What follows belongs to an exercise in optimizing a design on an open flow for small area and a short achievable clock period; a production flow would make more cautious choices. The RTL was checked by simulation tests, not by an equivalence proof against the original design. Not every run is shown, and edits may drop behaviour that the tests do not exercise. Power figures rest on the tool's default switching activity, not on a simulated workload.

**Run 1: supply network**

(3 px per um) Pins as bars on the die edge. Tap cells in gray.
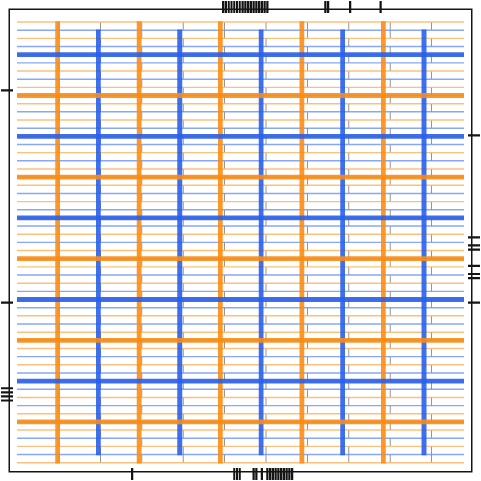
**Run 1: placed cells, one color a class**

(2 px per um)
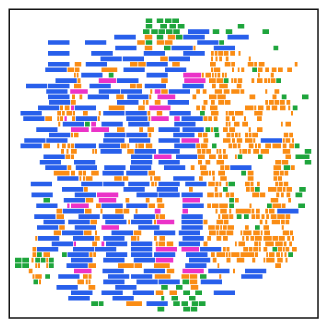
**Run 1: clock network drawn from the DEF**

(3 px per um)
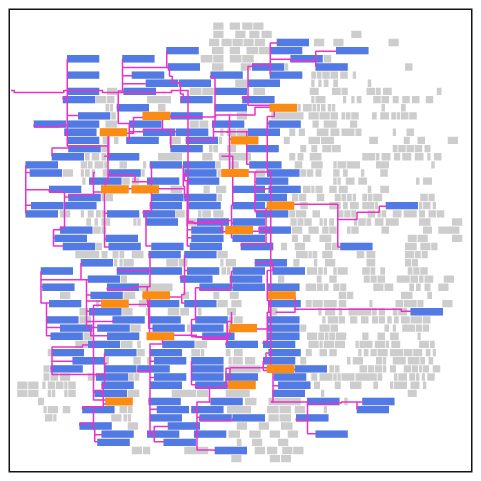
--- flow/config.mk ---
export PLATFORM = sky130hd
export DESIGN_NAME = datapath
export DESIGN_NICKNAME = datapath
export VERILOG_FILES = /design/flow/design.v
export SDC_FILE = /design/flow/constraint.sdc
export NUM_CORES = 4
export LEC_CHECK = 0
export CAP_MARGIN = 20
export CORE_MARGIN = 2
export CORE_UTILIZATION = 40
export SLEW_MARGIN = 20
--- flow/constraint.sdc ---
create_clock -name core_clock -period 5.5 [get_ports {clk}]
set_input_delay 1.1000 -clock core_clock [delete_from_list [all_inputs] [get_ports {clk}]]
set_output_delay 1.1000 -clock core_clock [all_outputs]
set_load 0.01 [all_outputs]
--- flow/design.v ---
module vDFFE(clk,en,D,Q);
  parameter n=1;
  input clk, en;
  input [n-1:0] D;
  output [n-1:0] Q;
  reg [n-1:0] Q;
  always @(posedge clk)
    if (en) Q <= D;
endmodule
module regfile(data_in,writenum,write,readnum,clk,data_out);
localparam IV0 = 8'b00000001;
localparam IV1 = 8'b00000010;
localparam IV2 = 8'b00000100;
localparam IV3 = 8'b00001000;
localparam IV4 = 8'b00010000;
localparam IV5 = 8'b00100000;
localparam IV6 = 8'b01000000;
localparam IV7 = 8'b10000000;
reg[15:0] OUT0, OUT1, OUT2, OUT3, OUT4, OUT5, OUT6, OUT7;
input [15:0] data_in;
input [2:0] writenum, readnum;
input write, clk;
output [15:0] data_out;
reg registerOut;
reg regSel[2:0];
always_ff @(posedge clk) begin
if (write) begin
case(writenum)
	0:begin
	   OUT0 <= data_in;
	   OUT1 <= OUT1;
	   OUT2 <= OUT2;
	   OUT3 <= OUT3;
	   OUT4 <= OUT4;
	   OUT5 <= OUT5;
	   OUT6 <= OUT6;
	   OUT7 <= OUT7;
	   end
	1: begin
	   OUT0 <= OUT0;
	   OUT1 <= data_in;
	   OUT2 <= OUT2;
	   OUT3 <= OUT3;
	   OUT4 <= OUT4;
	   OUT5 <= OUT5;
	   OUT6 <= OUT6;
	   OUT7 <= OUT7;
	   end
	2: begin
 	   OUT0 <= OUT0;
	   OUT1 <= OUT1;
	   OUT2 <= data_in;
	   OUT3 <= OUT3;
	   OUT4 <= OUT4;
	   OUT5 <= OUT5;
	   OUT6 <= OUT6;
	   OUT7 <= OUT7;
	   end
	3: begin 
	   OUT0 <= OUT0;
	   OUT1 <= OUT1;
	   OUT2 <= OUT2;
	   OUT3 <= data_in;
	   OUT4 <= OUT4;
	   OUT5 <= OUT5;
	   OUT6 <= OUT6;
	   OUT7 <= OUT7;
	   end
	4: begin
	   OUT0 <= OUT0;
	   OUT1 <= OUT1;
	   OUT2 <= OUT2;
	   OUT3 <= OUT3;
	   OUT4 <= data_in;
	   OUT5 <= OUT5;
	   OUT6 <= OUT6;
	   OUT7 <= OUT7;
	   end
	5: begin
	   OUT0 <= OUT0;
	   OUT1 <= OUT1;
	   OUT2 <= OUT2;
	   OUT3 <= OUT3;
	   OUT4 <= OUT4;
	   OUT5 <= data_in;
	   OUT6 <= OUT6;
	   OUT7 <= OUT7;
	   end
	6: begin 
	   OUT0 <= OUT0;
	   OUT1 <= OUT1;
	   OUT2 <= OUT2;
	   OUT3 <= OUT3;
	   OUT4 <= OUT4;
	   OUT5 <= OUT5;
	   OUT6 <= data_in;
	   OUT7 <= OUT7;
	   end
	7: begin
	   OUT0 <= OUT0;
	   OUT1 <= OUT1;
	   OUT2 <= OUT2;
	   OUT3 <= OUT3;
	   OUT4 <= OUT4;
	   OUT5 <= OUT5;
	   OUT6 <= OUT6;
	   OUT7 <= data_in;
	   end
	default: begin
	   OUT0 <= OUT0;
	   OUT1 <= OUT1;
	   OUT2 <= OUT2;
	   OUT3 <= OUT3;
	   OUT4 <= OUT4;
	   OUT5 <= OUT5;
	   OUT6 <= OUT6;
	   OUT7 <= OUT7;
	   end
endcase
end 
end  
assign data_out = (readnum == 3'b000) ? OUT0 :
              (readnum == 3'b001) ? OUT1 :
              (readnum == 3'b010) ? OUT2 :
              (readnum == 3'b011) ? OUT3 :
              (readnum == 3'b100) ? OUT4 :
              (readnum == 3'b101) ? OUT5 :
              (readnum == 3'b110) ? OUT6 :
              (readnum == 3'b111) ? OUT7 :
              1'b0;  
endmodule
module shifter(in,shift,sout);
input [15:0] in;
input [1:0] shift;
output reg [15:0] sout;
always @(shift or in) begin 
    case(shift)
        2'b00: sout = in;
        2'b01: sout = in << 1;
        2'b10: sout = in >> 1;
        2'b11: sout = $signed(in) >>> 1;
        default: sout = 16'bx;
    endcase
end
endmodule
module ALU(Ain,Bin,ALUop,out,Z);
input [15:0] Ain, Bin;
input [1:0] ALUop;
output reg [15:0] out;
output reg Z;
always @(Ain or Bin or ALUop) begin
	case(ALUop) 
		2'b00: out = Ain + Bin;
		2'b01: out = Ain - Bin;
		2'b10: out = Ain & Bin;
		2'b11: out = ~Bin;
		default: out = 16'bx;
	endcase
	if (out == 16'b0) Z = 1;
	else Z = 0;
end 
endmodule
module datapath(write, vsel, loada, loadb, asel, bsel, loadc, loads, datapath_in,
		 clk, readnum, writenum, shift, ALUop, Z_out, datapath_out);
  input [15:0] datapath_in;
  input clk, write, vsel, loada, loadb, asel, bsel, loadc, loads;
  input [2:0] writenum, readnum;
  input [1:0] shift, ALUop;
  output [15:0] datapath_out;
  output reg Z_out;
  reg [15:0] Ain, Bin,data_out, A_out, B_out, ALU_out, B_shift, data_in, sout;
  reg Z;
  assign data_in = vsel ? datapath_in: datapath_out;
  regfile REGFILE (.data_in(data_in), .writenum(writenum),
			 .write(write), .readnum(readnum), .clk(clk), .data_out(data_out));
  vDFFE #(16) A (.clk(clk), .en(loada), .D(data_out), .Q(A_out));
  vDFFE #(16) B (.clk(clk), .en(loadb), .D(data_out), .Q(B_out));
  vDFFE #(16) C (.clk(clk), .en(loadc), .D(ALU_out), .Q(datapath_out));
  vDFFE status (.clk(clk), .en(loads), .D(Z), .Q(Z_out));
 shifter shifter (.in(B_out), .shift(shift), .sout(sout));
  assign Ain = (asel == 1) ? 16'b0 : A_out;
  assign Bin = (bsel == 1) ? {11'b0, datapath_in[4:0]} : sout;
  ALU calculator (.Ain(Ain), .Bin(Bin), .ALUop(ALUop), .out(ALU_out) , .Z(Z));
endmodule
--- flow/run.sh ---
#!/bin/bash
# synth_recipe.tcl (not shown) runs the flow's synth.tcl, then flattens the netlist and writes it again
# the make line also repeats each setting of config.mk as NAME=value (left out here)
make -C /OpenROAD-flow-scripts/flow DESIGN_CONFIG=/design/flow/config.mk WORK_HOME=/design/flow/orfs CLKGATE_MAP_FILE= SYNTH_SCRIPT=/design/flow/synth_recipe.tcl finish
==> results.py, run 1 <==
metrics = {
    "synth": {
        "ys_types": 61,
        "synthXorXnorAreaFrac_pct": 2.25,
        "synth_cells": 688,
        "netlist_top_cells_count": "edfxtp_1 (177), nor2_1 (48), nor2b_1 (47)",
        "synth_simple_gate_area_share_pct": 10.8,
        "synth.top_cell.area_share_pct": 59.4,
        "syn_area_sq_um": 8950,
        "syn_area_per_cell_sq_um": 13.0,
        "synth-compound-area-share_pct": 11.0,
        "synth_edf_count": 177,
        "muxShareOfSynthArea_pct": 11.3,
        "yosys.area.top_type": "edfxtp_1",
        "synth_top_family_by_area": "multiplexers",
        "synth-seq-cells": 177,
    },
    "power_and_ir_drop": {
        "combPwrFrac_pct": 16.9,
        "power_leader": "sequential cells",
        "leakage_nw": 3.82,
        "power.total_mw": 3.50,
        "comb-power_mw": 0.591,
        "power_density_nw_per_um2": 330,
        "clkPwrFrac_pct": 37.1,
    },
    "detailed_routing": {
        "wl_um": 21200,
        "via_count": 5773,
        "drt-initial-drc-count": 397,
        "drt-met1-wl_um": 9650,
        "wl_per_cell_um": 20.0,
        "drc": 0,
        "dr.pass1.iters": 5,
        "top_layer": "met4",
    },
    "timing": {
        "rsz0062_at_grt": "false",
        "finalHoldWorstSlack_ps": 600,
        "relSlewSlack_pct": 37.5,
        "fin_crit_sh_pct": 91.5,
        "setup_viol": 0,
        "finalCriticalPeriod_ps": 5030,
        "max_freq_ghz": 0.199,
        "worst_pin_slew_ps": 935,
    },
    "worst_setup_path": {
        "worst_setup_path_end_kind": "flop",
        "ff2ff_setup_slack_ps": 1460,
        "cpMostUsedCell": "nor2_1",
        "cp_top_family": "simple AND/OR/NAND/NOR gates",
        "timing.rr.end": "status.Q",
        "reg2reg_depth": 18,
        "crit_fanout": 6,
        "endpoint": "status.Q",
        "cp.depth": 18,
        "rr_startpoint": "B.Q[1]",
        "crit_path_cell_trace": "clkdlybuf4s50_1, nor2b_1, a221o_1, ha_1, nand3_1, nor3_1, nor2_1, nor2_1, xor2_1, ha_1, and3_1, a221oi_1, a2bb2oi_1, o211ai_1, xnor2_1, mux2_2, nand4b_1, nor2_1",
        "worstSetupStartpointType": "primary input",
        "critPathMaxStageDelay_ps": 590,
    },
    "place": {
        "dp.cells": 1024,
        "place_area_sq_um": 9970,
        "io_buffers": 51,
    },
    "floorplanning": {
        "tapCellCount": 280,
        "start_util_pct": 40.9,
        "dieArea_sq_um": 23600,
    },
    "clock_network": {
        "clk_latency_ps": 430,
        "cts_root_buf": "clkbuf_16",
        "clkTransAtPathRegs_ps": 60,
        "htree_num_levels": 4,
        "cts_resized": 0,
        "cts_sinks": 177,
    },
    "layout": {
        "syn_to_final_growth_pct": 18.4,
        "dominant-cell-class": "sequential cells",
        "area_share_nonclk_buffers_pct": 7.57,
        "diodes": 0,
        "numSequentialCells": 177,
        "clock_area_share_pct": 6.03,
        "layout_common_cells": "edfxtp_1 (177), clkdlybuf4s50_1 (50), nor2_1 (48), nor2b_1 (47), mux2_2 (43)",
        "signal_buffers": 89,
        "inv_count": 25,
        "num-multi-input-gates": 453,
        "seq_share_pct": 50.1,
        "multi_input_area_share_pct": 32.1,
    },
    "global_route": {
        "grtUsageMet2_pct": 31.4,
        "overflow": 0,
        "grt_antenna_before_repair": 0,
        "gr-usage-met1_pct": 24.1,
        "grt_usage_pct": 18.4,
        "grt_pass1_vias": 5978,
        "grt_pass1_wl_um": 33300,
        "met3_usage_pct": 3.27,
    },
    "hold_path": {
        "hold_path_end": "A.Q[8]",
        "hold_path_depth": 2,
    },
    "run_status": {
        "status": "no timing/DRC/antenna violations",
    },
    "flow_run": {
        "maxCapViolCount": 0,
    },
}
Notes on 'supply network' above:
net	color
VSS	orange
VDD	blue
signal pins	52
met4 straps	10
met1 rails	55
Max IR drop VDD: 0.000208 V
Core Region: 21900 sq um
DIE HEIGHT: 154 um
DIE WIDTH: 154 um

Notes on 'placed cells, one color a class' above:
class	color	cells
clock drivers and dummy loads	magenta	32
flops	blue	177
all other logic	orange	478
other buffers and delay cells	green	89

Notes on 'clock network drawn from the DEF' above:
[cells driving clock nets] orange | count: 17
[flip-flops] blue | count: 177
[clock wires] magenta | length: 1860 um
routed clock nets	18

**Run 1: metal layers overlaid**

(2 px per um) Only two layers are drawn.
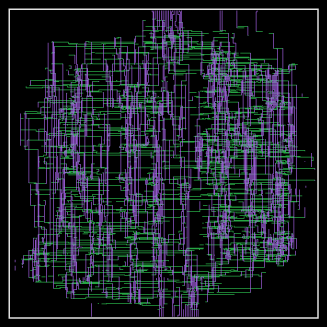

==> run 1 -> run 2 <==
==> flow/design.v (replaced) <==
module vDFFE(clk,en,D,Q);
  parameter n=1;
  input clk, en;
  input [n-1:0] D;
  output [n-1:0] Q;
  reg [n-1:0] Q;
  always @(posedge clk)
    if (en) Q <= D;
endmodule
module regfile(data_in,writenum,write,readnum,clk,data_out);
  input [15:0] data_in;
  input [2:0] writenum, readnum;
  input write, clk;
  output [15:0] data_out;
  reg [15:0] R [0:7];
  always_ff @(posedge clk)
    if (write) R[writenum] <= data_in;
  assign data_out = R[readnum];
endmodule
module shifter(in,shift,sout);
  input [15:0] in;
  input [1:0] shift;
  output reg [15:0] sout;
  always @* begin
    case (shift)
      2'b00: sout = in;
      2'b01: sout = {in[14:0], 1'b0};
      2'b10: sout = {1'b0, in[15:1]};
      default: sout = {in[15], in[15:1]};
    endcase
  end
endmodule
module ALU(Ain,Bin,ALUop,out,Z);
  input [15:0] Ain, Bin;
  input [1:0] ALUop;
  output reg [15:0] out;
  output reg Z;
  wire [15:0] x = Ain ^ Bin;
  wire zadd = ~|(x ^ {Ain[14:0] | Bin[14:0], 1'b0});
  wire zsub = ~|x;
  wire zand = ~|(Ain & Bin);
  wire znot = &Bin;
  always @* begin
    case (ALUop)
      2'b00: out = Ain + Bin;
      2'b01: out = Ain - Bin;
      2'b10: out = Ain & Bin;
      default: out = ~Bin;
    endcase
    case (ALUop)
      2'b00: Z = zadd;
      2'b01: Z = zsub;
      2'b10: Z = zand;
      default: Z = znot;
    endcase
  end
endmodule
module datapath(write, vsel, loada, loadb, asel, bsel, loadc, loads, datapath_in,
		 clk, readnum, writenum, shift, ALUop, Z_out, datapath_out);
  input [15:0] datapath_in;
  input clk, write, vsel, loada, loadb, asel, bsel, loadc, loads;
  input [2:0] writenum, readnum;
  input [1:0] shift, ALUop;
  output [15:0] datapath_out;
  output Z_out;
  wire [15:0] data_in, data_out, A_out, B_out, sout, Ain, Bin, ALU_out;
  wire Z;
  assign data_in = vsel ? datapath_in : datapath_out;
  regfile REGFILE (.data_in(data_in), .writenum(writenum), .write(write),
                   .readnum(readnum), .clk(clk), .data_out(data_out));
  vDFFE #(16) A (.clk(clk), .en(loada), .D(data_out), .Q(A_out));
  vDFFE #(16) B (.clk(clk), .en(loadb), .D(data_out), .Q(B_out));
  vDFFE #(16) C (.clk(clk), .en(loadc), .D(ALU_out), .Q(datapath_out));
  vDFFE status (.clk(clk), .en(loads), .D(Z), .Q(Z_out));
  shifter shifter (.in(B_out), .shift(shift), .sout(sout));
  assign Ain = asel ? 16'b0 : A_out;
  assign Bin = bsel ? {11'b0, datapath_in[4:0]} : sout;
  ALU calculator (.Ain(Ain), .Bin(Bin), .ALUop(ALUop), .out(ALU_out), .Z(Z));
endmodule
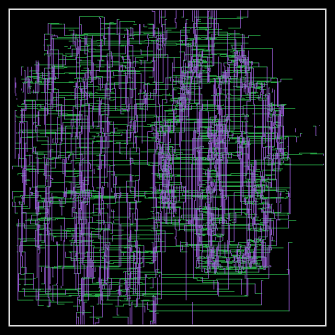
**Above:** run 2 (metal layers overlaid).
(2 px per um) Only two layers are drawn.
layer	color	wire length
met1	green	10100 um
met2	purple	11700 um
vias: 5687
routed wire length: 22700 um

==> run 2 against run 1 <==
Net effect: still clean on timing, DRC and antenna; hold slack gained 150 ps; clock power shrank about 10%; clock skew grew 14 ps; first-iteration DRC count shrank 18%; die area grew 5.1%; largest power group unchanged.
==> results.py, run 2 <==
metrics = {
    "run_status": {
        "status": "no timing/DRC/antenna violations",
    },
    "worst_setup_path": {
        "timing.rr.end": "C.Q[12]",
        "worstSetupStartpointType": "primary input",
        "cp.depth": 16,
        "ff2ff_setup_slack_ps": 1680,
        "crit_fanout": 24,
        "reg2reg_depth": 16,
        "endpoint": "C.Q[12]",
        "rr_startpoint": "B.Q[1]",
        "cp_top_family": "compound AO/OA/AOI/OAI gates",
    },
    "power_and_ir_drop": {
        "comb-power_mw": 0.587,
        "power.total_mw": 3.38,
        "power_leader": "sequential cells",
        "combPwrFrac_pct": 17.4,
        "peakVddDrop_v": 0.000248,
        "power_density_nw_per_um2": 310,
    },
    "global_route": {
        "met3_usage_pct": 2.59,
        "grt_pass1_wl_um": 34600,
        "grt_usage_pct": 19.1,
        "grtUsageMet2_pct": 33.3,
        "grt_pass1_vias": 5779,
    },
    "timing": {
        "max_freq_ghz": 0.212,
        "fin_crit_sh_pct": 85.6,
        "finalHoldWorstSlack_ps": 752,
        "setup_viol": 0,
        "relSlewSlack_pct": 29.3,
        "finalCriticalPeriod_ps": 4710,
        "rsz0062_at_grt": "false",
        "worst_pin_slew_ps": 1060,
    },
    "synth": {
        "ys_types": 76,
        "synth-seq-cells": 177,
        "synth_cells": 658,
        "synth.top_cell.area_share_pct": 56.4,
        "syn_area_per_cell_sq_um": 14.3,
        "muxShareOfSynthArea_pct": 13.1,
        "synth_simple_gate_area_share_pct": 8.03,
        "synthXorXnorAreaFrac_pct": 3.71,
        "netlist_top_cells_count": "edfxtp_1 (177), ha_1 (48), inv_1 (37)",
        "syn_area_sq_um": 9420,
        "synth_edf_count": 177,
    },
    "layout": {
        "inv_count": 40,
        "num-multi-input-gates": 411,
        "dominant-cell-class": "sequential cells",
        "multi_input_area_share_pct": 34.8,
        "layout_common_cells": "edfxtp_1 (177), clkdlybuf4s50_1 (50), ha_1 (48), inv_1 (37), mux2_2 (35)",
        "clock_area_share_pct": 5.21,
        "numSequentialCells": 177,
    },
    "detailed_routing": {
        "wl_per_cell_um": 21.6,
        "dr.pass1.iters": 5,
        "drt-initial-drc-count": 325,
    },
    "place": {
        "place_area_sq_um": 10300,
        "io_buffers": 51,
    },
    "clock_network": {
        "cts_resized": 0,
        "htree_num_levels": 4,
        "clkTransAtPathRegs_ps": 80,
    },
    "flow_run": {
        "maxCapViolCount": 0,
    },
    "floorplanning": {
        "tapCellCount": 319,
        "die_w_um": 157,
        "dieArea_sq_um": 24800,
        "start_util_pct": 40.5,
    },
}
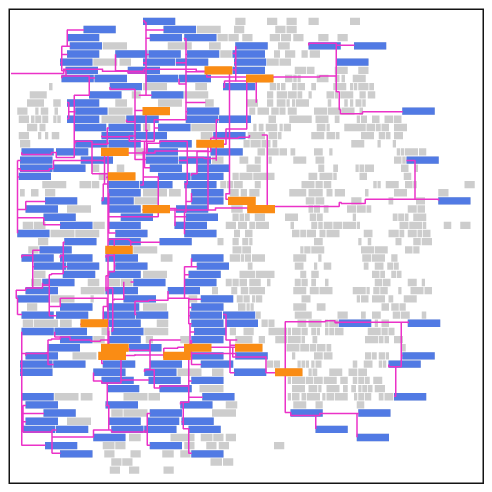
**Above:** run 2 (clock network drawn from the DEF).
(3 px per um)
[flip-flops] blue | count: 177
[clock wires] magenta | length: 2130 um
[cells driving clock nets] orange | count: 17
routed clock nets	18
clock skew: 22.3 ps
clock network power: 1.17 mW
clock share of power: 34.6%
clock latency on the worst-skew pair: 430 ps

**Run 2: supply network**

(3 px per um) Pins as bars on the die edge. Tap cells in gray.
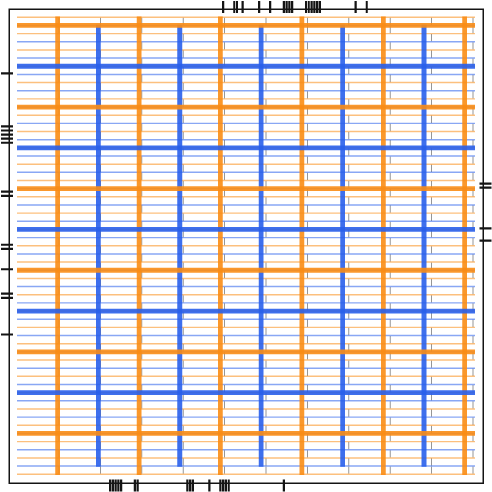

==> run 2 -> run 3 <==
--- a/flow/design.v
+++ b/flow/design.v
@@ -35,4 +35,50 @@
   input [1:0] ALUop;
-  output reg [15:0] out;
+  output [15:0] out;
   output reg Z;
+  wire arith = ~ALUop[1];
+  wire sub   = ~ALUop[1] & ALUop[0];
+  wire [15:0] bb = Bin ^ {16{sub}};
+  wire [15:0] p  = Ain ^ bb;
+  wire [15:0] g  = Ain & bb & {16{arith}};
+  wire [15:0] t  = arith ? p : (ALUop[0] ? ~Bin : (Ain & Bin));
+  wire [15:0] g0 = {g[15:1], g[0] | (p[0] & sub)};
+  wire [15:0] G1, P1, G2, P2, G3, P3, G4;
+  genvar i;
+  generate
+    for (i = 0; i < 16; i = i + 1) begin : l1
+      if (i >= 1) begin
+        assign G1[i] = g0[i] | (p[i] & g0[i-1]);
+        assign P1[i] = p[i] & p[i-1];
+      end else begin
+        assign G1[i] = g0[i];
+        assign P1[i] = p[i];
+      end
+    end
+    for (i = 0; i < 16; i = i + 1) begin : l2
+      if (i >= 2) begin
+        assign G2[i] = G1[i] | (P1[i] & G1[i-2]);
+        assign P2[i] = P1[i] & P1[i-2];
+      end else begin
+        assign G2[i] = G1[i];
+        assign P2[i] = P1[i];
+      end
+    end
+    for (i = 0; i < 16; i = i + 1) begin : l3
+      if (i >= 4) begin
+        assign G3[i] = G2[i] | (P2[i] & G2[i-4]);
+        assign P3[i] = P2[i] & P2[i-4];
+      end else begin
+        assign G3[i] = G2[i];
+        assign P3[i] = P2[i];
+      end
+    end
+    for (i = 0; i < 16; i = i + 1) begin : l4
+      if (i >= 8)
+        assign G4[i] = G3[i] | (P3[i] & G3[i-8]);
+      else
+        assign G4[i] = G3[i];
+    end
+  endgenerate
+  wire [15:0] c = {G4[14:0], sub};
+  assign out = t ^ (c & {16{arith}});
   wire [15:0] x = Ain ^ Bin;
@@ -43,8 +89,2 @@
   always @* begin
-    case (ALUop)
-      2'b00: out = Ain + Bin;
-      2'b01: out = Ain - Bin;
-      2'b10: out = Ain & Bin;
-      default: out = ~Bin;
-    endcase
     case (ALUop)
==> flow/flow/run.sh (new file) <==
#!/bin/bash
set -euo pipefail
W=$(pwd)
cat > "$W/own_config.mk" <<EOF
include $W/config.mk
export BUFFER_PORTS_ARGS = -buffer_cell sky130_fd_sc_hd__buf_2
export CTS_ARGS = -sink_clustering_enable -repair_clock_nets -dont_use_dummy_load
EOF
sed "s#DESIGN_CONFIG=[^ ]*#DESIGN_CONFIG=$W/own_config.mk#" standard.sh > own_standard.sh
bash own_standard.sh > "$W/flow_make.log" 2>&1
==> flow/standard.sh (new file) <==
#!/bin/bash
# synth_recipe.tcl (not shown) runs the flow's synth.tcl, then flattens the netlist and writes it again
# the make line also repeats each setting of config.mk as NAME=value (left out here)
make -C /OpenROAD-flow-scripts/flow DESIGN_CONFIG=/design/flow/config.mk WORK_HOME=/design/flow/orfs CLKGATE_MAP_FILE= SYNTH_SCRIPT=/design/flow/synth_recipe.tcl "${@:-finish}"
--- a/flow/config.mk
+++ b/flow/config.mk
@@ -10,2 +10,3 @@
 export CORE_UTILIZATION = 40
+export SETUP_SLACK_MARGIN = 3.2
 export SLEW_MARGIN = 20
removed: flow/run.sh
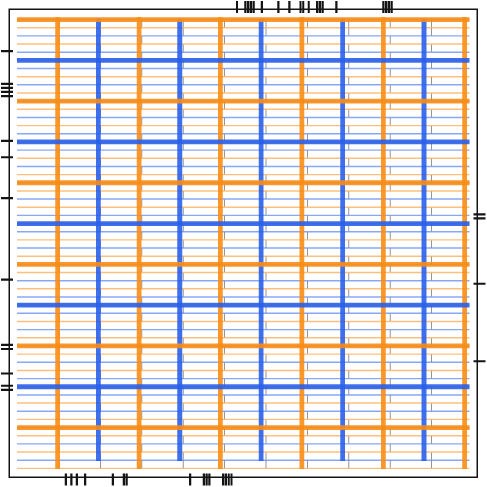
**Above:** run 3 (supply network).
(3 px per um) Pins as bars on the die edge. Tap cells in gray.
net	color
VDD	blue
VSS	orange
rows	55
met4 straps	11
met1 rails	56
met5 straps	11

==> run 3 against run 2 <==
Net effect: cell count decreased by 4.2%; hold slack got worse by 6.1 ps; via count decreased by 2.7%; sequential share of layout area down 0.13 points; utilization is 1.6 points higher; still clean on timing, DRC and antenna; non-clock buffer count grew 19; critical path depth down 2; total power shrank 4.4%; register-to-register slack improved by 1000 ps; maximum frequency increased by 46%; clock-buffer cell count did not move; first-iteration DRC count shrank 25%; critical path type unchanged.
==> results.py, run 3 <==
metrics = {
    "run_status": {
        "status": "no timing/DRC/antenna violations",
    },
    "worst_setup_path": {
        "crit_path_cell_trace": "buf_16, mux2i_1, nor2_1, a21oi_2, o21a_1, xor2_1, ha_2, nand3b_1, o211ai_4, a41oi_2, buf_4, buf_4, o22ai_2, a21oi_2",
        "rr_startpoint": "B.Q[1]",
        "cp_top_family": "compound AO/OA/AOI/OAI gates",
        "timing.rr.end": "C.Q[7]",
        "worst_setup_path_end_kind": "flop",
        "reg2reg_depth": 13,
        "cp.depth": 14,
        "ff2ff_setup_slack_ps": 2690,
        "critPathMaxStageDelay_ps": 380,
        "endpoint": "C.Q[7]",
        "crit_fanout": 5,
    },
    "floorplanning": {
        "placeableCoreArea_sq_um": 22600,
        "tapCellCount": 285,
        "dieArea_sq_um": 24200,
        "die_w_um": 156,
    },
    "clock_network": {
        "clkTransAtPathRegs_ps": 60,
        "cts_sinks": 177,
        "cts_resized": 68,
        "htree_num_levels": 4,
        "cts_root_buf": "clkbuf_16",
        "clk_latency_ps": 420,
    },
    "detailed_routing": {
        "via_count": 5534,
        "drt-met1-wl_um": 9860,
        "dr.pass1.iters": 4,
        "wl_per_cell_um": 22.0,
        "drc": 0,
        "wl_um": 22100,
    },
    "layout": {
        "dominant-cell-class": "sequential cells",
        "clock_area_share_pct": 3.89,
        "inv_count": 37,
        "signal_buffers": 92,
        "multi_input_area_share_pct": 36.4,
        "diodes": 0,
        "numSequentialCells": 177,
        "area_share_nonclk_buffers_pct": 6.49,
        "seq_share_pct": 48.6,
        "num-multi-input-gates": 399,
    },
    "global_route": {
        "grt_pass1_vias": 5758,
        "grt_usage_pct": 18.7,
        "gr-usage-met1_pct": 24.6,
        "grt_pass1_wl_um": 33500,
        "met3_usage_pct": 2.45,
        "grt_antenna_before_repair": 0,
        "grtUsageMet2_pct": 32.3,
        "overflow": 0,
    },
    "place": {
        "place_area_sq_um": 9820,
        "dp.cells": 957,
        "io_buffers": 51,
    },
    "synth": {
        "synth.top_cell.area_share_pct": 57.9,
        "ys_types": 51,
        "synthXorXnorAreaFrac_pct": 4.58,
        "synth_simple_gate_area_share_pct": 6.73,
        "synth-seq-cells": 177,
        "seq_area_frac_synth_pct": 57.9,
        "muxShareOfSynthArea_pct": 14.5,
        "synth_top_family_by_area": "multiplexers",
        "netlist_top_cells_count": "edfxtp_1 (177), ha_1 (46), mux2_2 (43)",
        "synth_cells": 643,
        "yosys.area.top_type": "edfxtp_1",
        "syn_area_per_cell_sq_um": 14.3,
    },
    "hold_path": {
        "hold_path_end": "REGFILE.R[2][6]",
        "hold_path_depth": 1,
    },
    "power_and_ir_drop": {
        "peakVddDrop_v": 0.000201,
        "power.total_mw": 3.23,
        "combPwrFrac_pct": 19.7,
        "comb-power_mw": 0.634,
        "power_leader": "sequential cells",
        "leakage_nw": 3.94,
        "p_clk_mw": 0.973,
    },
    "timing": {
        "finalCriticalPeriod_ps": 3220,
        "setup_viol": 0,
        "rsz0062_at_grt": "true",
        "worst_pin_slew_ps": 674,
        "max_freq_ghz": 0.311,
        "fin_crit_sh_pct": 58.5,
        "relSlewSlack_pct": 55.0,
    },
}
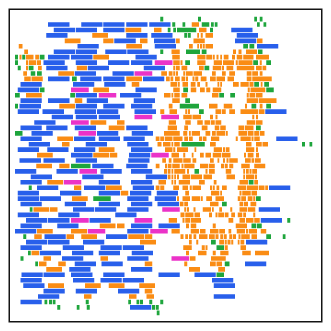
**Above:** run 3 (placed cells, one color a class).
(2 px per um)
class	color	cells
all other logic	orange	436
other buffers and delay cells	green	92
flops	blue	177
cells driving clock nets	magenta	17

**Run 3: clock nets**

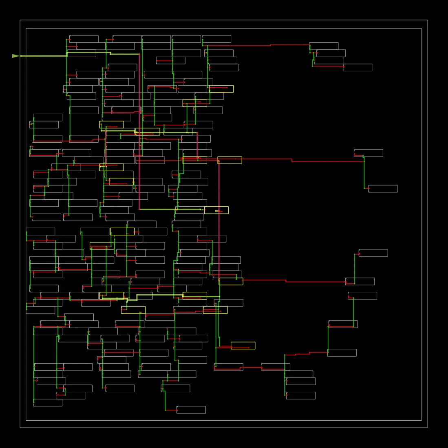

--- run 4 (changed files replaced; the others as in run 3) ---
==> flow/design.v <==
module vDFFE(clk,en,D,Q);
  parameter n=1;
  input clk, en;
  input [n-1:0] D;
  output [n-1:0] Q;
  reg [n-1:0] Q;
  always @(posedge clk)
    if (en) Q <= D;
endmodule
module regfile(data_in,writenum,write,readnum,clk,data_out);
  input [15:0] data_in;
  input [2:0] writenum, readnum;
  input write, clk;
  output [15:0] data_out;
  reg [15:0] R [0:7];
  always_ff @(posedge clk)
    if (write) R[writenum] <= data_in;
  assign data_out = R[readnum];
endmodule
module shifter(in,shift,sout);
  input [15:0] in;
  input [1:0] shift;
  output reg [15:0] sout;
  always @* begin
    case (shift)
      2'b00: sout = in;
      2'b01: sout = {in[14:0], 1'b0};
      2'b10: sout = {1'b0, in[15:1]};
      default: sout = {in[15], in[15:1]};
    endcase
  end
endmodule
module ALU(Ain,Bin,ALUop,out,Z);
  input [15:0] Ain, Bin;
  input [1:0] ALUop;
  output [15:0] out;
  output Z;
  wire arith = ~ALUop[1];
  wire sub   = ~ALUop[1] & ALUop[0];
  wire add   = ~ALUop[1] & ~ALUop[0];
  wire [15:0] a = Ain ^ {16{sub}};
  wire [15:0] p = a ^ Bin;
  wire [15:0] g = a & Bin & {16{arith}};
  wire [15:0] t = arith ? (p ^ {16{sub}}) : (ALUop[0] ? ~Bin : (Ain & Bin));
  wire g1_1 = g[1] | (p[1] & g[0]);
  wire g1_3 = g[3] | (p[3] & g[2]);
  wire p1_3 = p[3] & p[2];
  wire g1_5 = g[5] | (p[5] & g[4]);
  wire p1_5 = p[5] & p[4];
  wire g1_7 = g[7] | (p[7] & g[6]);
  wire p1_7 = p[7] & p[6];
  wire g1_9 = g[9] | (p[9] & g[8]);
  wire p1_9 = p[9] & p[8];
  wire g1_11 = g[11] | (p[11] & g[10]);
  wire p1_11 = p[11] & p[10];
  wire g1_13 = g[13] | (p[13] & g[12]);
  wire p1_13 = p[13] & p[12];
  wire g1_15 = g[15] | (p[15] & g[14]);
  wire p1_15 = p[15] & p[14];
  wire g2_2 = g[2] | (p[2] & g1_1);
  wire g2_3 = g1_3 | (p1_3 & g1_1);
  wire g2_6 = g[6] | (p[6] & g1_5);
  wire p2_6 = p[6] & p1_5;
  wire g2_7 = g1_7 | (p1_7 & g1_5);
  wire p2_7 = p1_7 & p1_5;
  wire g2_10 = g[10] | (p[10] & g1_9);
  wire p2_10 = p[10] & p1_9;
  wire g2_11 = g1_11 | (p1_11 & g1_9);
  wire p2_11 = p1_11 & p1_9;
  wire g2_14 = g[14] | (p[14] & g1_13);
  wire p2_14 = p[14] & p1_13;
  wire g2_15 = g1_15 | (p1_15 & g1_13);
  wire p2_15 = p1_15 & p1_13;
  wire g3_4 = g[4] | (p[4] & g2_3);
  wire g3_5 = g1_5 | (p1_5 & g2_3);
  wire g3_6 = g2_6 | (p2_6 & g2_3);
  wire g3_7 = g2_7 | (p2_7 & g2_3);
  wire g3_12 = g[12] | (p[12] & g2_11);
  wire p3_12 = p[12] & p2_11;
  wire g3_13 = g1_13 | (p1_13 & g2_11);
  wire p3_13 = p1_13 & p2_11;
  wire g3_14 = g2_14 | (p2_14 & g2_11);
  wire p3_14 = p2_14 & p2_11;
  wire g3_15 = g2_15 | (p2_15 & g2_11);
  wire p3_15 = p2_15 & p2_11;
  wire g4_8 = g[8] | (p[8] & g3_7);
  wire g4_9 = g1_9 | (p1_9 & g3_7);
  wire g4_10 = g2_10 | (p2_10 & g3_7);
  wire g4_11 = g2_11 | (p2_11 & g3_7);
  wire g4_12 = g3_12 | (p3_12 & g3_7);
  wire g4_13 = g3_13 | (p3_13 & g3_7);
  wire g4_14 = g3_14 | (p3_14 & g3_7);
  wire g4_15 = g3_15 | (p3_15 & g3_7);
  wire [15:0] c = {g4_14, g4_13, g4_12, g4_11, g4_10, g4_9, g4_8, g3_7, g3_6, g3_5, g3_4, g2_3, g2_2, g1_1, g[0], 1'b0};
  assign out = t ^ c;
  wire [15:0] k = {(a[14:0] | Bin[14:0]) & {15{add}}, 1'b0};
  assign Z = ~|(t ^ k);
endmodule
module datapath(write, vsel, loada, loadb, asel, bsel, loadc, loads, datapath_in,
		 clk, readnum, writenum, shift, ALUop, Z_out, datapath_out);
  input [15:0] datapath_in;
  input clk, write, vsel, loada, loadb, asel, bsel, loadc, loads;
  input [2:0] writenum, readnum;
  input [1:0] shift, ALUop;
  output [15:0] datapath_out;
  output Z_out;
  wire [15:0] data_in, data_out, A_out, B_out, sout, Ain, Bin, ALU_out;
  wire Z;
  assign data_in = vsel ? datapath_in : datapath_out;
  regfile REGFILE (.data_in(data_in), .writenum(writenum), .write(write),
                   .readnum(readnum), .clk(clk), .data_out(data_out));
  vDFFE #(16) A (.clk(clk), .en(loada), .D(data_out), .Q(A_out));
  vDFFE #(16) B (.clk(clk), .en(loadb), .D(data_out), .Q(B_out));
  vDFFE #(16) C (.clk(clk), .en(loadc), .D(ALU_out), .Q(datapath_out));
  vDFFE status (.clk(clk), .en(loads), .D(Z), .Q(Z_out));
  shifter shifter (.in(B_out), .shift(shift), .sout(sout));
  assign Ain = asel ? 16'b0 : A_out;
  assign Bin = bsel ? {11'b0, datapath_in[4:0]} : sout;
  ALU calculator (.Ain(Ain), .Bin(Bin), .ALUop(ALUop), .out(ALU_out), .Z(Z));
endmodule
==> flow/config.mk <==
export PLATFORM = sky130hd
export DESIGN_NAME = datapath
export DESIGN_NICKNAME = datapath
export VERILOG_FILES = /design/flow/design.v
export SDC_FILE = /design/flow/constraint.sdc
export NUM_CORES = 4
export LEC_CHECK = 0
export ABC_AREA = 1
export CAP_MARGIN = 20
export CORE_MARGIN = 2
export CORE_UTILIZATION = 40
export SETUP_SLACK_MARGIN = 2.6
export SLEW_MARGIN = 20
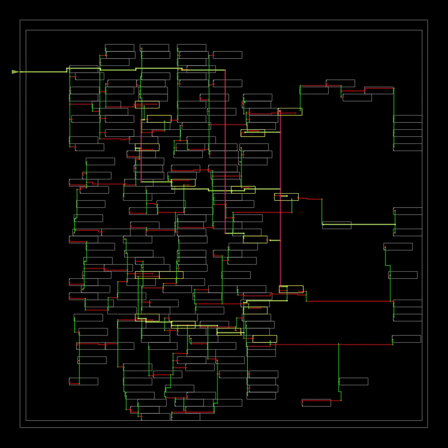
**Above:** run 4 (clock nets).
cts bufs inserted: 17
clock latency on the worst-skew pair: 420 ps
clock network power: 0.977 mW

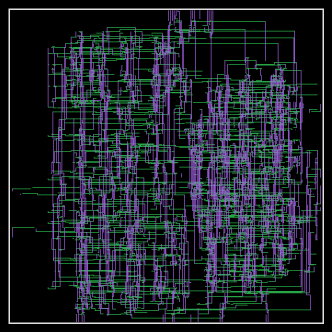
**Above:** run 4 (metal layers overlaid).
(2 px per um) Only two layers are drawn.
layer	color	wire length
met1	green	10400 um
met2	purple	11100 um
Total Routing Usage GR: 19.0%
routed wire length: 22900 um

==> run 4 against run 3 <==
Net effect: still clean; utilization decreased by 1.0 points; combinational power decreased by 9.5%; synthesized cell count increased by 51%; via count increased by 24%; clock-buffer cell count unchanged; critical endpoint is now C.Q[12]; largest power group unchanged.
==> results.py, run 4 <==
metrics = {
    "floorplanning": {
        "start_util_pct": 40.8,
        "placeableCoreArea_sq_um": 22700,
        "die_w_um": 156,
        "dieArea_sq_um": 24400,
        "tapCellCount": 285,
    },
    "layout": {
        "layout_common_cells": "edfxtp_1 (177), nand2_1 (168), nor2_1 (159), inv_1 (77), o21ai_0 (76)",
        "area_share_nonclk_buffers_pct": 5.44,
        "clock_area_share_pct": 3.95,
        "multi_input_area_share_pct": 34.4,
        "diodes": 0,
        "syn_to_final_growth_pct": 16.1,
        "numSequentialCells": 177,
    },
    "timing": {
        "rsz0062_at_grt": "false",
        "finalHoldWorstSlack_ps": 692,
        "worst_clock_skew_ps": 18.1,
        "max_freq_ghz": 0.359,
        "finalCriticalPeriod_ps": 2790,
        "worst_pin_slew_ps": 948,
    },
    "synth": {
        "synthXorXnorAreaFrac_pct": 2.27,
        "synth_edf_count": 177,
        "synth_simple_gate_area_share_pct": 20.5,
        "seq_area_frac_synth_pct": 57.4,
        "synth.top_cell.area_share_pct": 57.4,
        "syn_area_per_cell_sq_um": 9.55,
        "netlist_top_cells_count": "nand2_1 (180), edfxtp_1 (177), nor2_1 (161)",
        "synth_cells": 970,
    },
    "global_route": {
        "overflow": 0,
        "grt_antenna_before_repair": 0,
        "grt_pass1_wl_um": 35300,
        "grtUsageMet2_pct": 32.6,
        "met3_usage_pct": 2.99,
    },
    "place": {
        "place_area_sq_um": 9900,
        "io_buffers": 51,
    },
    "worst_setup_path": {
        "timing.rr.end": "C.Q[12]",
        "worst_setup_path_end_kind": "flop",
        "reg2reg_depth": 13,
        "cp.depth": 16,
        "crit_fanout": 21,
        "rr_startpoint": "B.Q[3]",
        "crit_path_cell_trace": "buf_8, nor2_4, nand2_1, nand3_2, nand2_2, ha_4, a21oi_2, nor2_2, nand3_1, nand3_2, nand3_2, nand3_4, nand2_2, nand3_2, nand2_1, nand2_1",
        "worstSetupStartpointType": "primary input",
        "cpMostUsedCell": "nand3_2",
        "cp_top_family": "simple AND/OR/NAND/NOR gates",
        "ff2ff_setup_slack_ps": 3230,
    },
    "detailed_routing": {
        "top_layer": "met4",
        "drt-initial-drc-count": 439,
        "wl_per_cell_um": 17.5,
        "dr.pass1.iters": 5,
        "drc": 0,
        "drt-met1-wl_um": 10400,
    },
    "power_and_ir_drop": {
        "comb-power_mw": 0.574,
        "power.total_mw": 3.16,
        "power_density_nw_per_um2": 294,
    },
    "hold_path": {
        "hold_path_depth": 2,
        "hold_path_end": "B.Q[2]",
    },
    "flow_run": {
        "maxCapViolCount": 0,
    },
    "clock_network": {
        "clkTransAtPathRegs_ps": 60,
        "cts_sinks": 177,
        "cts_root_buf": "clkbuf_16",
        "htree_num_levels": 4,
    },
    "run_status": {
        "status": "no timing/DRC/antenna violations",
    },
}
**Run 4: placed cells, one color a class**

(2 px per um)
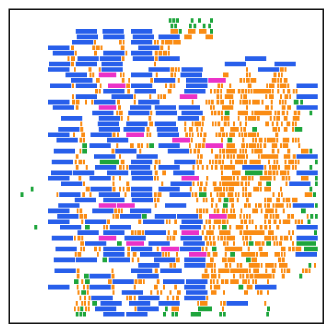

==> run 4 -> run 5 <==
--- a/flow/design.v
+++ b/flow/design.v
@@ -17,3 +17,8 @@
     if (write) R[writenum] <= data_in;
-  assign data_out = R[readnum];
+  wire [7:0] rsel = 8'b1 << readnum;
+  wire [15:0] r01 = (R[0] & {16{rsel[0]}}) | (R[1] & {16{rsel[1]}});
+  wire [15:0] r23 = (R[2] & {16{rsel[2]}}) | (R[3] & {16{rsel[3]}});
+  wire [15:0] r45 = (R[4] & {16{rsel[4]}}) | (R[5] & {16{rsel[5]}});
+  wire [15:0] r67 = (R[6] & {16{rsel[6]}}) | (R[7] & {16{rsel[7]}});
+  assign data_out = (r01 | r23) | (r45 | r67);
 endmodule
--- a/flow/flow/run.sh
+++ b/flow/flow/run.sh
@@ -1,2 +1,7 @@
 #!/bin/bash
+# Own layout flow: the standard ORFS flow (standard.sh, unchanged synthesis)
+# with these changes layered on top of the standard flow's config.mk:
+#  - port buffers are plain buf_2 cells instead of the delay cells
+#    buffer_ports picks by default,
+#  - CTS builds the clock tree from clkbuf_8 cells and adds no dummy loads,
 set -euo pipefail
@@ -6,3 +11,3 @@
 export BUFFER_PORTS_ARGS = -buffer_cell sky130_fd_sc_hd__buf_2
-export CTS_ARGS = -sink_clustering_enable -repair_clock_nets -dont_use_dummy_load
+export CTS_ARGS = -sink_clustering_enable -repair_clock_nets -dont_use_dummy_load -buf_list sky130_fd_sc_hd__clkbuf_8
 EOF
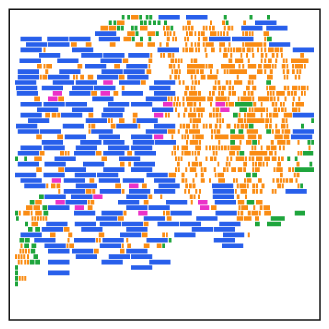
**Above:** run 5 (placed cells, one color a class).
(2 px per um)
class	color	cells
other buffers and delay cells	green	81
flops	blue	177
all other logic	orange	655
cells driving clock nets	magenta	17
Seq area share: 51.5%
design area: 10300 sq um

==> run 5 against run 4 <==
Net effect: routed wire length rose by 1.0%; hold slack got worse by 85 ps; utilization fell by 1.4 points; critical path depth rose by 2; largest power group unchanged; non-clock buffer count rose by 1; cell count fell by 7.3%; setup slack improved by 25 ps; largest cell class unchanged.
==> results.py, run 5 <==
metrics = {
    "floorplanning": {
        "dieHeight_um": 155,
        "tapCellCount": 285,
        "die_w_um": 155,
        "dieArea_sq_um": 23900,
        "placeableCoreArea_sq_um": 22400,
    },
    "synth": {
        "muxShareOfSynthArea_pct": 1.61,
        "synth_simple_gate_area_share_pct": 20.5,
        "seq_area_frac_synth_pct": 58.6,
        "synth-compound-area-share_pct": 7.23,
        "syn_area_per_cell_sq_um": 10.5,
        "synthXorXnorAreaFrac_pct": 2.30,
        "yosys.area.top_type": "edfxtp_1",
        "synth_cells": 861,
        "netlist_top_cells_count": "nand2_1 (206), edfxtp_1 (177), inv_1 (91)",
        "synth_top_family_by_area": "simple AND/OR/NAND/NOR gates",
        "synth_edf_count": 177,
    },
    "power_and_ir_drop": {
        "comb-power_mw": 0.570,
        "combPwrFrac_pct": 19.8,
        "leakage_nw": 4.12,
        "power.total_mw": 2.88,
        "clkPwrFrac_pct": 23.5,
        "power_density_nw_per_um2": 279,
        "power_leader": "sequential cells",
    },
    "worst_setup_path": {
        "worstSetupStartpointType": "primary input",
        "cp_top_family": "simple AND/OR/NAND/NOR gates",
        "worst_setup_path_end_kind": "flop",
        "crit_path_cell_trace": "buf_8, clkinvlp_4, or2_2, nand2_2, inv_1, ha_4, nand3_1, nand2_1, inv_1, nand2_2, nand2_1, nand3_2, nand2_2, nand2_4, nand2_1, nand3_1, nand2_1, nand2_1",
        "cpMostUsedCell": "nand2_1",
        "cp.depth": 18,
        "endpoint": "C.Q[13]",
        "reg2reg_depth": 17,
        "ff2ff_setup_slack_ps": 3170,
        "rr_startpoint": "B.Q[2]",
        "critPathMaxStageDelay_ps": 300,
    },
    "detailed_routing": {
        "wl_um": 23200,
        "top_layer": "met4",
        "drt-initial-drc-count": 512,
        "drc": 0,
        "via_count": 6399,
        "drt-met1-wl_um": 10200,
        "wl_per_cell_um": 19.1,
        "dr.pass1.iters": 5,
    },
    "layout": {
        "layout_common_cells": "nand2_1 (196), edfxtp_1 (177), inv_1 (88), nand3_1 (65), nor2_1 (51)",
        "multi_input_area_share_pct": 33.4,
        "inv_count": 97,
        "num-multi-input-gates": 558,
        "clock_area_share_pct": 2.27,
        "signal_buffers": 81,
        "area_share_nonclk_buffers_pct": 5.60,
        "syn_to_final_growth_pct": 13.9,
        "diodes": 0,
        "dominant-cell-class": "sequential cells",
    },
    "timing": {
        "relSlewSlack_pct": 43.5,
        "worst_pin_slew_ps": 848,
        "setup_viol": 0,
        "worst_clock_skew_ps": 40.8,
    },
    "global_route": {
        "grt_usage_pct": 19.6,
        "grt_pass1_vias": 6064,
        "grt_antenna_before_repair": 0,
        "grt_pass1_wl_um": 35100,
        "overflow": 0,
        "grtUsageMet2_pct": 33.0,
        "met3_usage_pct": 3.78,
    },
    "hold_path": {
        "hold_path_depth": 2,
        "hold_path_end": "B.Q[5]",
    },
    "run_status": {
        "status": "no timing/DRC/antenna violations",
    },
    "clock_network": {
        "cts_buffers": 17,
        "cts_sinks": 177,
        "clkTransAtPathRegs_ps": 90,
        "cts_root_buf": "clkbuf_8",
        "htree_num_levels": 4,
        "cts_resized": 21,
    },
    "place": {
        "gp_congestion": 0.861,
        "dp.cells": 1181,
        "dp_slack_ps": 1440,
        "place_area_sq_um": 9670,
    },
    "flow_run": {
        "maxCapViolCount": 0,
    },
}
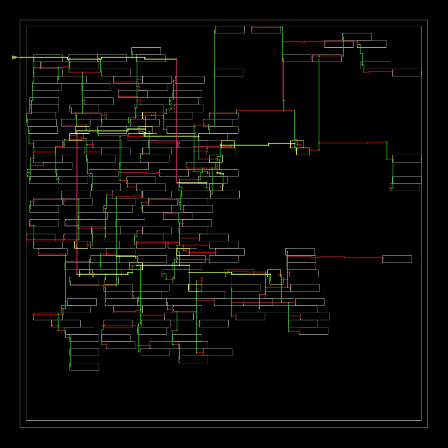
**Above:** run 5 (clock nets).
layout sequential cell count: 177
clock latency on the worst-skew pair: 460 ps
clkbuf count: 17
clock network power: 0.678 mW

**Run 5: supply network**

(3 px per um) Pins as bars on the die edge. Tap cells in gray.
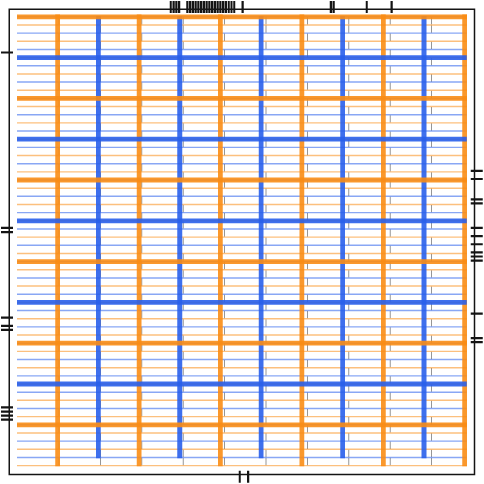

==> run 5 -> run 6 <==
--- a/flow/flow/run.sh
+++ b/flow/flow/run.sh
@@ -6,2 +6,4 @@
 #  - CTS builds the clock tree from clkbuf_8 cells and adds no dummy loads,
+#  - synthesis maps no half/full adder cells (ha/fa are added to the
+#    don't-use list, so the adders stay plain gates for abc),
 set -euo pipefail
@@ -11,2 +13,3 @@
 export BUFFER_PORTS_ARGS = -buffer_cell sky130_fd_sc_hd__buf_2
+export DONT_USE_CELLS = sky130_fd_sc_hd__ha_1 sky130_fd_sc_hd__ha_2 sky130_fd_sc_hd__ha_4 sky130_fd_sc_hd__fa_1 sky130_fd_sc_hd__fa_2 sky130_fd_sc_hd__fa_4
 export CTS_ARGS = -sink_clustering_enable -repair_clock_nets -dont_use_dummy_load -buf_list sky130_fd_sc_hd__clkbuf_8
--- a/flow/config.mk
+++ b/flow/config.mk
@@ -11,3 +11,3 @@
 export CORE_UTILIZATION = 40
-export SETUP_SLACK_MARGIN = 2.6
+export SETUP_SLACK_MARGIN = 2.8
 export SLEW_MARGIN = 20
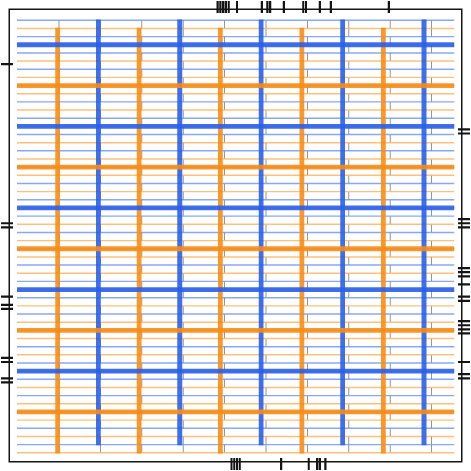
**Above:** run 6 (supply network).
(3 px per um) Pins as bars on the die edge. Tap cells in gray.
net	color
VSS	orange
VDD	blue
signal pins	52
tap cells	275
met4 straps	10
met1 rails	54
met5 straps	10
DIE WIDTH: 150 um
DIE HEIGHT: 150 um
Max IR drop VDD: 0.000134 V

==> run 6 against run 5 <==
Net effect: sequential share of layout area up 4.3 points; critical path type unchanged; global-route usage rose by 0.16 points; register-to-register slack improved by 340 ps; setup slack gained 140 ps; via count shrank 2.8%; critical endpoint is now C.Q[15]; design area is 7.8% lower.
==> results.py, run 6 <==
metrics = {
    "timing": {
        "relSlewSlack_pct": 46.2,
        "rsz0062_at_grt": "true",
        "fin_crit_sh_pct": 47.6,
        "drv_slew": 0,
        "finalHoldWorstSlack_ps": 571,
        "setup_viol": 0,
        "max_freq_ghz": 0.382,
        "finalCriticalPeriod_ps": 2620,
        "worst_pin_slew_ps": 807,
    },
    "layout": {
        "fin_area_sq_um": 9530,
        "signal_buffers": 70,
        "clock_area_share_pct": 2.46,
        "n_fill_cell": 1970,
        "syn_to_final_growth_pct": 11.3,
        "multiInputGateArea_sq_um": 2900,
        "seq_share_pct": 55.8,
        "num-multi-input-gates": 565,
        "post-route-util_pct": 45.3,
        "dominant-cell-class": "sequential cells",
        "area_share_nonclk_buffers_pct": 4.43,
        "layout_common_cells": "nand2_1 (257), edfxtp_1 (177), nand3_1 (65), inv_1 (64), nor2_1 (54)",
        "numSequentialCells": 177,
        "inv_count": 75,
        "diodes": 0,
        "final_nets": 941,
        "top_register": "REGFILE.R",
        "mostFrequentLayoutCell": "nand2_1",
        "multi_input_area_share_pct": 30.4,
        "num-clock-buffers": 17,
    },
    "detailed_routing": {
        "dr.pass1.iters": 5,
        "drt-initial-drc-count": 507,
        "drc": 0,
        "top_layer": "met4",
        "wl_per_cell_um": 18.2,
        "postRouteAntennaNets": 0,
        "via_count": 6217,
        "drt-met1-wl_um": 9970,
        "routed-wl-met3_um": 1010,
        "vias_per_cell": 5.27,
        "met2WireLength_um": 10200,
        "wl_um": 21500,
    },
    "clock_network": {
        "cts_buffers": 17,
        "htree_num_levels": 4,
        "clkTransAtPathRegs_ps": 80,
        "cts_root_buf": "clkbuf_8",
        "post-cts-setup-buffers": 1,
        "clockBufferDepth": 2,
        "cts_resized": 9,
        "cts_sinks": 177,
        "holdBufCountCts": 0,
    },
    "worst_setup_path": {
        "cpMostUsedCell": "nand2_1",
        "endpoint": "C.Q[15]",
        "reg2reg_depth": 14,
        "crit_path_top_delay_cell": "nor2_4",
        "timing.rr.end": "C.Q[12]",
        "rr_startpoint": "B.Q[1]",
        "crit_path_cell_trace": "buf_4, nor2_4, buf_4, nand2_1, nand3_1, nand2_1, nand2_2, nand2_1, nor2_2, nand2_1, nor3_2, nand2_1, nand3_1, nand2_1",
        "worst_setup_path_end_kind": "flop",
        "cp_top_family": "simple AND/OR/NAND/NOR gates",
        "crit_required_ps": 5670,
        "crit_fanout": 16,
        "critPathMaxStageDelay_ps": 220,
        "cp.depth": 14,
        "worstSetupStartpointType": "primary input",
        "cp-startpoint": "shift[0]",
        "ff2ff_setup_slack_ps": 3510,
    },
    "global_route": {
        "grt_antenna_before_repair": 0,
        "grt_pass1_wl_um": 33000,
        "grtUsageMet2_pct": 32.8,
        "busiest_layer": "met2",
        "overflow": 0,
        "gr-usage-met1_pct": 27.2,
        "grt_usage_pct": 19.8,
        "met3_usage_pct": 3.61,
        "grt_max_degree": 24,
        "grt_pass1_vias": 5886,
    },
    "place": {
        "io_buffers": 51,
        "place_area_sq_um": 9130,
        "gp_congestion": 0.886,
        "dp_slack_ps": 2030,
        "place_hpwl_um": 14500,
        "dp.cells": 1152,
    },
    "hold_path": {
        "hold_path_depth": 2,
        "hold_path_end": "A.Q[14]",
        "hp-start": "REGFILE.R[5][14]",
        "worstHoldPathType": "reg -> reg",
    },
    "floorplanning": {
        "dieArea_sq_um": 22600,
        "tapCellCount": 275,
        "placeableCoreArea_sq_um": 21000,
        "start_util_pct": 40.7,
    },
    "synth": {
        "ys_types": 34,
        "synth-compound-area-share_pct": 8.17,
        "async_flop_share_pct": 0,
        "synthXorXnorAreaFrac_pct": 1.74,
        "synth-seq-cells": 177,
        "synth.top_cell.area_share_pct": 62.1,
        "synth_cells": 841,
        "syn_area_sq_um": 8560,
        "syn_area_per_cell_sq_um": 10.2,
        "synth_top_family_by_area": "simple AND/OR/NAND/NOR gates",
        "yosysMostFrequentCell": "nand2_1",
        "yosys.area.top_type": "edfxtp_1",
        "seq_area_frac_synth_pct": 62.1,
        "netlist_top_cells_count": "nand2_1 (261), edfxtp_1 (177), inv_1 (66), nand3_1 (66), nor2_1 (55)",
        "muxShareOfSynthArea_pct": 1.58,
        "synth_simple_gate_area_share_pct": 21.4,
        "synth_edf_count": 177,
    },
    "power_and_ir_drop": {
        "leakage_nw": 3.72,
        "power.switching_mw": 0.701,
        "seqPwrFrac_pct": 59.8,
        "power_density_nw_per_um2": 282,
        "comb-power_mw": 0.425,
        "combPwrFrac_pct": 15.8,
        "power.total_mw": 2.69,
        "power_leader": "sequential cells",
        "seq-power_mw": 1.61,
    },
    "run_status": {
        "status": "no timing/DRC/antenna violations",
    },
    "flow_run": {
        "maxCapViolCount": 0,
    },
}
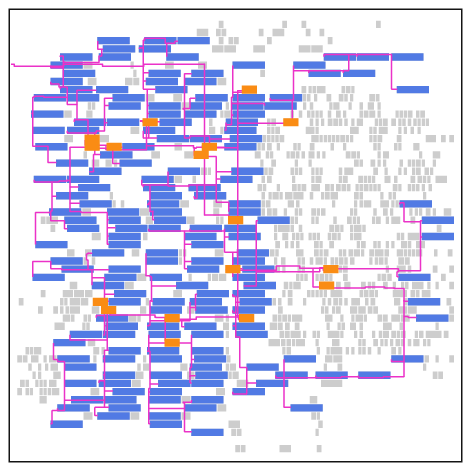
**Above:** run 6 (clock network drawn from the DEF).
(3 px per um)
[clock wires] magenta | length: 1790 um
[cells driving clock nets] orange | count: 17
[flip-flops] blue | count: 177
routed clock nets	18
clock latency on the worst-skew pair: 440 ps
clock network power: 0.655 mW
clock skew: 37.7 ps
clock share of power: 24.4%

**Run 6: metal layers overlaid**

(2 px per um) Only two layers are drawn.
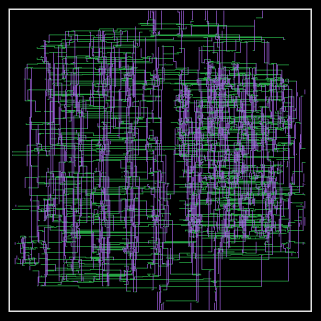

==> run 6 -> run 7 <==
--- a/flow/design.v
+++ b/flow/design.v
@@ -27,11 +27,11 @@
   input [1:0] shift;
-  output reg [15:0] sout;
-  always @* begin
-    case (shift)
-      2'b00: sout = in;
-      2'b01: sout = {in[14:0], 1'b0};
-      2'b10: sout = {1'b0, in[15:1]};
-      default: sout = {in[15], in[15:1]};
-    endcase
-  end
+  output [15:0] sout;
+  wire pass  = ~shift[1] & ~shift[0];
+  wire left  = ~shift[1] &  shift[0];
+  wire right =  shift[1];
+  wire keep  =  shift[1] &  shift[0];
+  assign sout = ({16{pass}} & in)
+              | ({16{left}} & {in[14:0], 1'b0})
+              | ({16{right}} & {1'b0, in[15:1]})
+              | {keep & in[15], 15'b0};
 endmodule
@@ -122,3 +122,3 @@
   assign Ain = asel ? 16'b0 : A_out;
-  assign Bin = bsel ? {11'b0, datapath_in[4:0]} : sout;
+  assign Bin = ({16{~bsel}} & sout) | ({16{bsel}} & {11'b0, datapath_in[4:0]});
   ALU calculator (.Ain(Ain), .Bin(Bin), .ALUop(ALUop), .out(ALU_out), .Z(Z));
--- a/flow/flow/run.sh
+++ b/flow/flow/run.sh
@@ -1,3 +1,3 @@
 #!/bin/bash
-# Own layout flow: the standard ORFS flow (standard.sh, unchanged synthesis)
+# Own layout flow: the standard ORFS flow (standard.sh, with its synthesis script)
 # with these changes layered on top of the standard flow's config.mk:
--- a/flow/config.mk
+++ b/flow/config.mk
@@ -11,3 +11,3 @@
 export CORE_UTILIZATION = 40
-export SETUP_SLACK_MARGIN = 2.8
+export SETUP_SLACK_MARGIN = 2.9
 export SLEW_MARGIN = 20
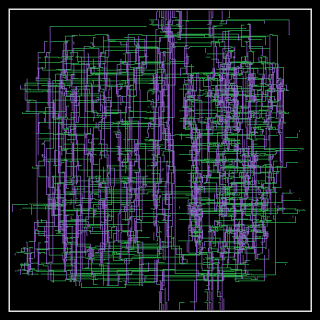
**Above:** run 7 (metal layers overlaid).
(2 px per um) Only two layers are drawn.
layer	color	wire length
met2	purple	10200 um
met1	green	9070 um
vias: 6204
Total Routing Usage GR: 18.9%

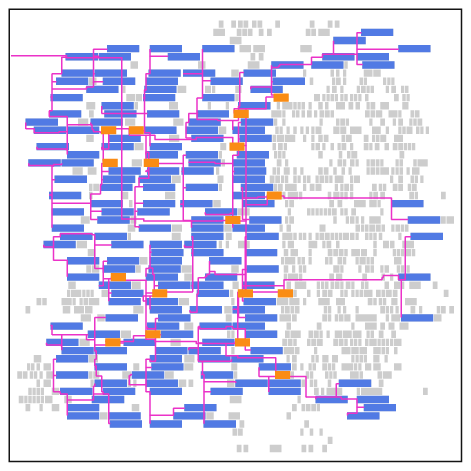
**Above:** run 7 (clock network drawn from the DEF).
(3 px per um)
[flip-flops] blue | count: 177
[cells driving clock nets] orange | count: 17
[clock wires] magenta | length: 1810 um
routed clock nets	18
clock skew: 34.7 ps
clock network power: 0.652 mW
clock share of power: 24.2%
clock latency on the worst-skew pair: 450 ps

==> run 7 against run 6 <==
Net effect: design area is 1.8% higher; non-clock buffer count rose by 9; still clean on timing, DRC and antenna; sequential power is essentially flat; register-to-register slack gained 70 ps; clock power hardly changed; hold slack better by 4.3 ps; critical path type unchanged; highest routed layer unchanged; total power rose by 0.49%.
==> results.py, run 7 <==
metrics = {
    "worst_setup_path": {
        "crit_path_top_delay_cell": "a21oi_1",
        "crit_required_ps": 5680,
        "worstSetupStartpointType": "primary input",
        "critPathBufInv": 4,
        "crit_path_cell_trace": "buf_4, inv_2, nor2_4, buf_12, nand2_1, nand2_1, nand3_1, nand2_1, nor2_2, a21oi_1, nand2_4, buf_4, xor2_1",
        "cp.depth": 13,
        "ff2ff_setup_slack_ps": 3580,
        "timing.rr.end": "C.Q[10]",
        "cp.arrival_ps": 2690,
        "critPathMaxStageDelay_ps": 230,
        "rr_startpoint": "B.Q[3]",
        "cp_top_family": "simple AND/OR/NAND/NOR gates",
        "crit_fanout": 11,
        "reg2reg_depth": 12,
        "cpMostUsedCell": "nand2_1",
        "worst_setup_path_end_kind": "flop",
        "cp-startpoint": "ALUop[0]",
        "path_class": "in -> reg",
        "endpoint": "C.Q[8]",
    },
    "clock_network": {
        "cts_buffers": 17,
        "clockBufferDepth": 2,
        "cts_root_buf": "clkbuf_8",
        "post-cts-setup-buffers": 4,
        "cts_sinks": 177,
        "holdBufCountCts": 0,
        "clkTransAtPathRegs_ps": 80,
        "cts_resized": 14,
        "tritoncts": "yes",
        "htree_num_levels": 4,
    },
    "power_and_ir_drop": {
        "power.switching_mw": 0.700,
        "comb-power_mw": 0.439,
        "peakVddDrop_v": 0.000145,
        "seqPwrFrac_pct": 59.6,
        "power.total_mw": 2.70,
        "seq-power_mw": 1.61,
        "combPwrFrac_pct": 16.3,
        "switching_share_pct": 25.9,
        "leakage_nw": 3.80,
        "power_density_nw_per_um2": 278,
        "intPower_mw": 2.00,
        "power_leader": "sequential cells",
    },
    "global_route": {
        "grt_antenna_before_repair": 0,
        "met3_usage_pct": 3.15,
        "grt_pass1_vias": 5771,
        "busiest_layer": "met2",
        "grtUsageMet2_pct": 32.5,
        "grt_max_degree": 29,
        "gr-usage-met1_pct": 24.7,
        "overflow": 0,
        "grt_pass1_wl_um": 31700,
    },
    "layout": {
        "fin_area_sq_um": 9700,
        "num-clock-buffers": 17,
        "area_share_nonclk_buffers_pct": 5.33,
        "clock_area_share_pct": 2.41,
        "multiInputGateArea_sq_um": 2980,
        "seq_share_pct": 54.8,
        "largest_reg_flops": 128,
        "fin_cells": 1185,
        "inv_count": 76,
        "diodes": 0,
        "signal_buffers": 79,
        "mostFrequentLayoutCell": "nand2_1",
        "dominant-cell-class": "sequential cells",
        "drive_above_1_share_pct": 18.4,
        "top_register": "REGFILE.R",
        "numSequentialCells": 177,
        "final_nets": 947,
        "layout_common_cells": "nand2_1 (235), edfxtp_1 (177), nand3_1 (71), inv_1 (70), nor2_1 (52)",
        "seqCellArea_sq_um": 5320,
        "num-multi-input-gates": 561,
        "n_fill_cell": 1955,
        "multi_input_area_share_pct": 30.7,
        "post-route-util_pct": 46.1,
        "syn_to_final_growth_pct": 13.4,
    },
    "timing": {
        "setup_tns_ps": 0,
        "max_freq_ghz": 0.398,
        "relSlewSlack_pct": 49.9,
        "setup_ws_ps": 2990,
        "finalHoldWorstSlack_ps": 575,
        "drv_slew": 0,
        "finalCriticalPeriod_ps": 2510,
        "timing.final.hold_violations": 0,
        "worst_pin_slew_ps": 751,
        "setup_viol": 0,
        "rsz0062_at_grt": "true",
        "fin_crit_sh_pct": 45.7,
    },
    "detailed_routing": {
        "drc": 0,
        "drt-met1-wl_um": 9070,
        "wl_per_cell_um": 17.4,
        "routed-wl-met3_um": 890,
        "met2WireLength_um": 10200,
        "dr.pass1.iters": 5,
        "drt-initial-drc-count": 434,
        "vias_per_cell": 5.24,
        "top_layer": "met4",
        "postRouteAntennaNets": 0,
        "wl_um": 20600,
    },
    "synth": {
        "synth-seq-cells": 177,
        "netlist_top_cells_area": "edfxtp_1 (62%), nand2_1 (11%), nand3_1 (4.6%)",
        "synth_edf_count": 177,
        "synthFlopType": "edfxtp_1",
        "synth_simple_gate_area_share_pct": 20.9,
        "synth_cells": 844,
        "syn_nets": 879,
        "synth-compound-area-share_pct": 8.38,
        "netlist_top_cells_count": "nand2_1 (256), edfxtp_1 (177), nand3_1 (79)",
        "synthAdderAreaFrac_pct": 0,
        "ys_types": 32,
        "syn_area_per_cell_sq_um": 10.1,
        "syn_area_sq_um": 8550,
        "seq_area_frac_synth_pct": 62.1,
        "muxShareOfSynthArea_pct": 1.58,
        "synth_top_family_by_area": "simple AND/OR/NAND/NOR gates",
        "async_flop_share_pct": 0,
        "yosysMostFrequentCell": "nand2_1",
        "synthXorXnorAreaFrac_pct": 1.74,
        "synth.top_cell.area_share_pct": 62.1,
        "yosys_warnings": 3,
        "yosys.area.top_type": "edfxtp_1",
    },
    "floorplanning": {
        "rows": 53,
        "tapCellCount": 275,
        "dieArea_sq_um": 22600,
        "pin_count": 52,
        "placeableCoreArea_sq_um": 21000,
        "die_w_um": 150,
        "dieHeight_um": 150,
        "start_util_pct": 40.7,
    },
    "place": {
        "place_hpwl_um": 14000,
        "place_area_sq_um": 9150,
        "dp_slack_ps": 1740,
        "gp_congestion": 0.898,
        "dp.cells": 1154,
        "io_buffers": 51,
    },
    "hold_path": {
        "worstHoldPathType": "reg -> reg",
        "hp-start": "REGFILE.R[7][4]",
        "hold_path_end": "B.Q[4]",
        "hold_path_depth": 2,
    },
    "flow_run": {
        "maxCapViolCount": 0,
    },
    "run_status": {
        "status": "no timing/DRC/antenna violations",
    },
}
**Run 7: clock nets**

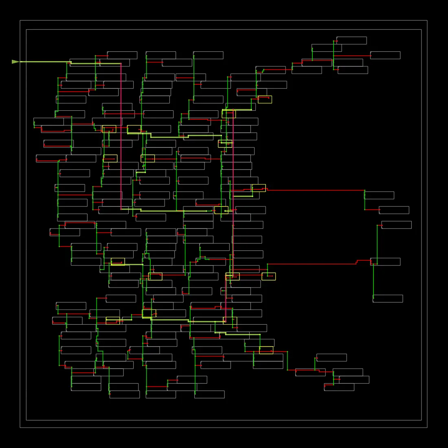

==> run 7 -> run 8 <==
--- a/flow/config.mk
+++ b/flow/config.mk
@@ -11,3 +11,3 @@
 export CORE_UTILIZATION = 40
-export SETUP_SLACK_MARGIN = 2.9
+export SETUP_SLACK_MARGIN = 3.0
 export SLEW_MARGIN = 20
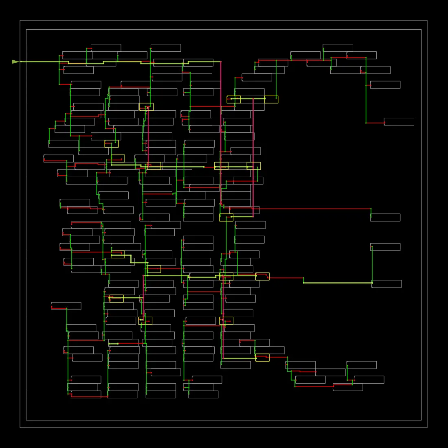
**Above:** run 8 (clock nets).
clock network power: 0.655 mW
clk sinks: 177

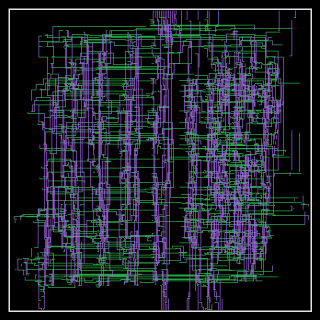
**Above:** run 8 (metal layers overlaid).
(2 px per um) Only two layers are drawn.
layer	color	wire length
met1	green	9080 um
met2	purple	10400 um
DR WL/cell: 17.6 um
vias: 6213
Total Routing Usage GR: 18.6%
routed wire length: 20800 um

==> run 8 against run 7 <==
Net effect: hold slack lost 8.3 ps; clock skew grew 6.1 ps; critical path depth increased by 1; register-to-register slack about the same; flip-flop and latch count did not move.
==> results.py, run 8 <==
metrics = {
    "timing": {
        "drv_slew": 0,
        "max_freq_ghz": 0.408,
        "worst_pin_slew_ps": 720,
        "setup_tns_ps": 0,
        "finalHoldWorstSlack_ps": 567,
        "setup_ws_ps": 3050,
        "fin_crit_sh_pct": 44.5,
        "finalCriticalPeriod_ps": 2450,
        "setup_viol": 0,
        "timing.final.hold_violations": 0,
        "relSlewSlack_pct": 52.0,
        "rsz0062_at_grt": "true",
        "worst_clock_skew_ps": 40.9,
    },
    "layout": {
        "fin_cells": 1185,
        "num-clock-buffers": 17,
        "seqCellArea_sq_um": 5320,
        "clock_area_share_pct": 2.39,
        "mostFrequentLayoutCell": "nand2_1",
        "diodes": 0,
        "layout_common_cells": "nand2_1 (235), edfxtp_1 (177), nand3_1 (72), inv_1 (68), nor2_1 (53)",
        "fin_area_sq_um": 9790,
        "largest_reg_flops": 128,
        "numSequentialCells": 177,
        "final_nets": 947,
        "post-route-util_pct": 46.6,
        "dominant-cell-class": "sequential cells",
        "top_register": "REGFILE.R",
        "multi_input_area_share_pct": 30.7,
        "multiInputGateArea_sq_um": 3000,
        "syn_to_final_growth_pct": 14.5,
        "inv_count": 76,
        "n_fill_cell": 1943,
        "drive_above_1_share_pct": 18.8,
        "area_share_nonclk_buffers_pct": 5.76,
        "seq_share_pct": 54.3,
        "signal_buffers": 78,
        "num-multi-input-gates": 562,
    },
    "clock_network": {
        "cts_root_buf": "clkbuf_8",
        "post-cts-setup-buffers": 2,
        "htree_num_levels": 4,
        "tritoncts": "yes",
        "holdBufCountCts": 0,
        "clockBufferDepth": 2,
        "cts_resized": 17,
        "clkTransAtPathRegs_ps": 70,
        "clk_latency_ps": 460,
        "cts_buffers": 17,
    },
    "hold_path": {
        "hp-start": "REGFILE.R[4][0]",
        "worstHoldPathType": "reg -> reg",
        "hold_path_depth": 2,
        "hold_path_end": "B.Q[0]",
    },
    "synth": {
        "synth_top_family_by_area": "simple AND/OR/NAND/NOR gates",
        "synth-compound-area-share_pct": 8.38,
        "ys_types": 32,
        "synth-seq-cells": 177,
        "async_flop_share_pct": 0,
        "muxShareOfSynthArea_pct": 1.58,
        "synth_cells": 844,
        "synth_simple_gate_area_share_pct": 20.9,
        "syn_nets": 879,
        "syn_area_sq_um": 8550,
        "synthXorXnorAreaFrac_pct": 1.74,
        "netlist_top_cells_area": "edfxtp_1 (62%), nand2_1 (11%), nand3_1 (4.6%)",
        "yosysMostFrequentCell": "nand2_1",
        "synthAdderAreaFrac_pct": 0,
        "synth.top_cell.area_share_pct": 62.1,
        "synthFlopType": "edfxtp_1",
        "syn_area_per_cell_sq_um": 10.1,
        "synth_edf_count": 177,
        "yosys_warnings": 3,
        "netlist_top_cells_count": "nand2_1 (256), edfxtp_1 (177), nand3_1 (79)",
        "seq_area_frac_synth_pct": 62.1,
        "yosys.area.top_type": "edfxtp_1",
    },
    "worst_setup_path": {
        "timing.rr.end": "C.Q[8]",
        "cp.depth": 14,
        "ff2ff_setup_slack_ps": 3590,
        "rr_startpoint": "B.Q[1]",
        "critPathMaxStageDelay_ps": 180,
        "crit_path_top_delay_cell": "xnor2_2",
        "cp-startpoint": "ALUop[1]",
        "endpoint": "C.Q[8]",
        "crit_fanout": 14,
        "worst_setup_path_end_kind": "flop",
        "crit_required_ps": 5690,
        "cpMostUsedCell": "nand2_2",
        "worstSetupStartpointType": "primary input",
        "cp.arrival_ps": 2640,
        "crit_path_cell_trace": "buf_16, clkinv_16, nand2_8, buf_8, xnor2_2, nand2_2, nand2_1, nand2_2, nand2_1, nand2_2, nand2_2, nand2_4, buf_4, xor2_1",
        "cp_top_family": "simple AND/OR/NAND/NOR gates",
        "reg2reg_depth": 12,
        "critPathBufInv": 4,
        "path_class": "in -> reg",
    },
    "place": {
        "gp_congestion": 0.863,
        "dp_slack_ps": 2070,
        "io_buffers": 51,
        "place_hpwl_um": 14100,
        "dp.cells": 1154,
        "place_area_sq_um": 9160,
    },
    "global_route": {
        "grtUsageMet2_pct": 31.4,
        "overflow": 0,
        "met3_usage_pct": 3.21,
        "grt_pass1_wl_um": 30900,
        "busiest_layer": "met2",
        "gr-usage-met1_pct": 24.3,
        "grt_antenna_before_repair": 0,
        "grt_max_degree": 29,
        "grt_pass1_vias": 5718,
    },
    "power_and_ir_drop": {
        "combPwrFrac_pct": 16.6,
        "intPower_mw": 2.00,
        "power_density_nw_per_um2": 277,
        "seqPwrFrac_pct": 59.3,
        "comb-power_mw": 0.449,
        "peakVddDrop_v": 0.000141,
        "seq-power_mw": 1.61,
        "clkPwrFrac_pct": 24.2,
        "switching_share_pct": 26.2,
        "leakage_nw": 3.83,
        "power.total_mw": 2.71,
        "power_leader": "sequential cells",
        "power.switching_mw": 0.710,
    },
    "detailed_routing": {
        "drc": 0,
        "postRouteAntennaNets": 0,
        "drt-initial-drc-count": 401,
        "vias_per_cell": 5.24,
        "routed-wl-met3_um": 842,
        "met2WireLength_um": 10400,
        "top_layer": "met4",
        "dr.pass1.iters": 5,
        "drt-met1-wl_um": 9080,
    },
    "floorplanning": {
        "rows": 53,
        "dieHeight_um": 150,
        "placeableCoreArea_sq_um": 21000,
        "die_w_um": 150,
        "tapCellCount": 275,
        "start_util_pct": 40.7,
        "pin_count": 52,
        "dieArea_sq_um": 22600,
    },
    "flow_run": {
        "maxCapViolCount": 0,
    },
    "run_status": {
        "status": "no timing/DRC/antenna violations",
    },
}
**Run 8: supply network**

(3 px per um) Pins as bars on the die edge. Tap cells in gray.
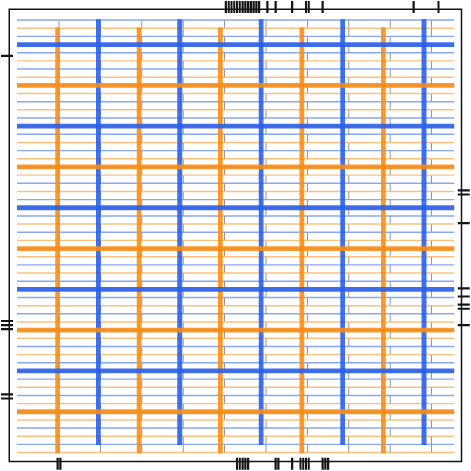

==> run 8 -> run 9 <==
--- a/flow/config.mk
+++ b/flow/config.mk
@@ -10,3 +10,4 @@
 export CORE_MARGIN = 2
-export CORE_UTILIZATION = 40
+export CORE_UTILIZATION = 60
+export PLACE_DENSITY = 0.8
 export SETUP_SLACK_MARGIN = 3.0
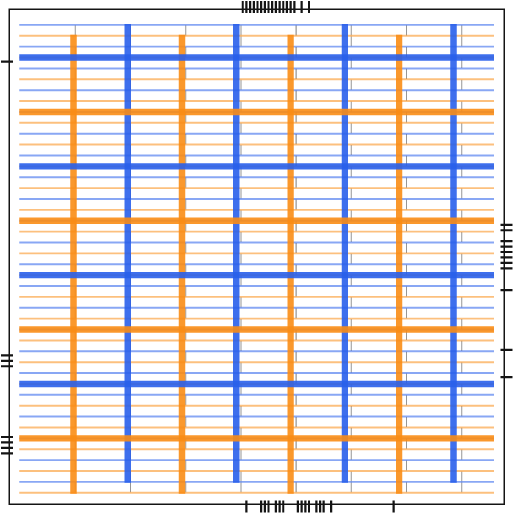
**Above:** run 9 (supply network).
(4 px per um) Pins as bars on the die edge. Tap cells in gray.
net	color
VDD	blue
VSS	orange
signal pins	52
rows	43
met5 straps	8
met4 straps	8
met1 rails	44

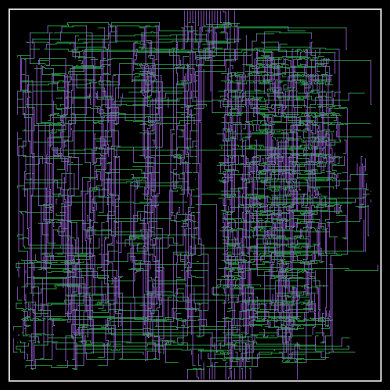
**Above:** run 9 (metal layers overlaid).
(3 px per um) Only two layers are drawn.
layer	color	wire length
met2	purple	9580 um
met1	green	7940 um
routed wire length: 19100 um
Total Routing Usage GR: 25.9%
vias: 6278
DR WL/cell: 17.6 um

==> run 9 against run 8 <==
Net effect: flip-flop and latch count stayed put; sequential power hardly changed; synthesized cell count is the same; maximum frequency is 0.92% higher; clock skew shrank 13 ps; total power fell by 0.44%; non-clock buffer count is the same; utilization up 23 points; clock power barely moved; register-to-register slack gained 30 ps; sequential share of layout area up 0.98 points.
==> results.py, run 9 <==
metrics = {
    "synth": {
        "netlist_top_cells_count": "nand2_1 (256), edfxtp_1 (177), nand3_1 (79)",
        "synthFlopType": "edfxtp_1",
        "seq_area_frac_synth_pct": 62.1,
        "netlist_top_cells_area": "edfxtp_1 (62%), nand2_1 (11%), nand3_1 (4.6%)",
        "muxShareOfSynthArea_pct": 1.58,
        "synth_simple_gate_area_share_pct": 20.9,
        "syn_area_sq_um": 8550,
        "synth_top_family_by_area": "simple AND/OR/NAND/NOR gates",
    },
    "power_and_ir_drop": {
        "leakage_nw": 3.81,
        "combPwrFrac_pct": 16.1,
        "comb-power_mw": 0.435,
        "clkPwrFrac_pct": 24.3,
        "seq-power_mw": 1.61,
        "power.total_mw": 2.70,
        "power.switching_mw": 0.703,
        "power_leader": "sequential cells",
        "intPower_mw": 2.00,
        "power_density_nw_per_um2": 281,
        "switching_share_pct": 26.0,
    },
    "worst_setup_path": {
        "crit_path_top_delay_cell": "xnor2_1",
        "timing.rr.end": "C.Q[8]",
        "endpoint": "C.Q[8]",
        "reg2reg_depth": 12,
        "cp_top_family": "simple AND/OR/NAND/NOR gates",
        "path_class": "in -> reg",
        "critPathMaxStageDelay_ps": 230,
        "crit_required_ps": 5700,
        "rr_startpoint": "B.Q[2]",
    },
    "layout": {
        "n_fill_cell": 1038,
        "diodes": 0,
        "signal_buffers": 78,
        "mostFrequentLayoutCell": "nand2_1",
        "num-multi-input-gates": 561,
        "top_register": "REGFILE.R",
        "seq_share_pct": 55.3,
        "fin_cells": 1089,
        "multi_input_area_share_pct": 31.3,
        "largest_reg_flops": 128,
        "inv_count": 76,
        "multiInputGateArea_sq_um": 3010,
    },
    "detailed_routing": {
        "drc": 0,
        "top_layer": "met4",
        "drt-met1-wl_um": 7940,
        "routed-wl-met3_um": 1130,
        "dr.pass1.iters": 6,
        "drt-initial-drc-count": 612,
    },
    "clock_network": {
        "clockBufferDepth": 2,
        "cts_root_buf": "clkbuf_8",
        "cts_buffers": 17,
        "htree_num_levels": 4,
        "post-cts-setup-buffers": 3,
    },
    "flow_run": {
        "maxCapViolCount": 0,
    },
    "place": {
        "dp_slack_ps": 2150,
        "dp.cells": 1059,
        "io_buffers": 51,
    },
    "global_route": {
        "grt_pass1_wl_um": 28900,
        "overflow": 0,
        "grt_max_degree": 31,
        "busiest_layer": "met2",
    },
    "floorplanning": {
        "dieArea_sq_um": 15200,
        "placeableCoreArea_sq_um": 13900,
    },
    "timing": {
        "finalCriticalPeriod_ps": 2430,
        "worst_clock_skew_ps": 28.2,
        "timing.final.hold_violations": 0,
        "relSlewSlack_pct": 49.5,
    },
    "hold_path": {
        "hp-start": "REGFILE.R[5][13]",
        "hold_path_end": "B.Q[13]",
    },
    "run_status": {
        "status": "no timing/DRC/antenna violations",
    },
}

==> notes/layouts.md <==
Pictures saved along the way, in no particular order.

Clock nets.
(a)
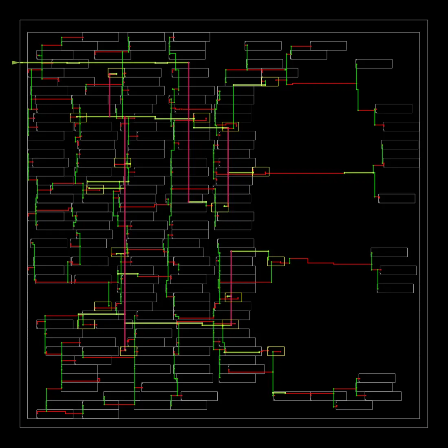
(b)
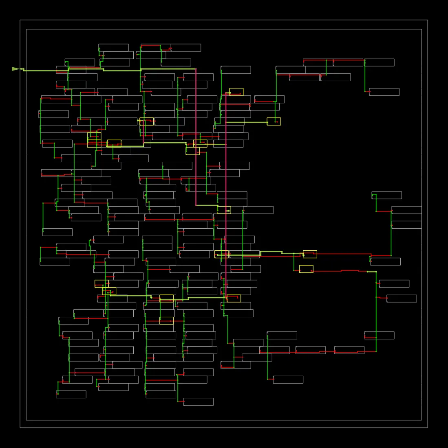
(c)
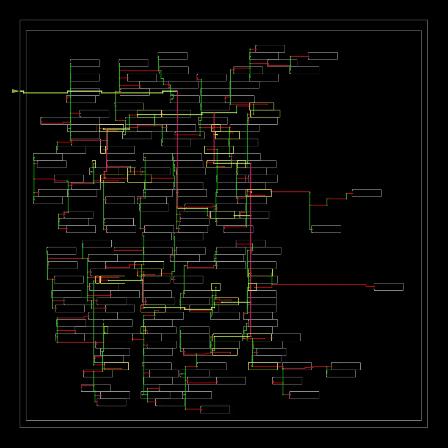
(d)
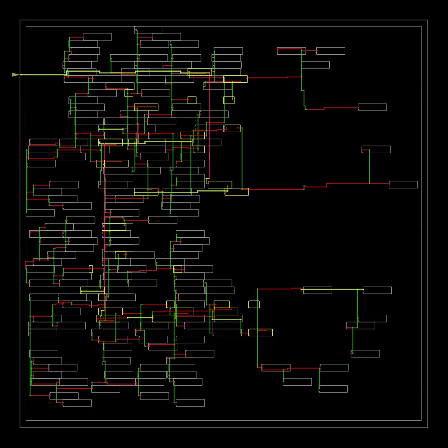
(a) comes from run 9.
(b) comes from run 6.
(d) comes from run 2.
(c) comes from run 1.


==> notes/layouts.md <==
Pictures saved along the way, in no particular order.

Placed cells, one color a class.
picture 1
(2 px per um)
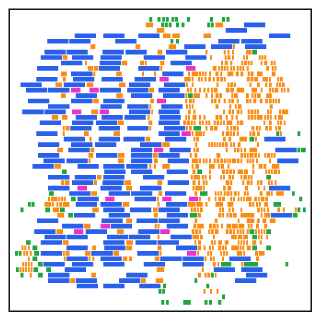
picture 2
(2 px per um)
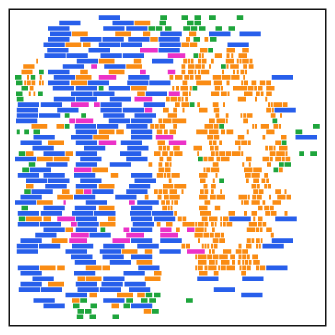
picture 3
(3 px per um)
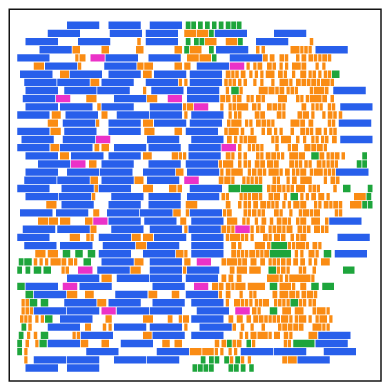
- smallest die: picture 3
| picture | from |
|---|---|
| picture 3 | run 9 |
| picture 2 | run 2 |
| picture 1 | run 7 |

Key to picture 3:
class	color	cells
all other logic	orange	637
cells driving clock nets	magenta	17
other buffers and delay cells	green	78
flops	blue	177

-- afterwards: timing with drivers on the ports --
How much do the figures lean on ideal ports? The routed layouts below were timed once more, with nothing changed but the port constraints.
Step 1: set_driving_cell puts a clkbuf_16 on clk and a buf_2 on each other input, an assumption about the parent block.
Step 2 adds t to the input delays and takes it off the output delays; t is the mean of the earliest and latest rising clock arrival at the registers after step 1. Input paths then give back, and output paths get back, about the clock's delay inside the block.
a / b / c = ideal ports / drivers / drivers and shift; a / b = the first two.
run | t (ns) | slack for setup (ns) | worst register clock-pin slew, ns | worst data-port slew with drivers (ns)
run 1 | 0.465 | 0.469 / 0.452 / -0.013 | 0.07 / 0.07 | 0.06
run 2 | 0.464 | 0.793 / 0.811 / 0.347 | 0.08 / 0.08 | 0.04
run 3 | 0.455 | 2.281 / 2.144 / 1.689 | 0.07 / 0.07 | 0.21
run 4 | 0.463 | 2.714 / 2.614 / 2.152 | 0.07 / 0.07 | 0.17
run 5 | 0.478 | 2.738 / 2.665 / 2.188 | 0.11 / 0.11 | 0.18
run 6 | 0.463 | 2.880 / 2.869 / 2.406 | 0.10 / 0.10 | 0.06
run 7 | 0.474 | 2.987 / 2.997 / 2.524 | 0.11 / 0.11 | 0.06
run 8 | 0.486 | 3.050 / 2.917 / 2.431 | 0.10 / 0.10 | 0.19
run 9 | 0.481 | 3.073 / 3.058 / 2.577 | 0.09 / 0.09 | 0.08
With both steps, setup timing fails in run 1, where it was met with ideal ports. For run 8, which loses most, drivers alone change the setup slack by -0.133 ns; drivers and shift together by -0.619 ns.
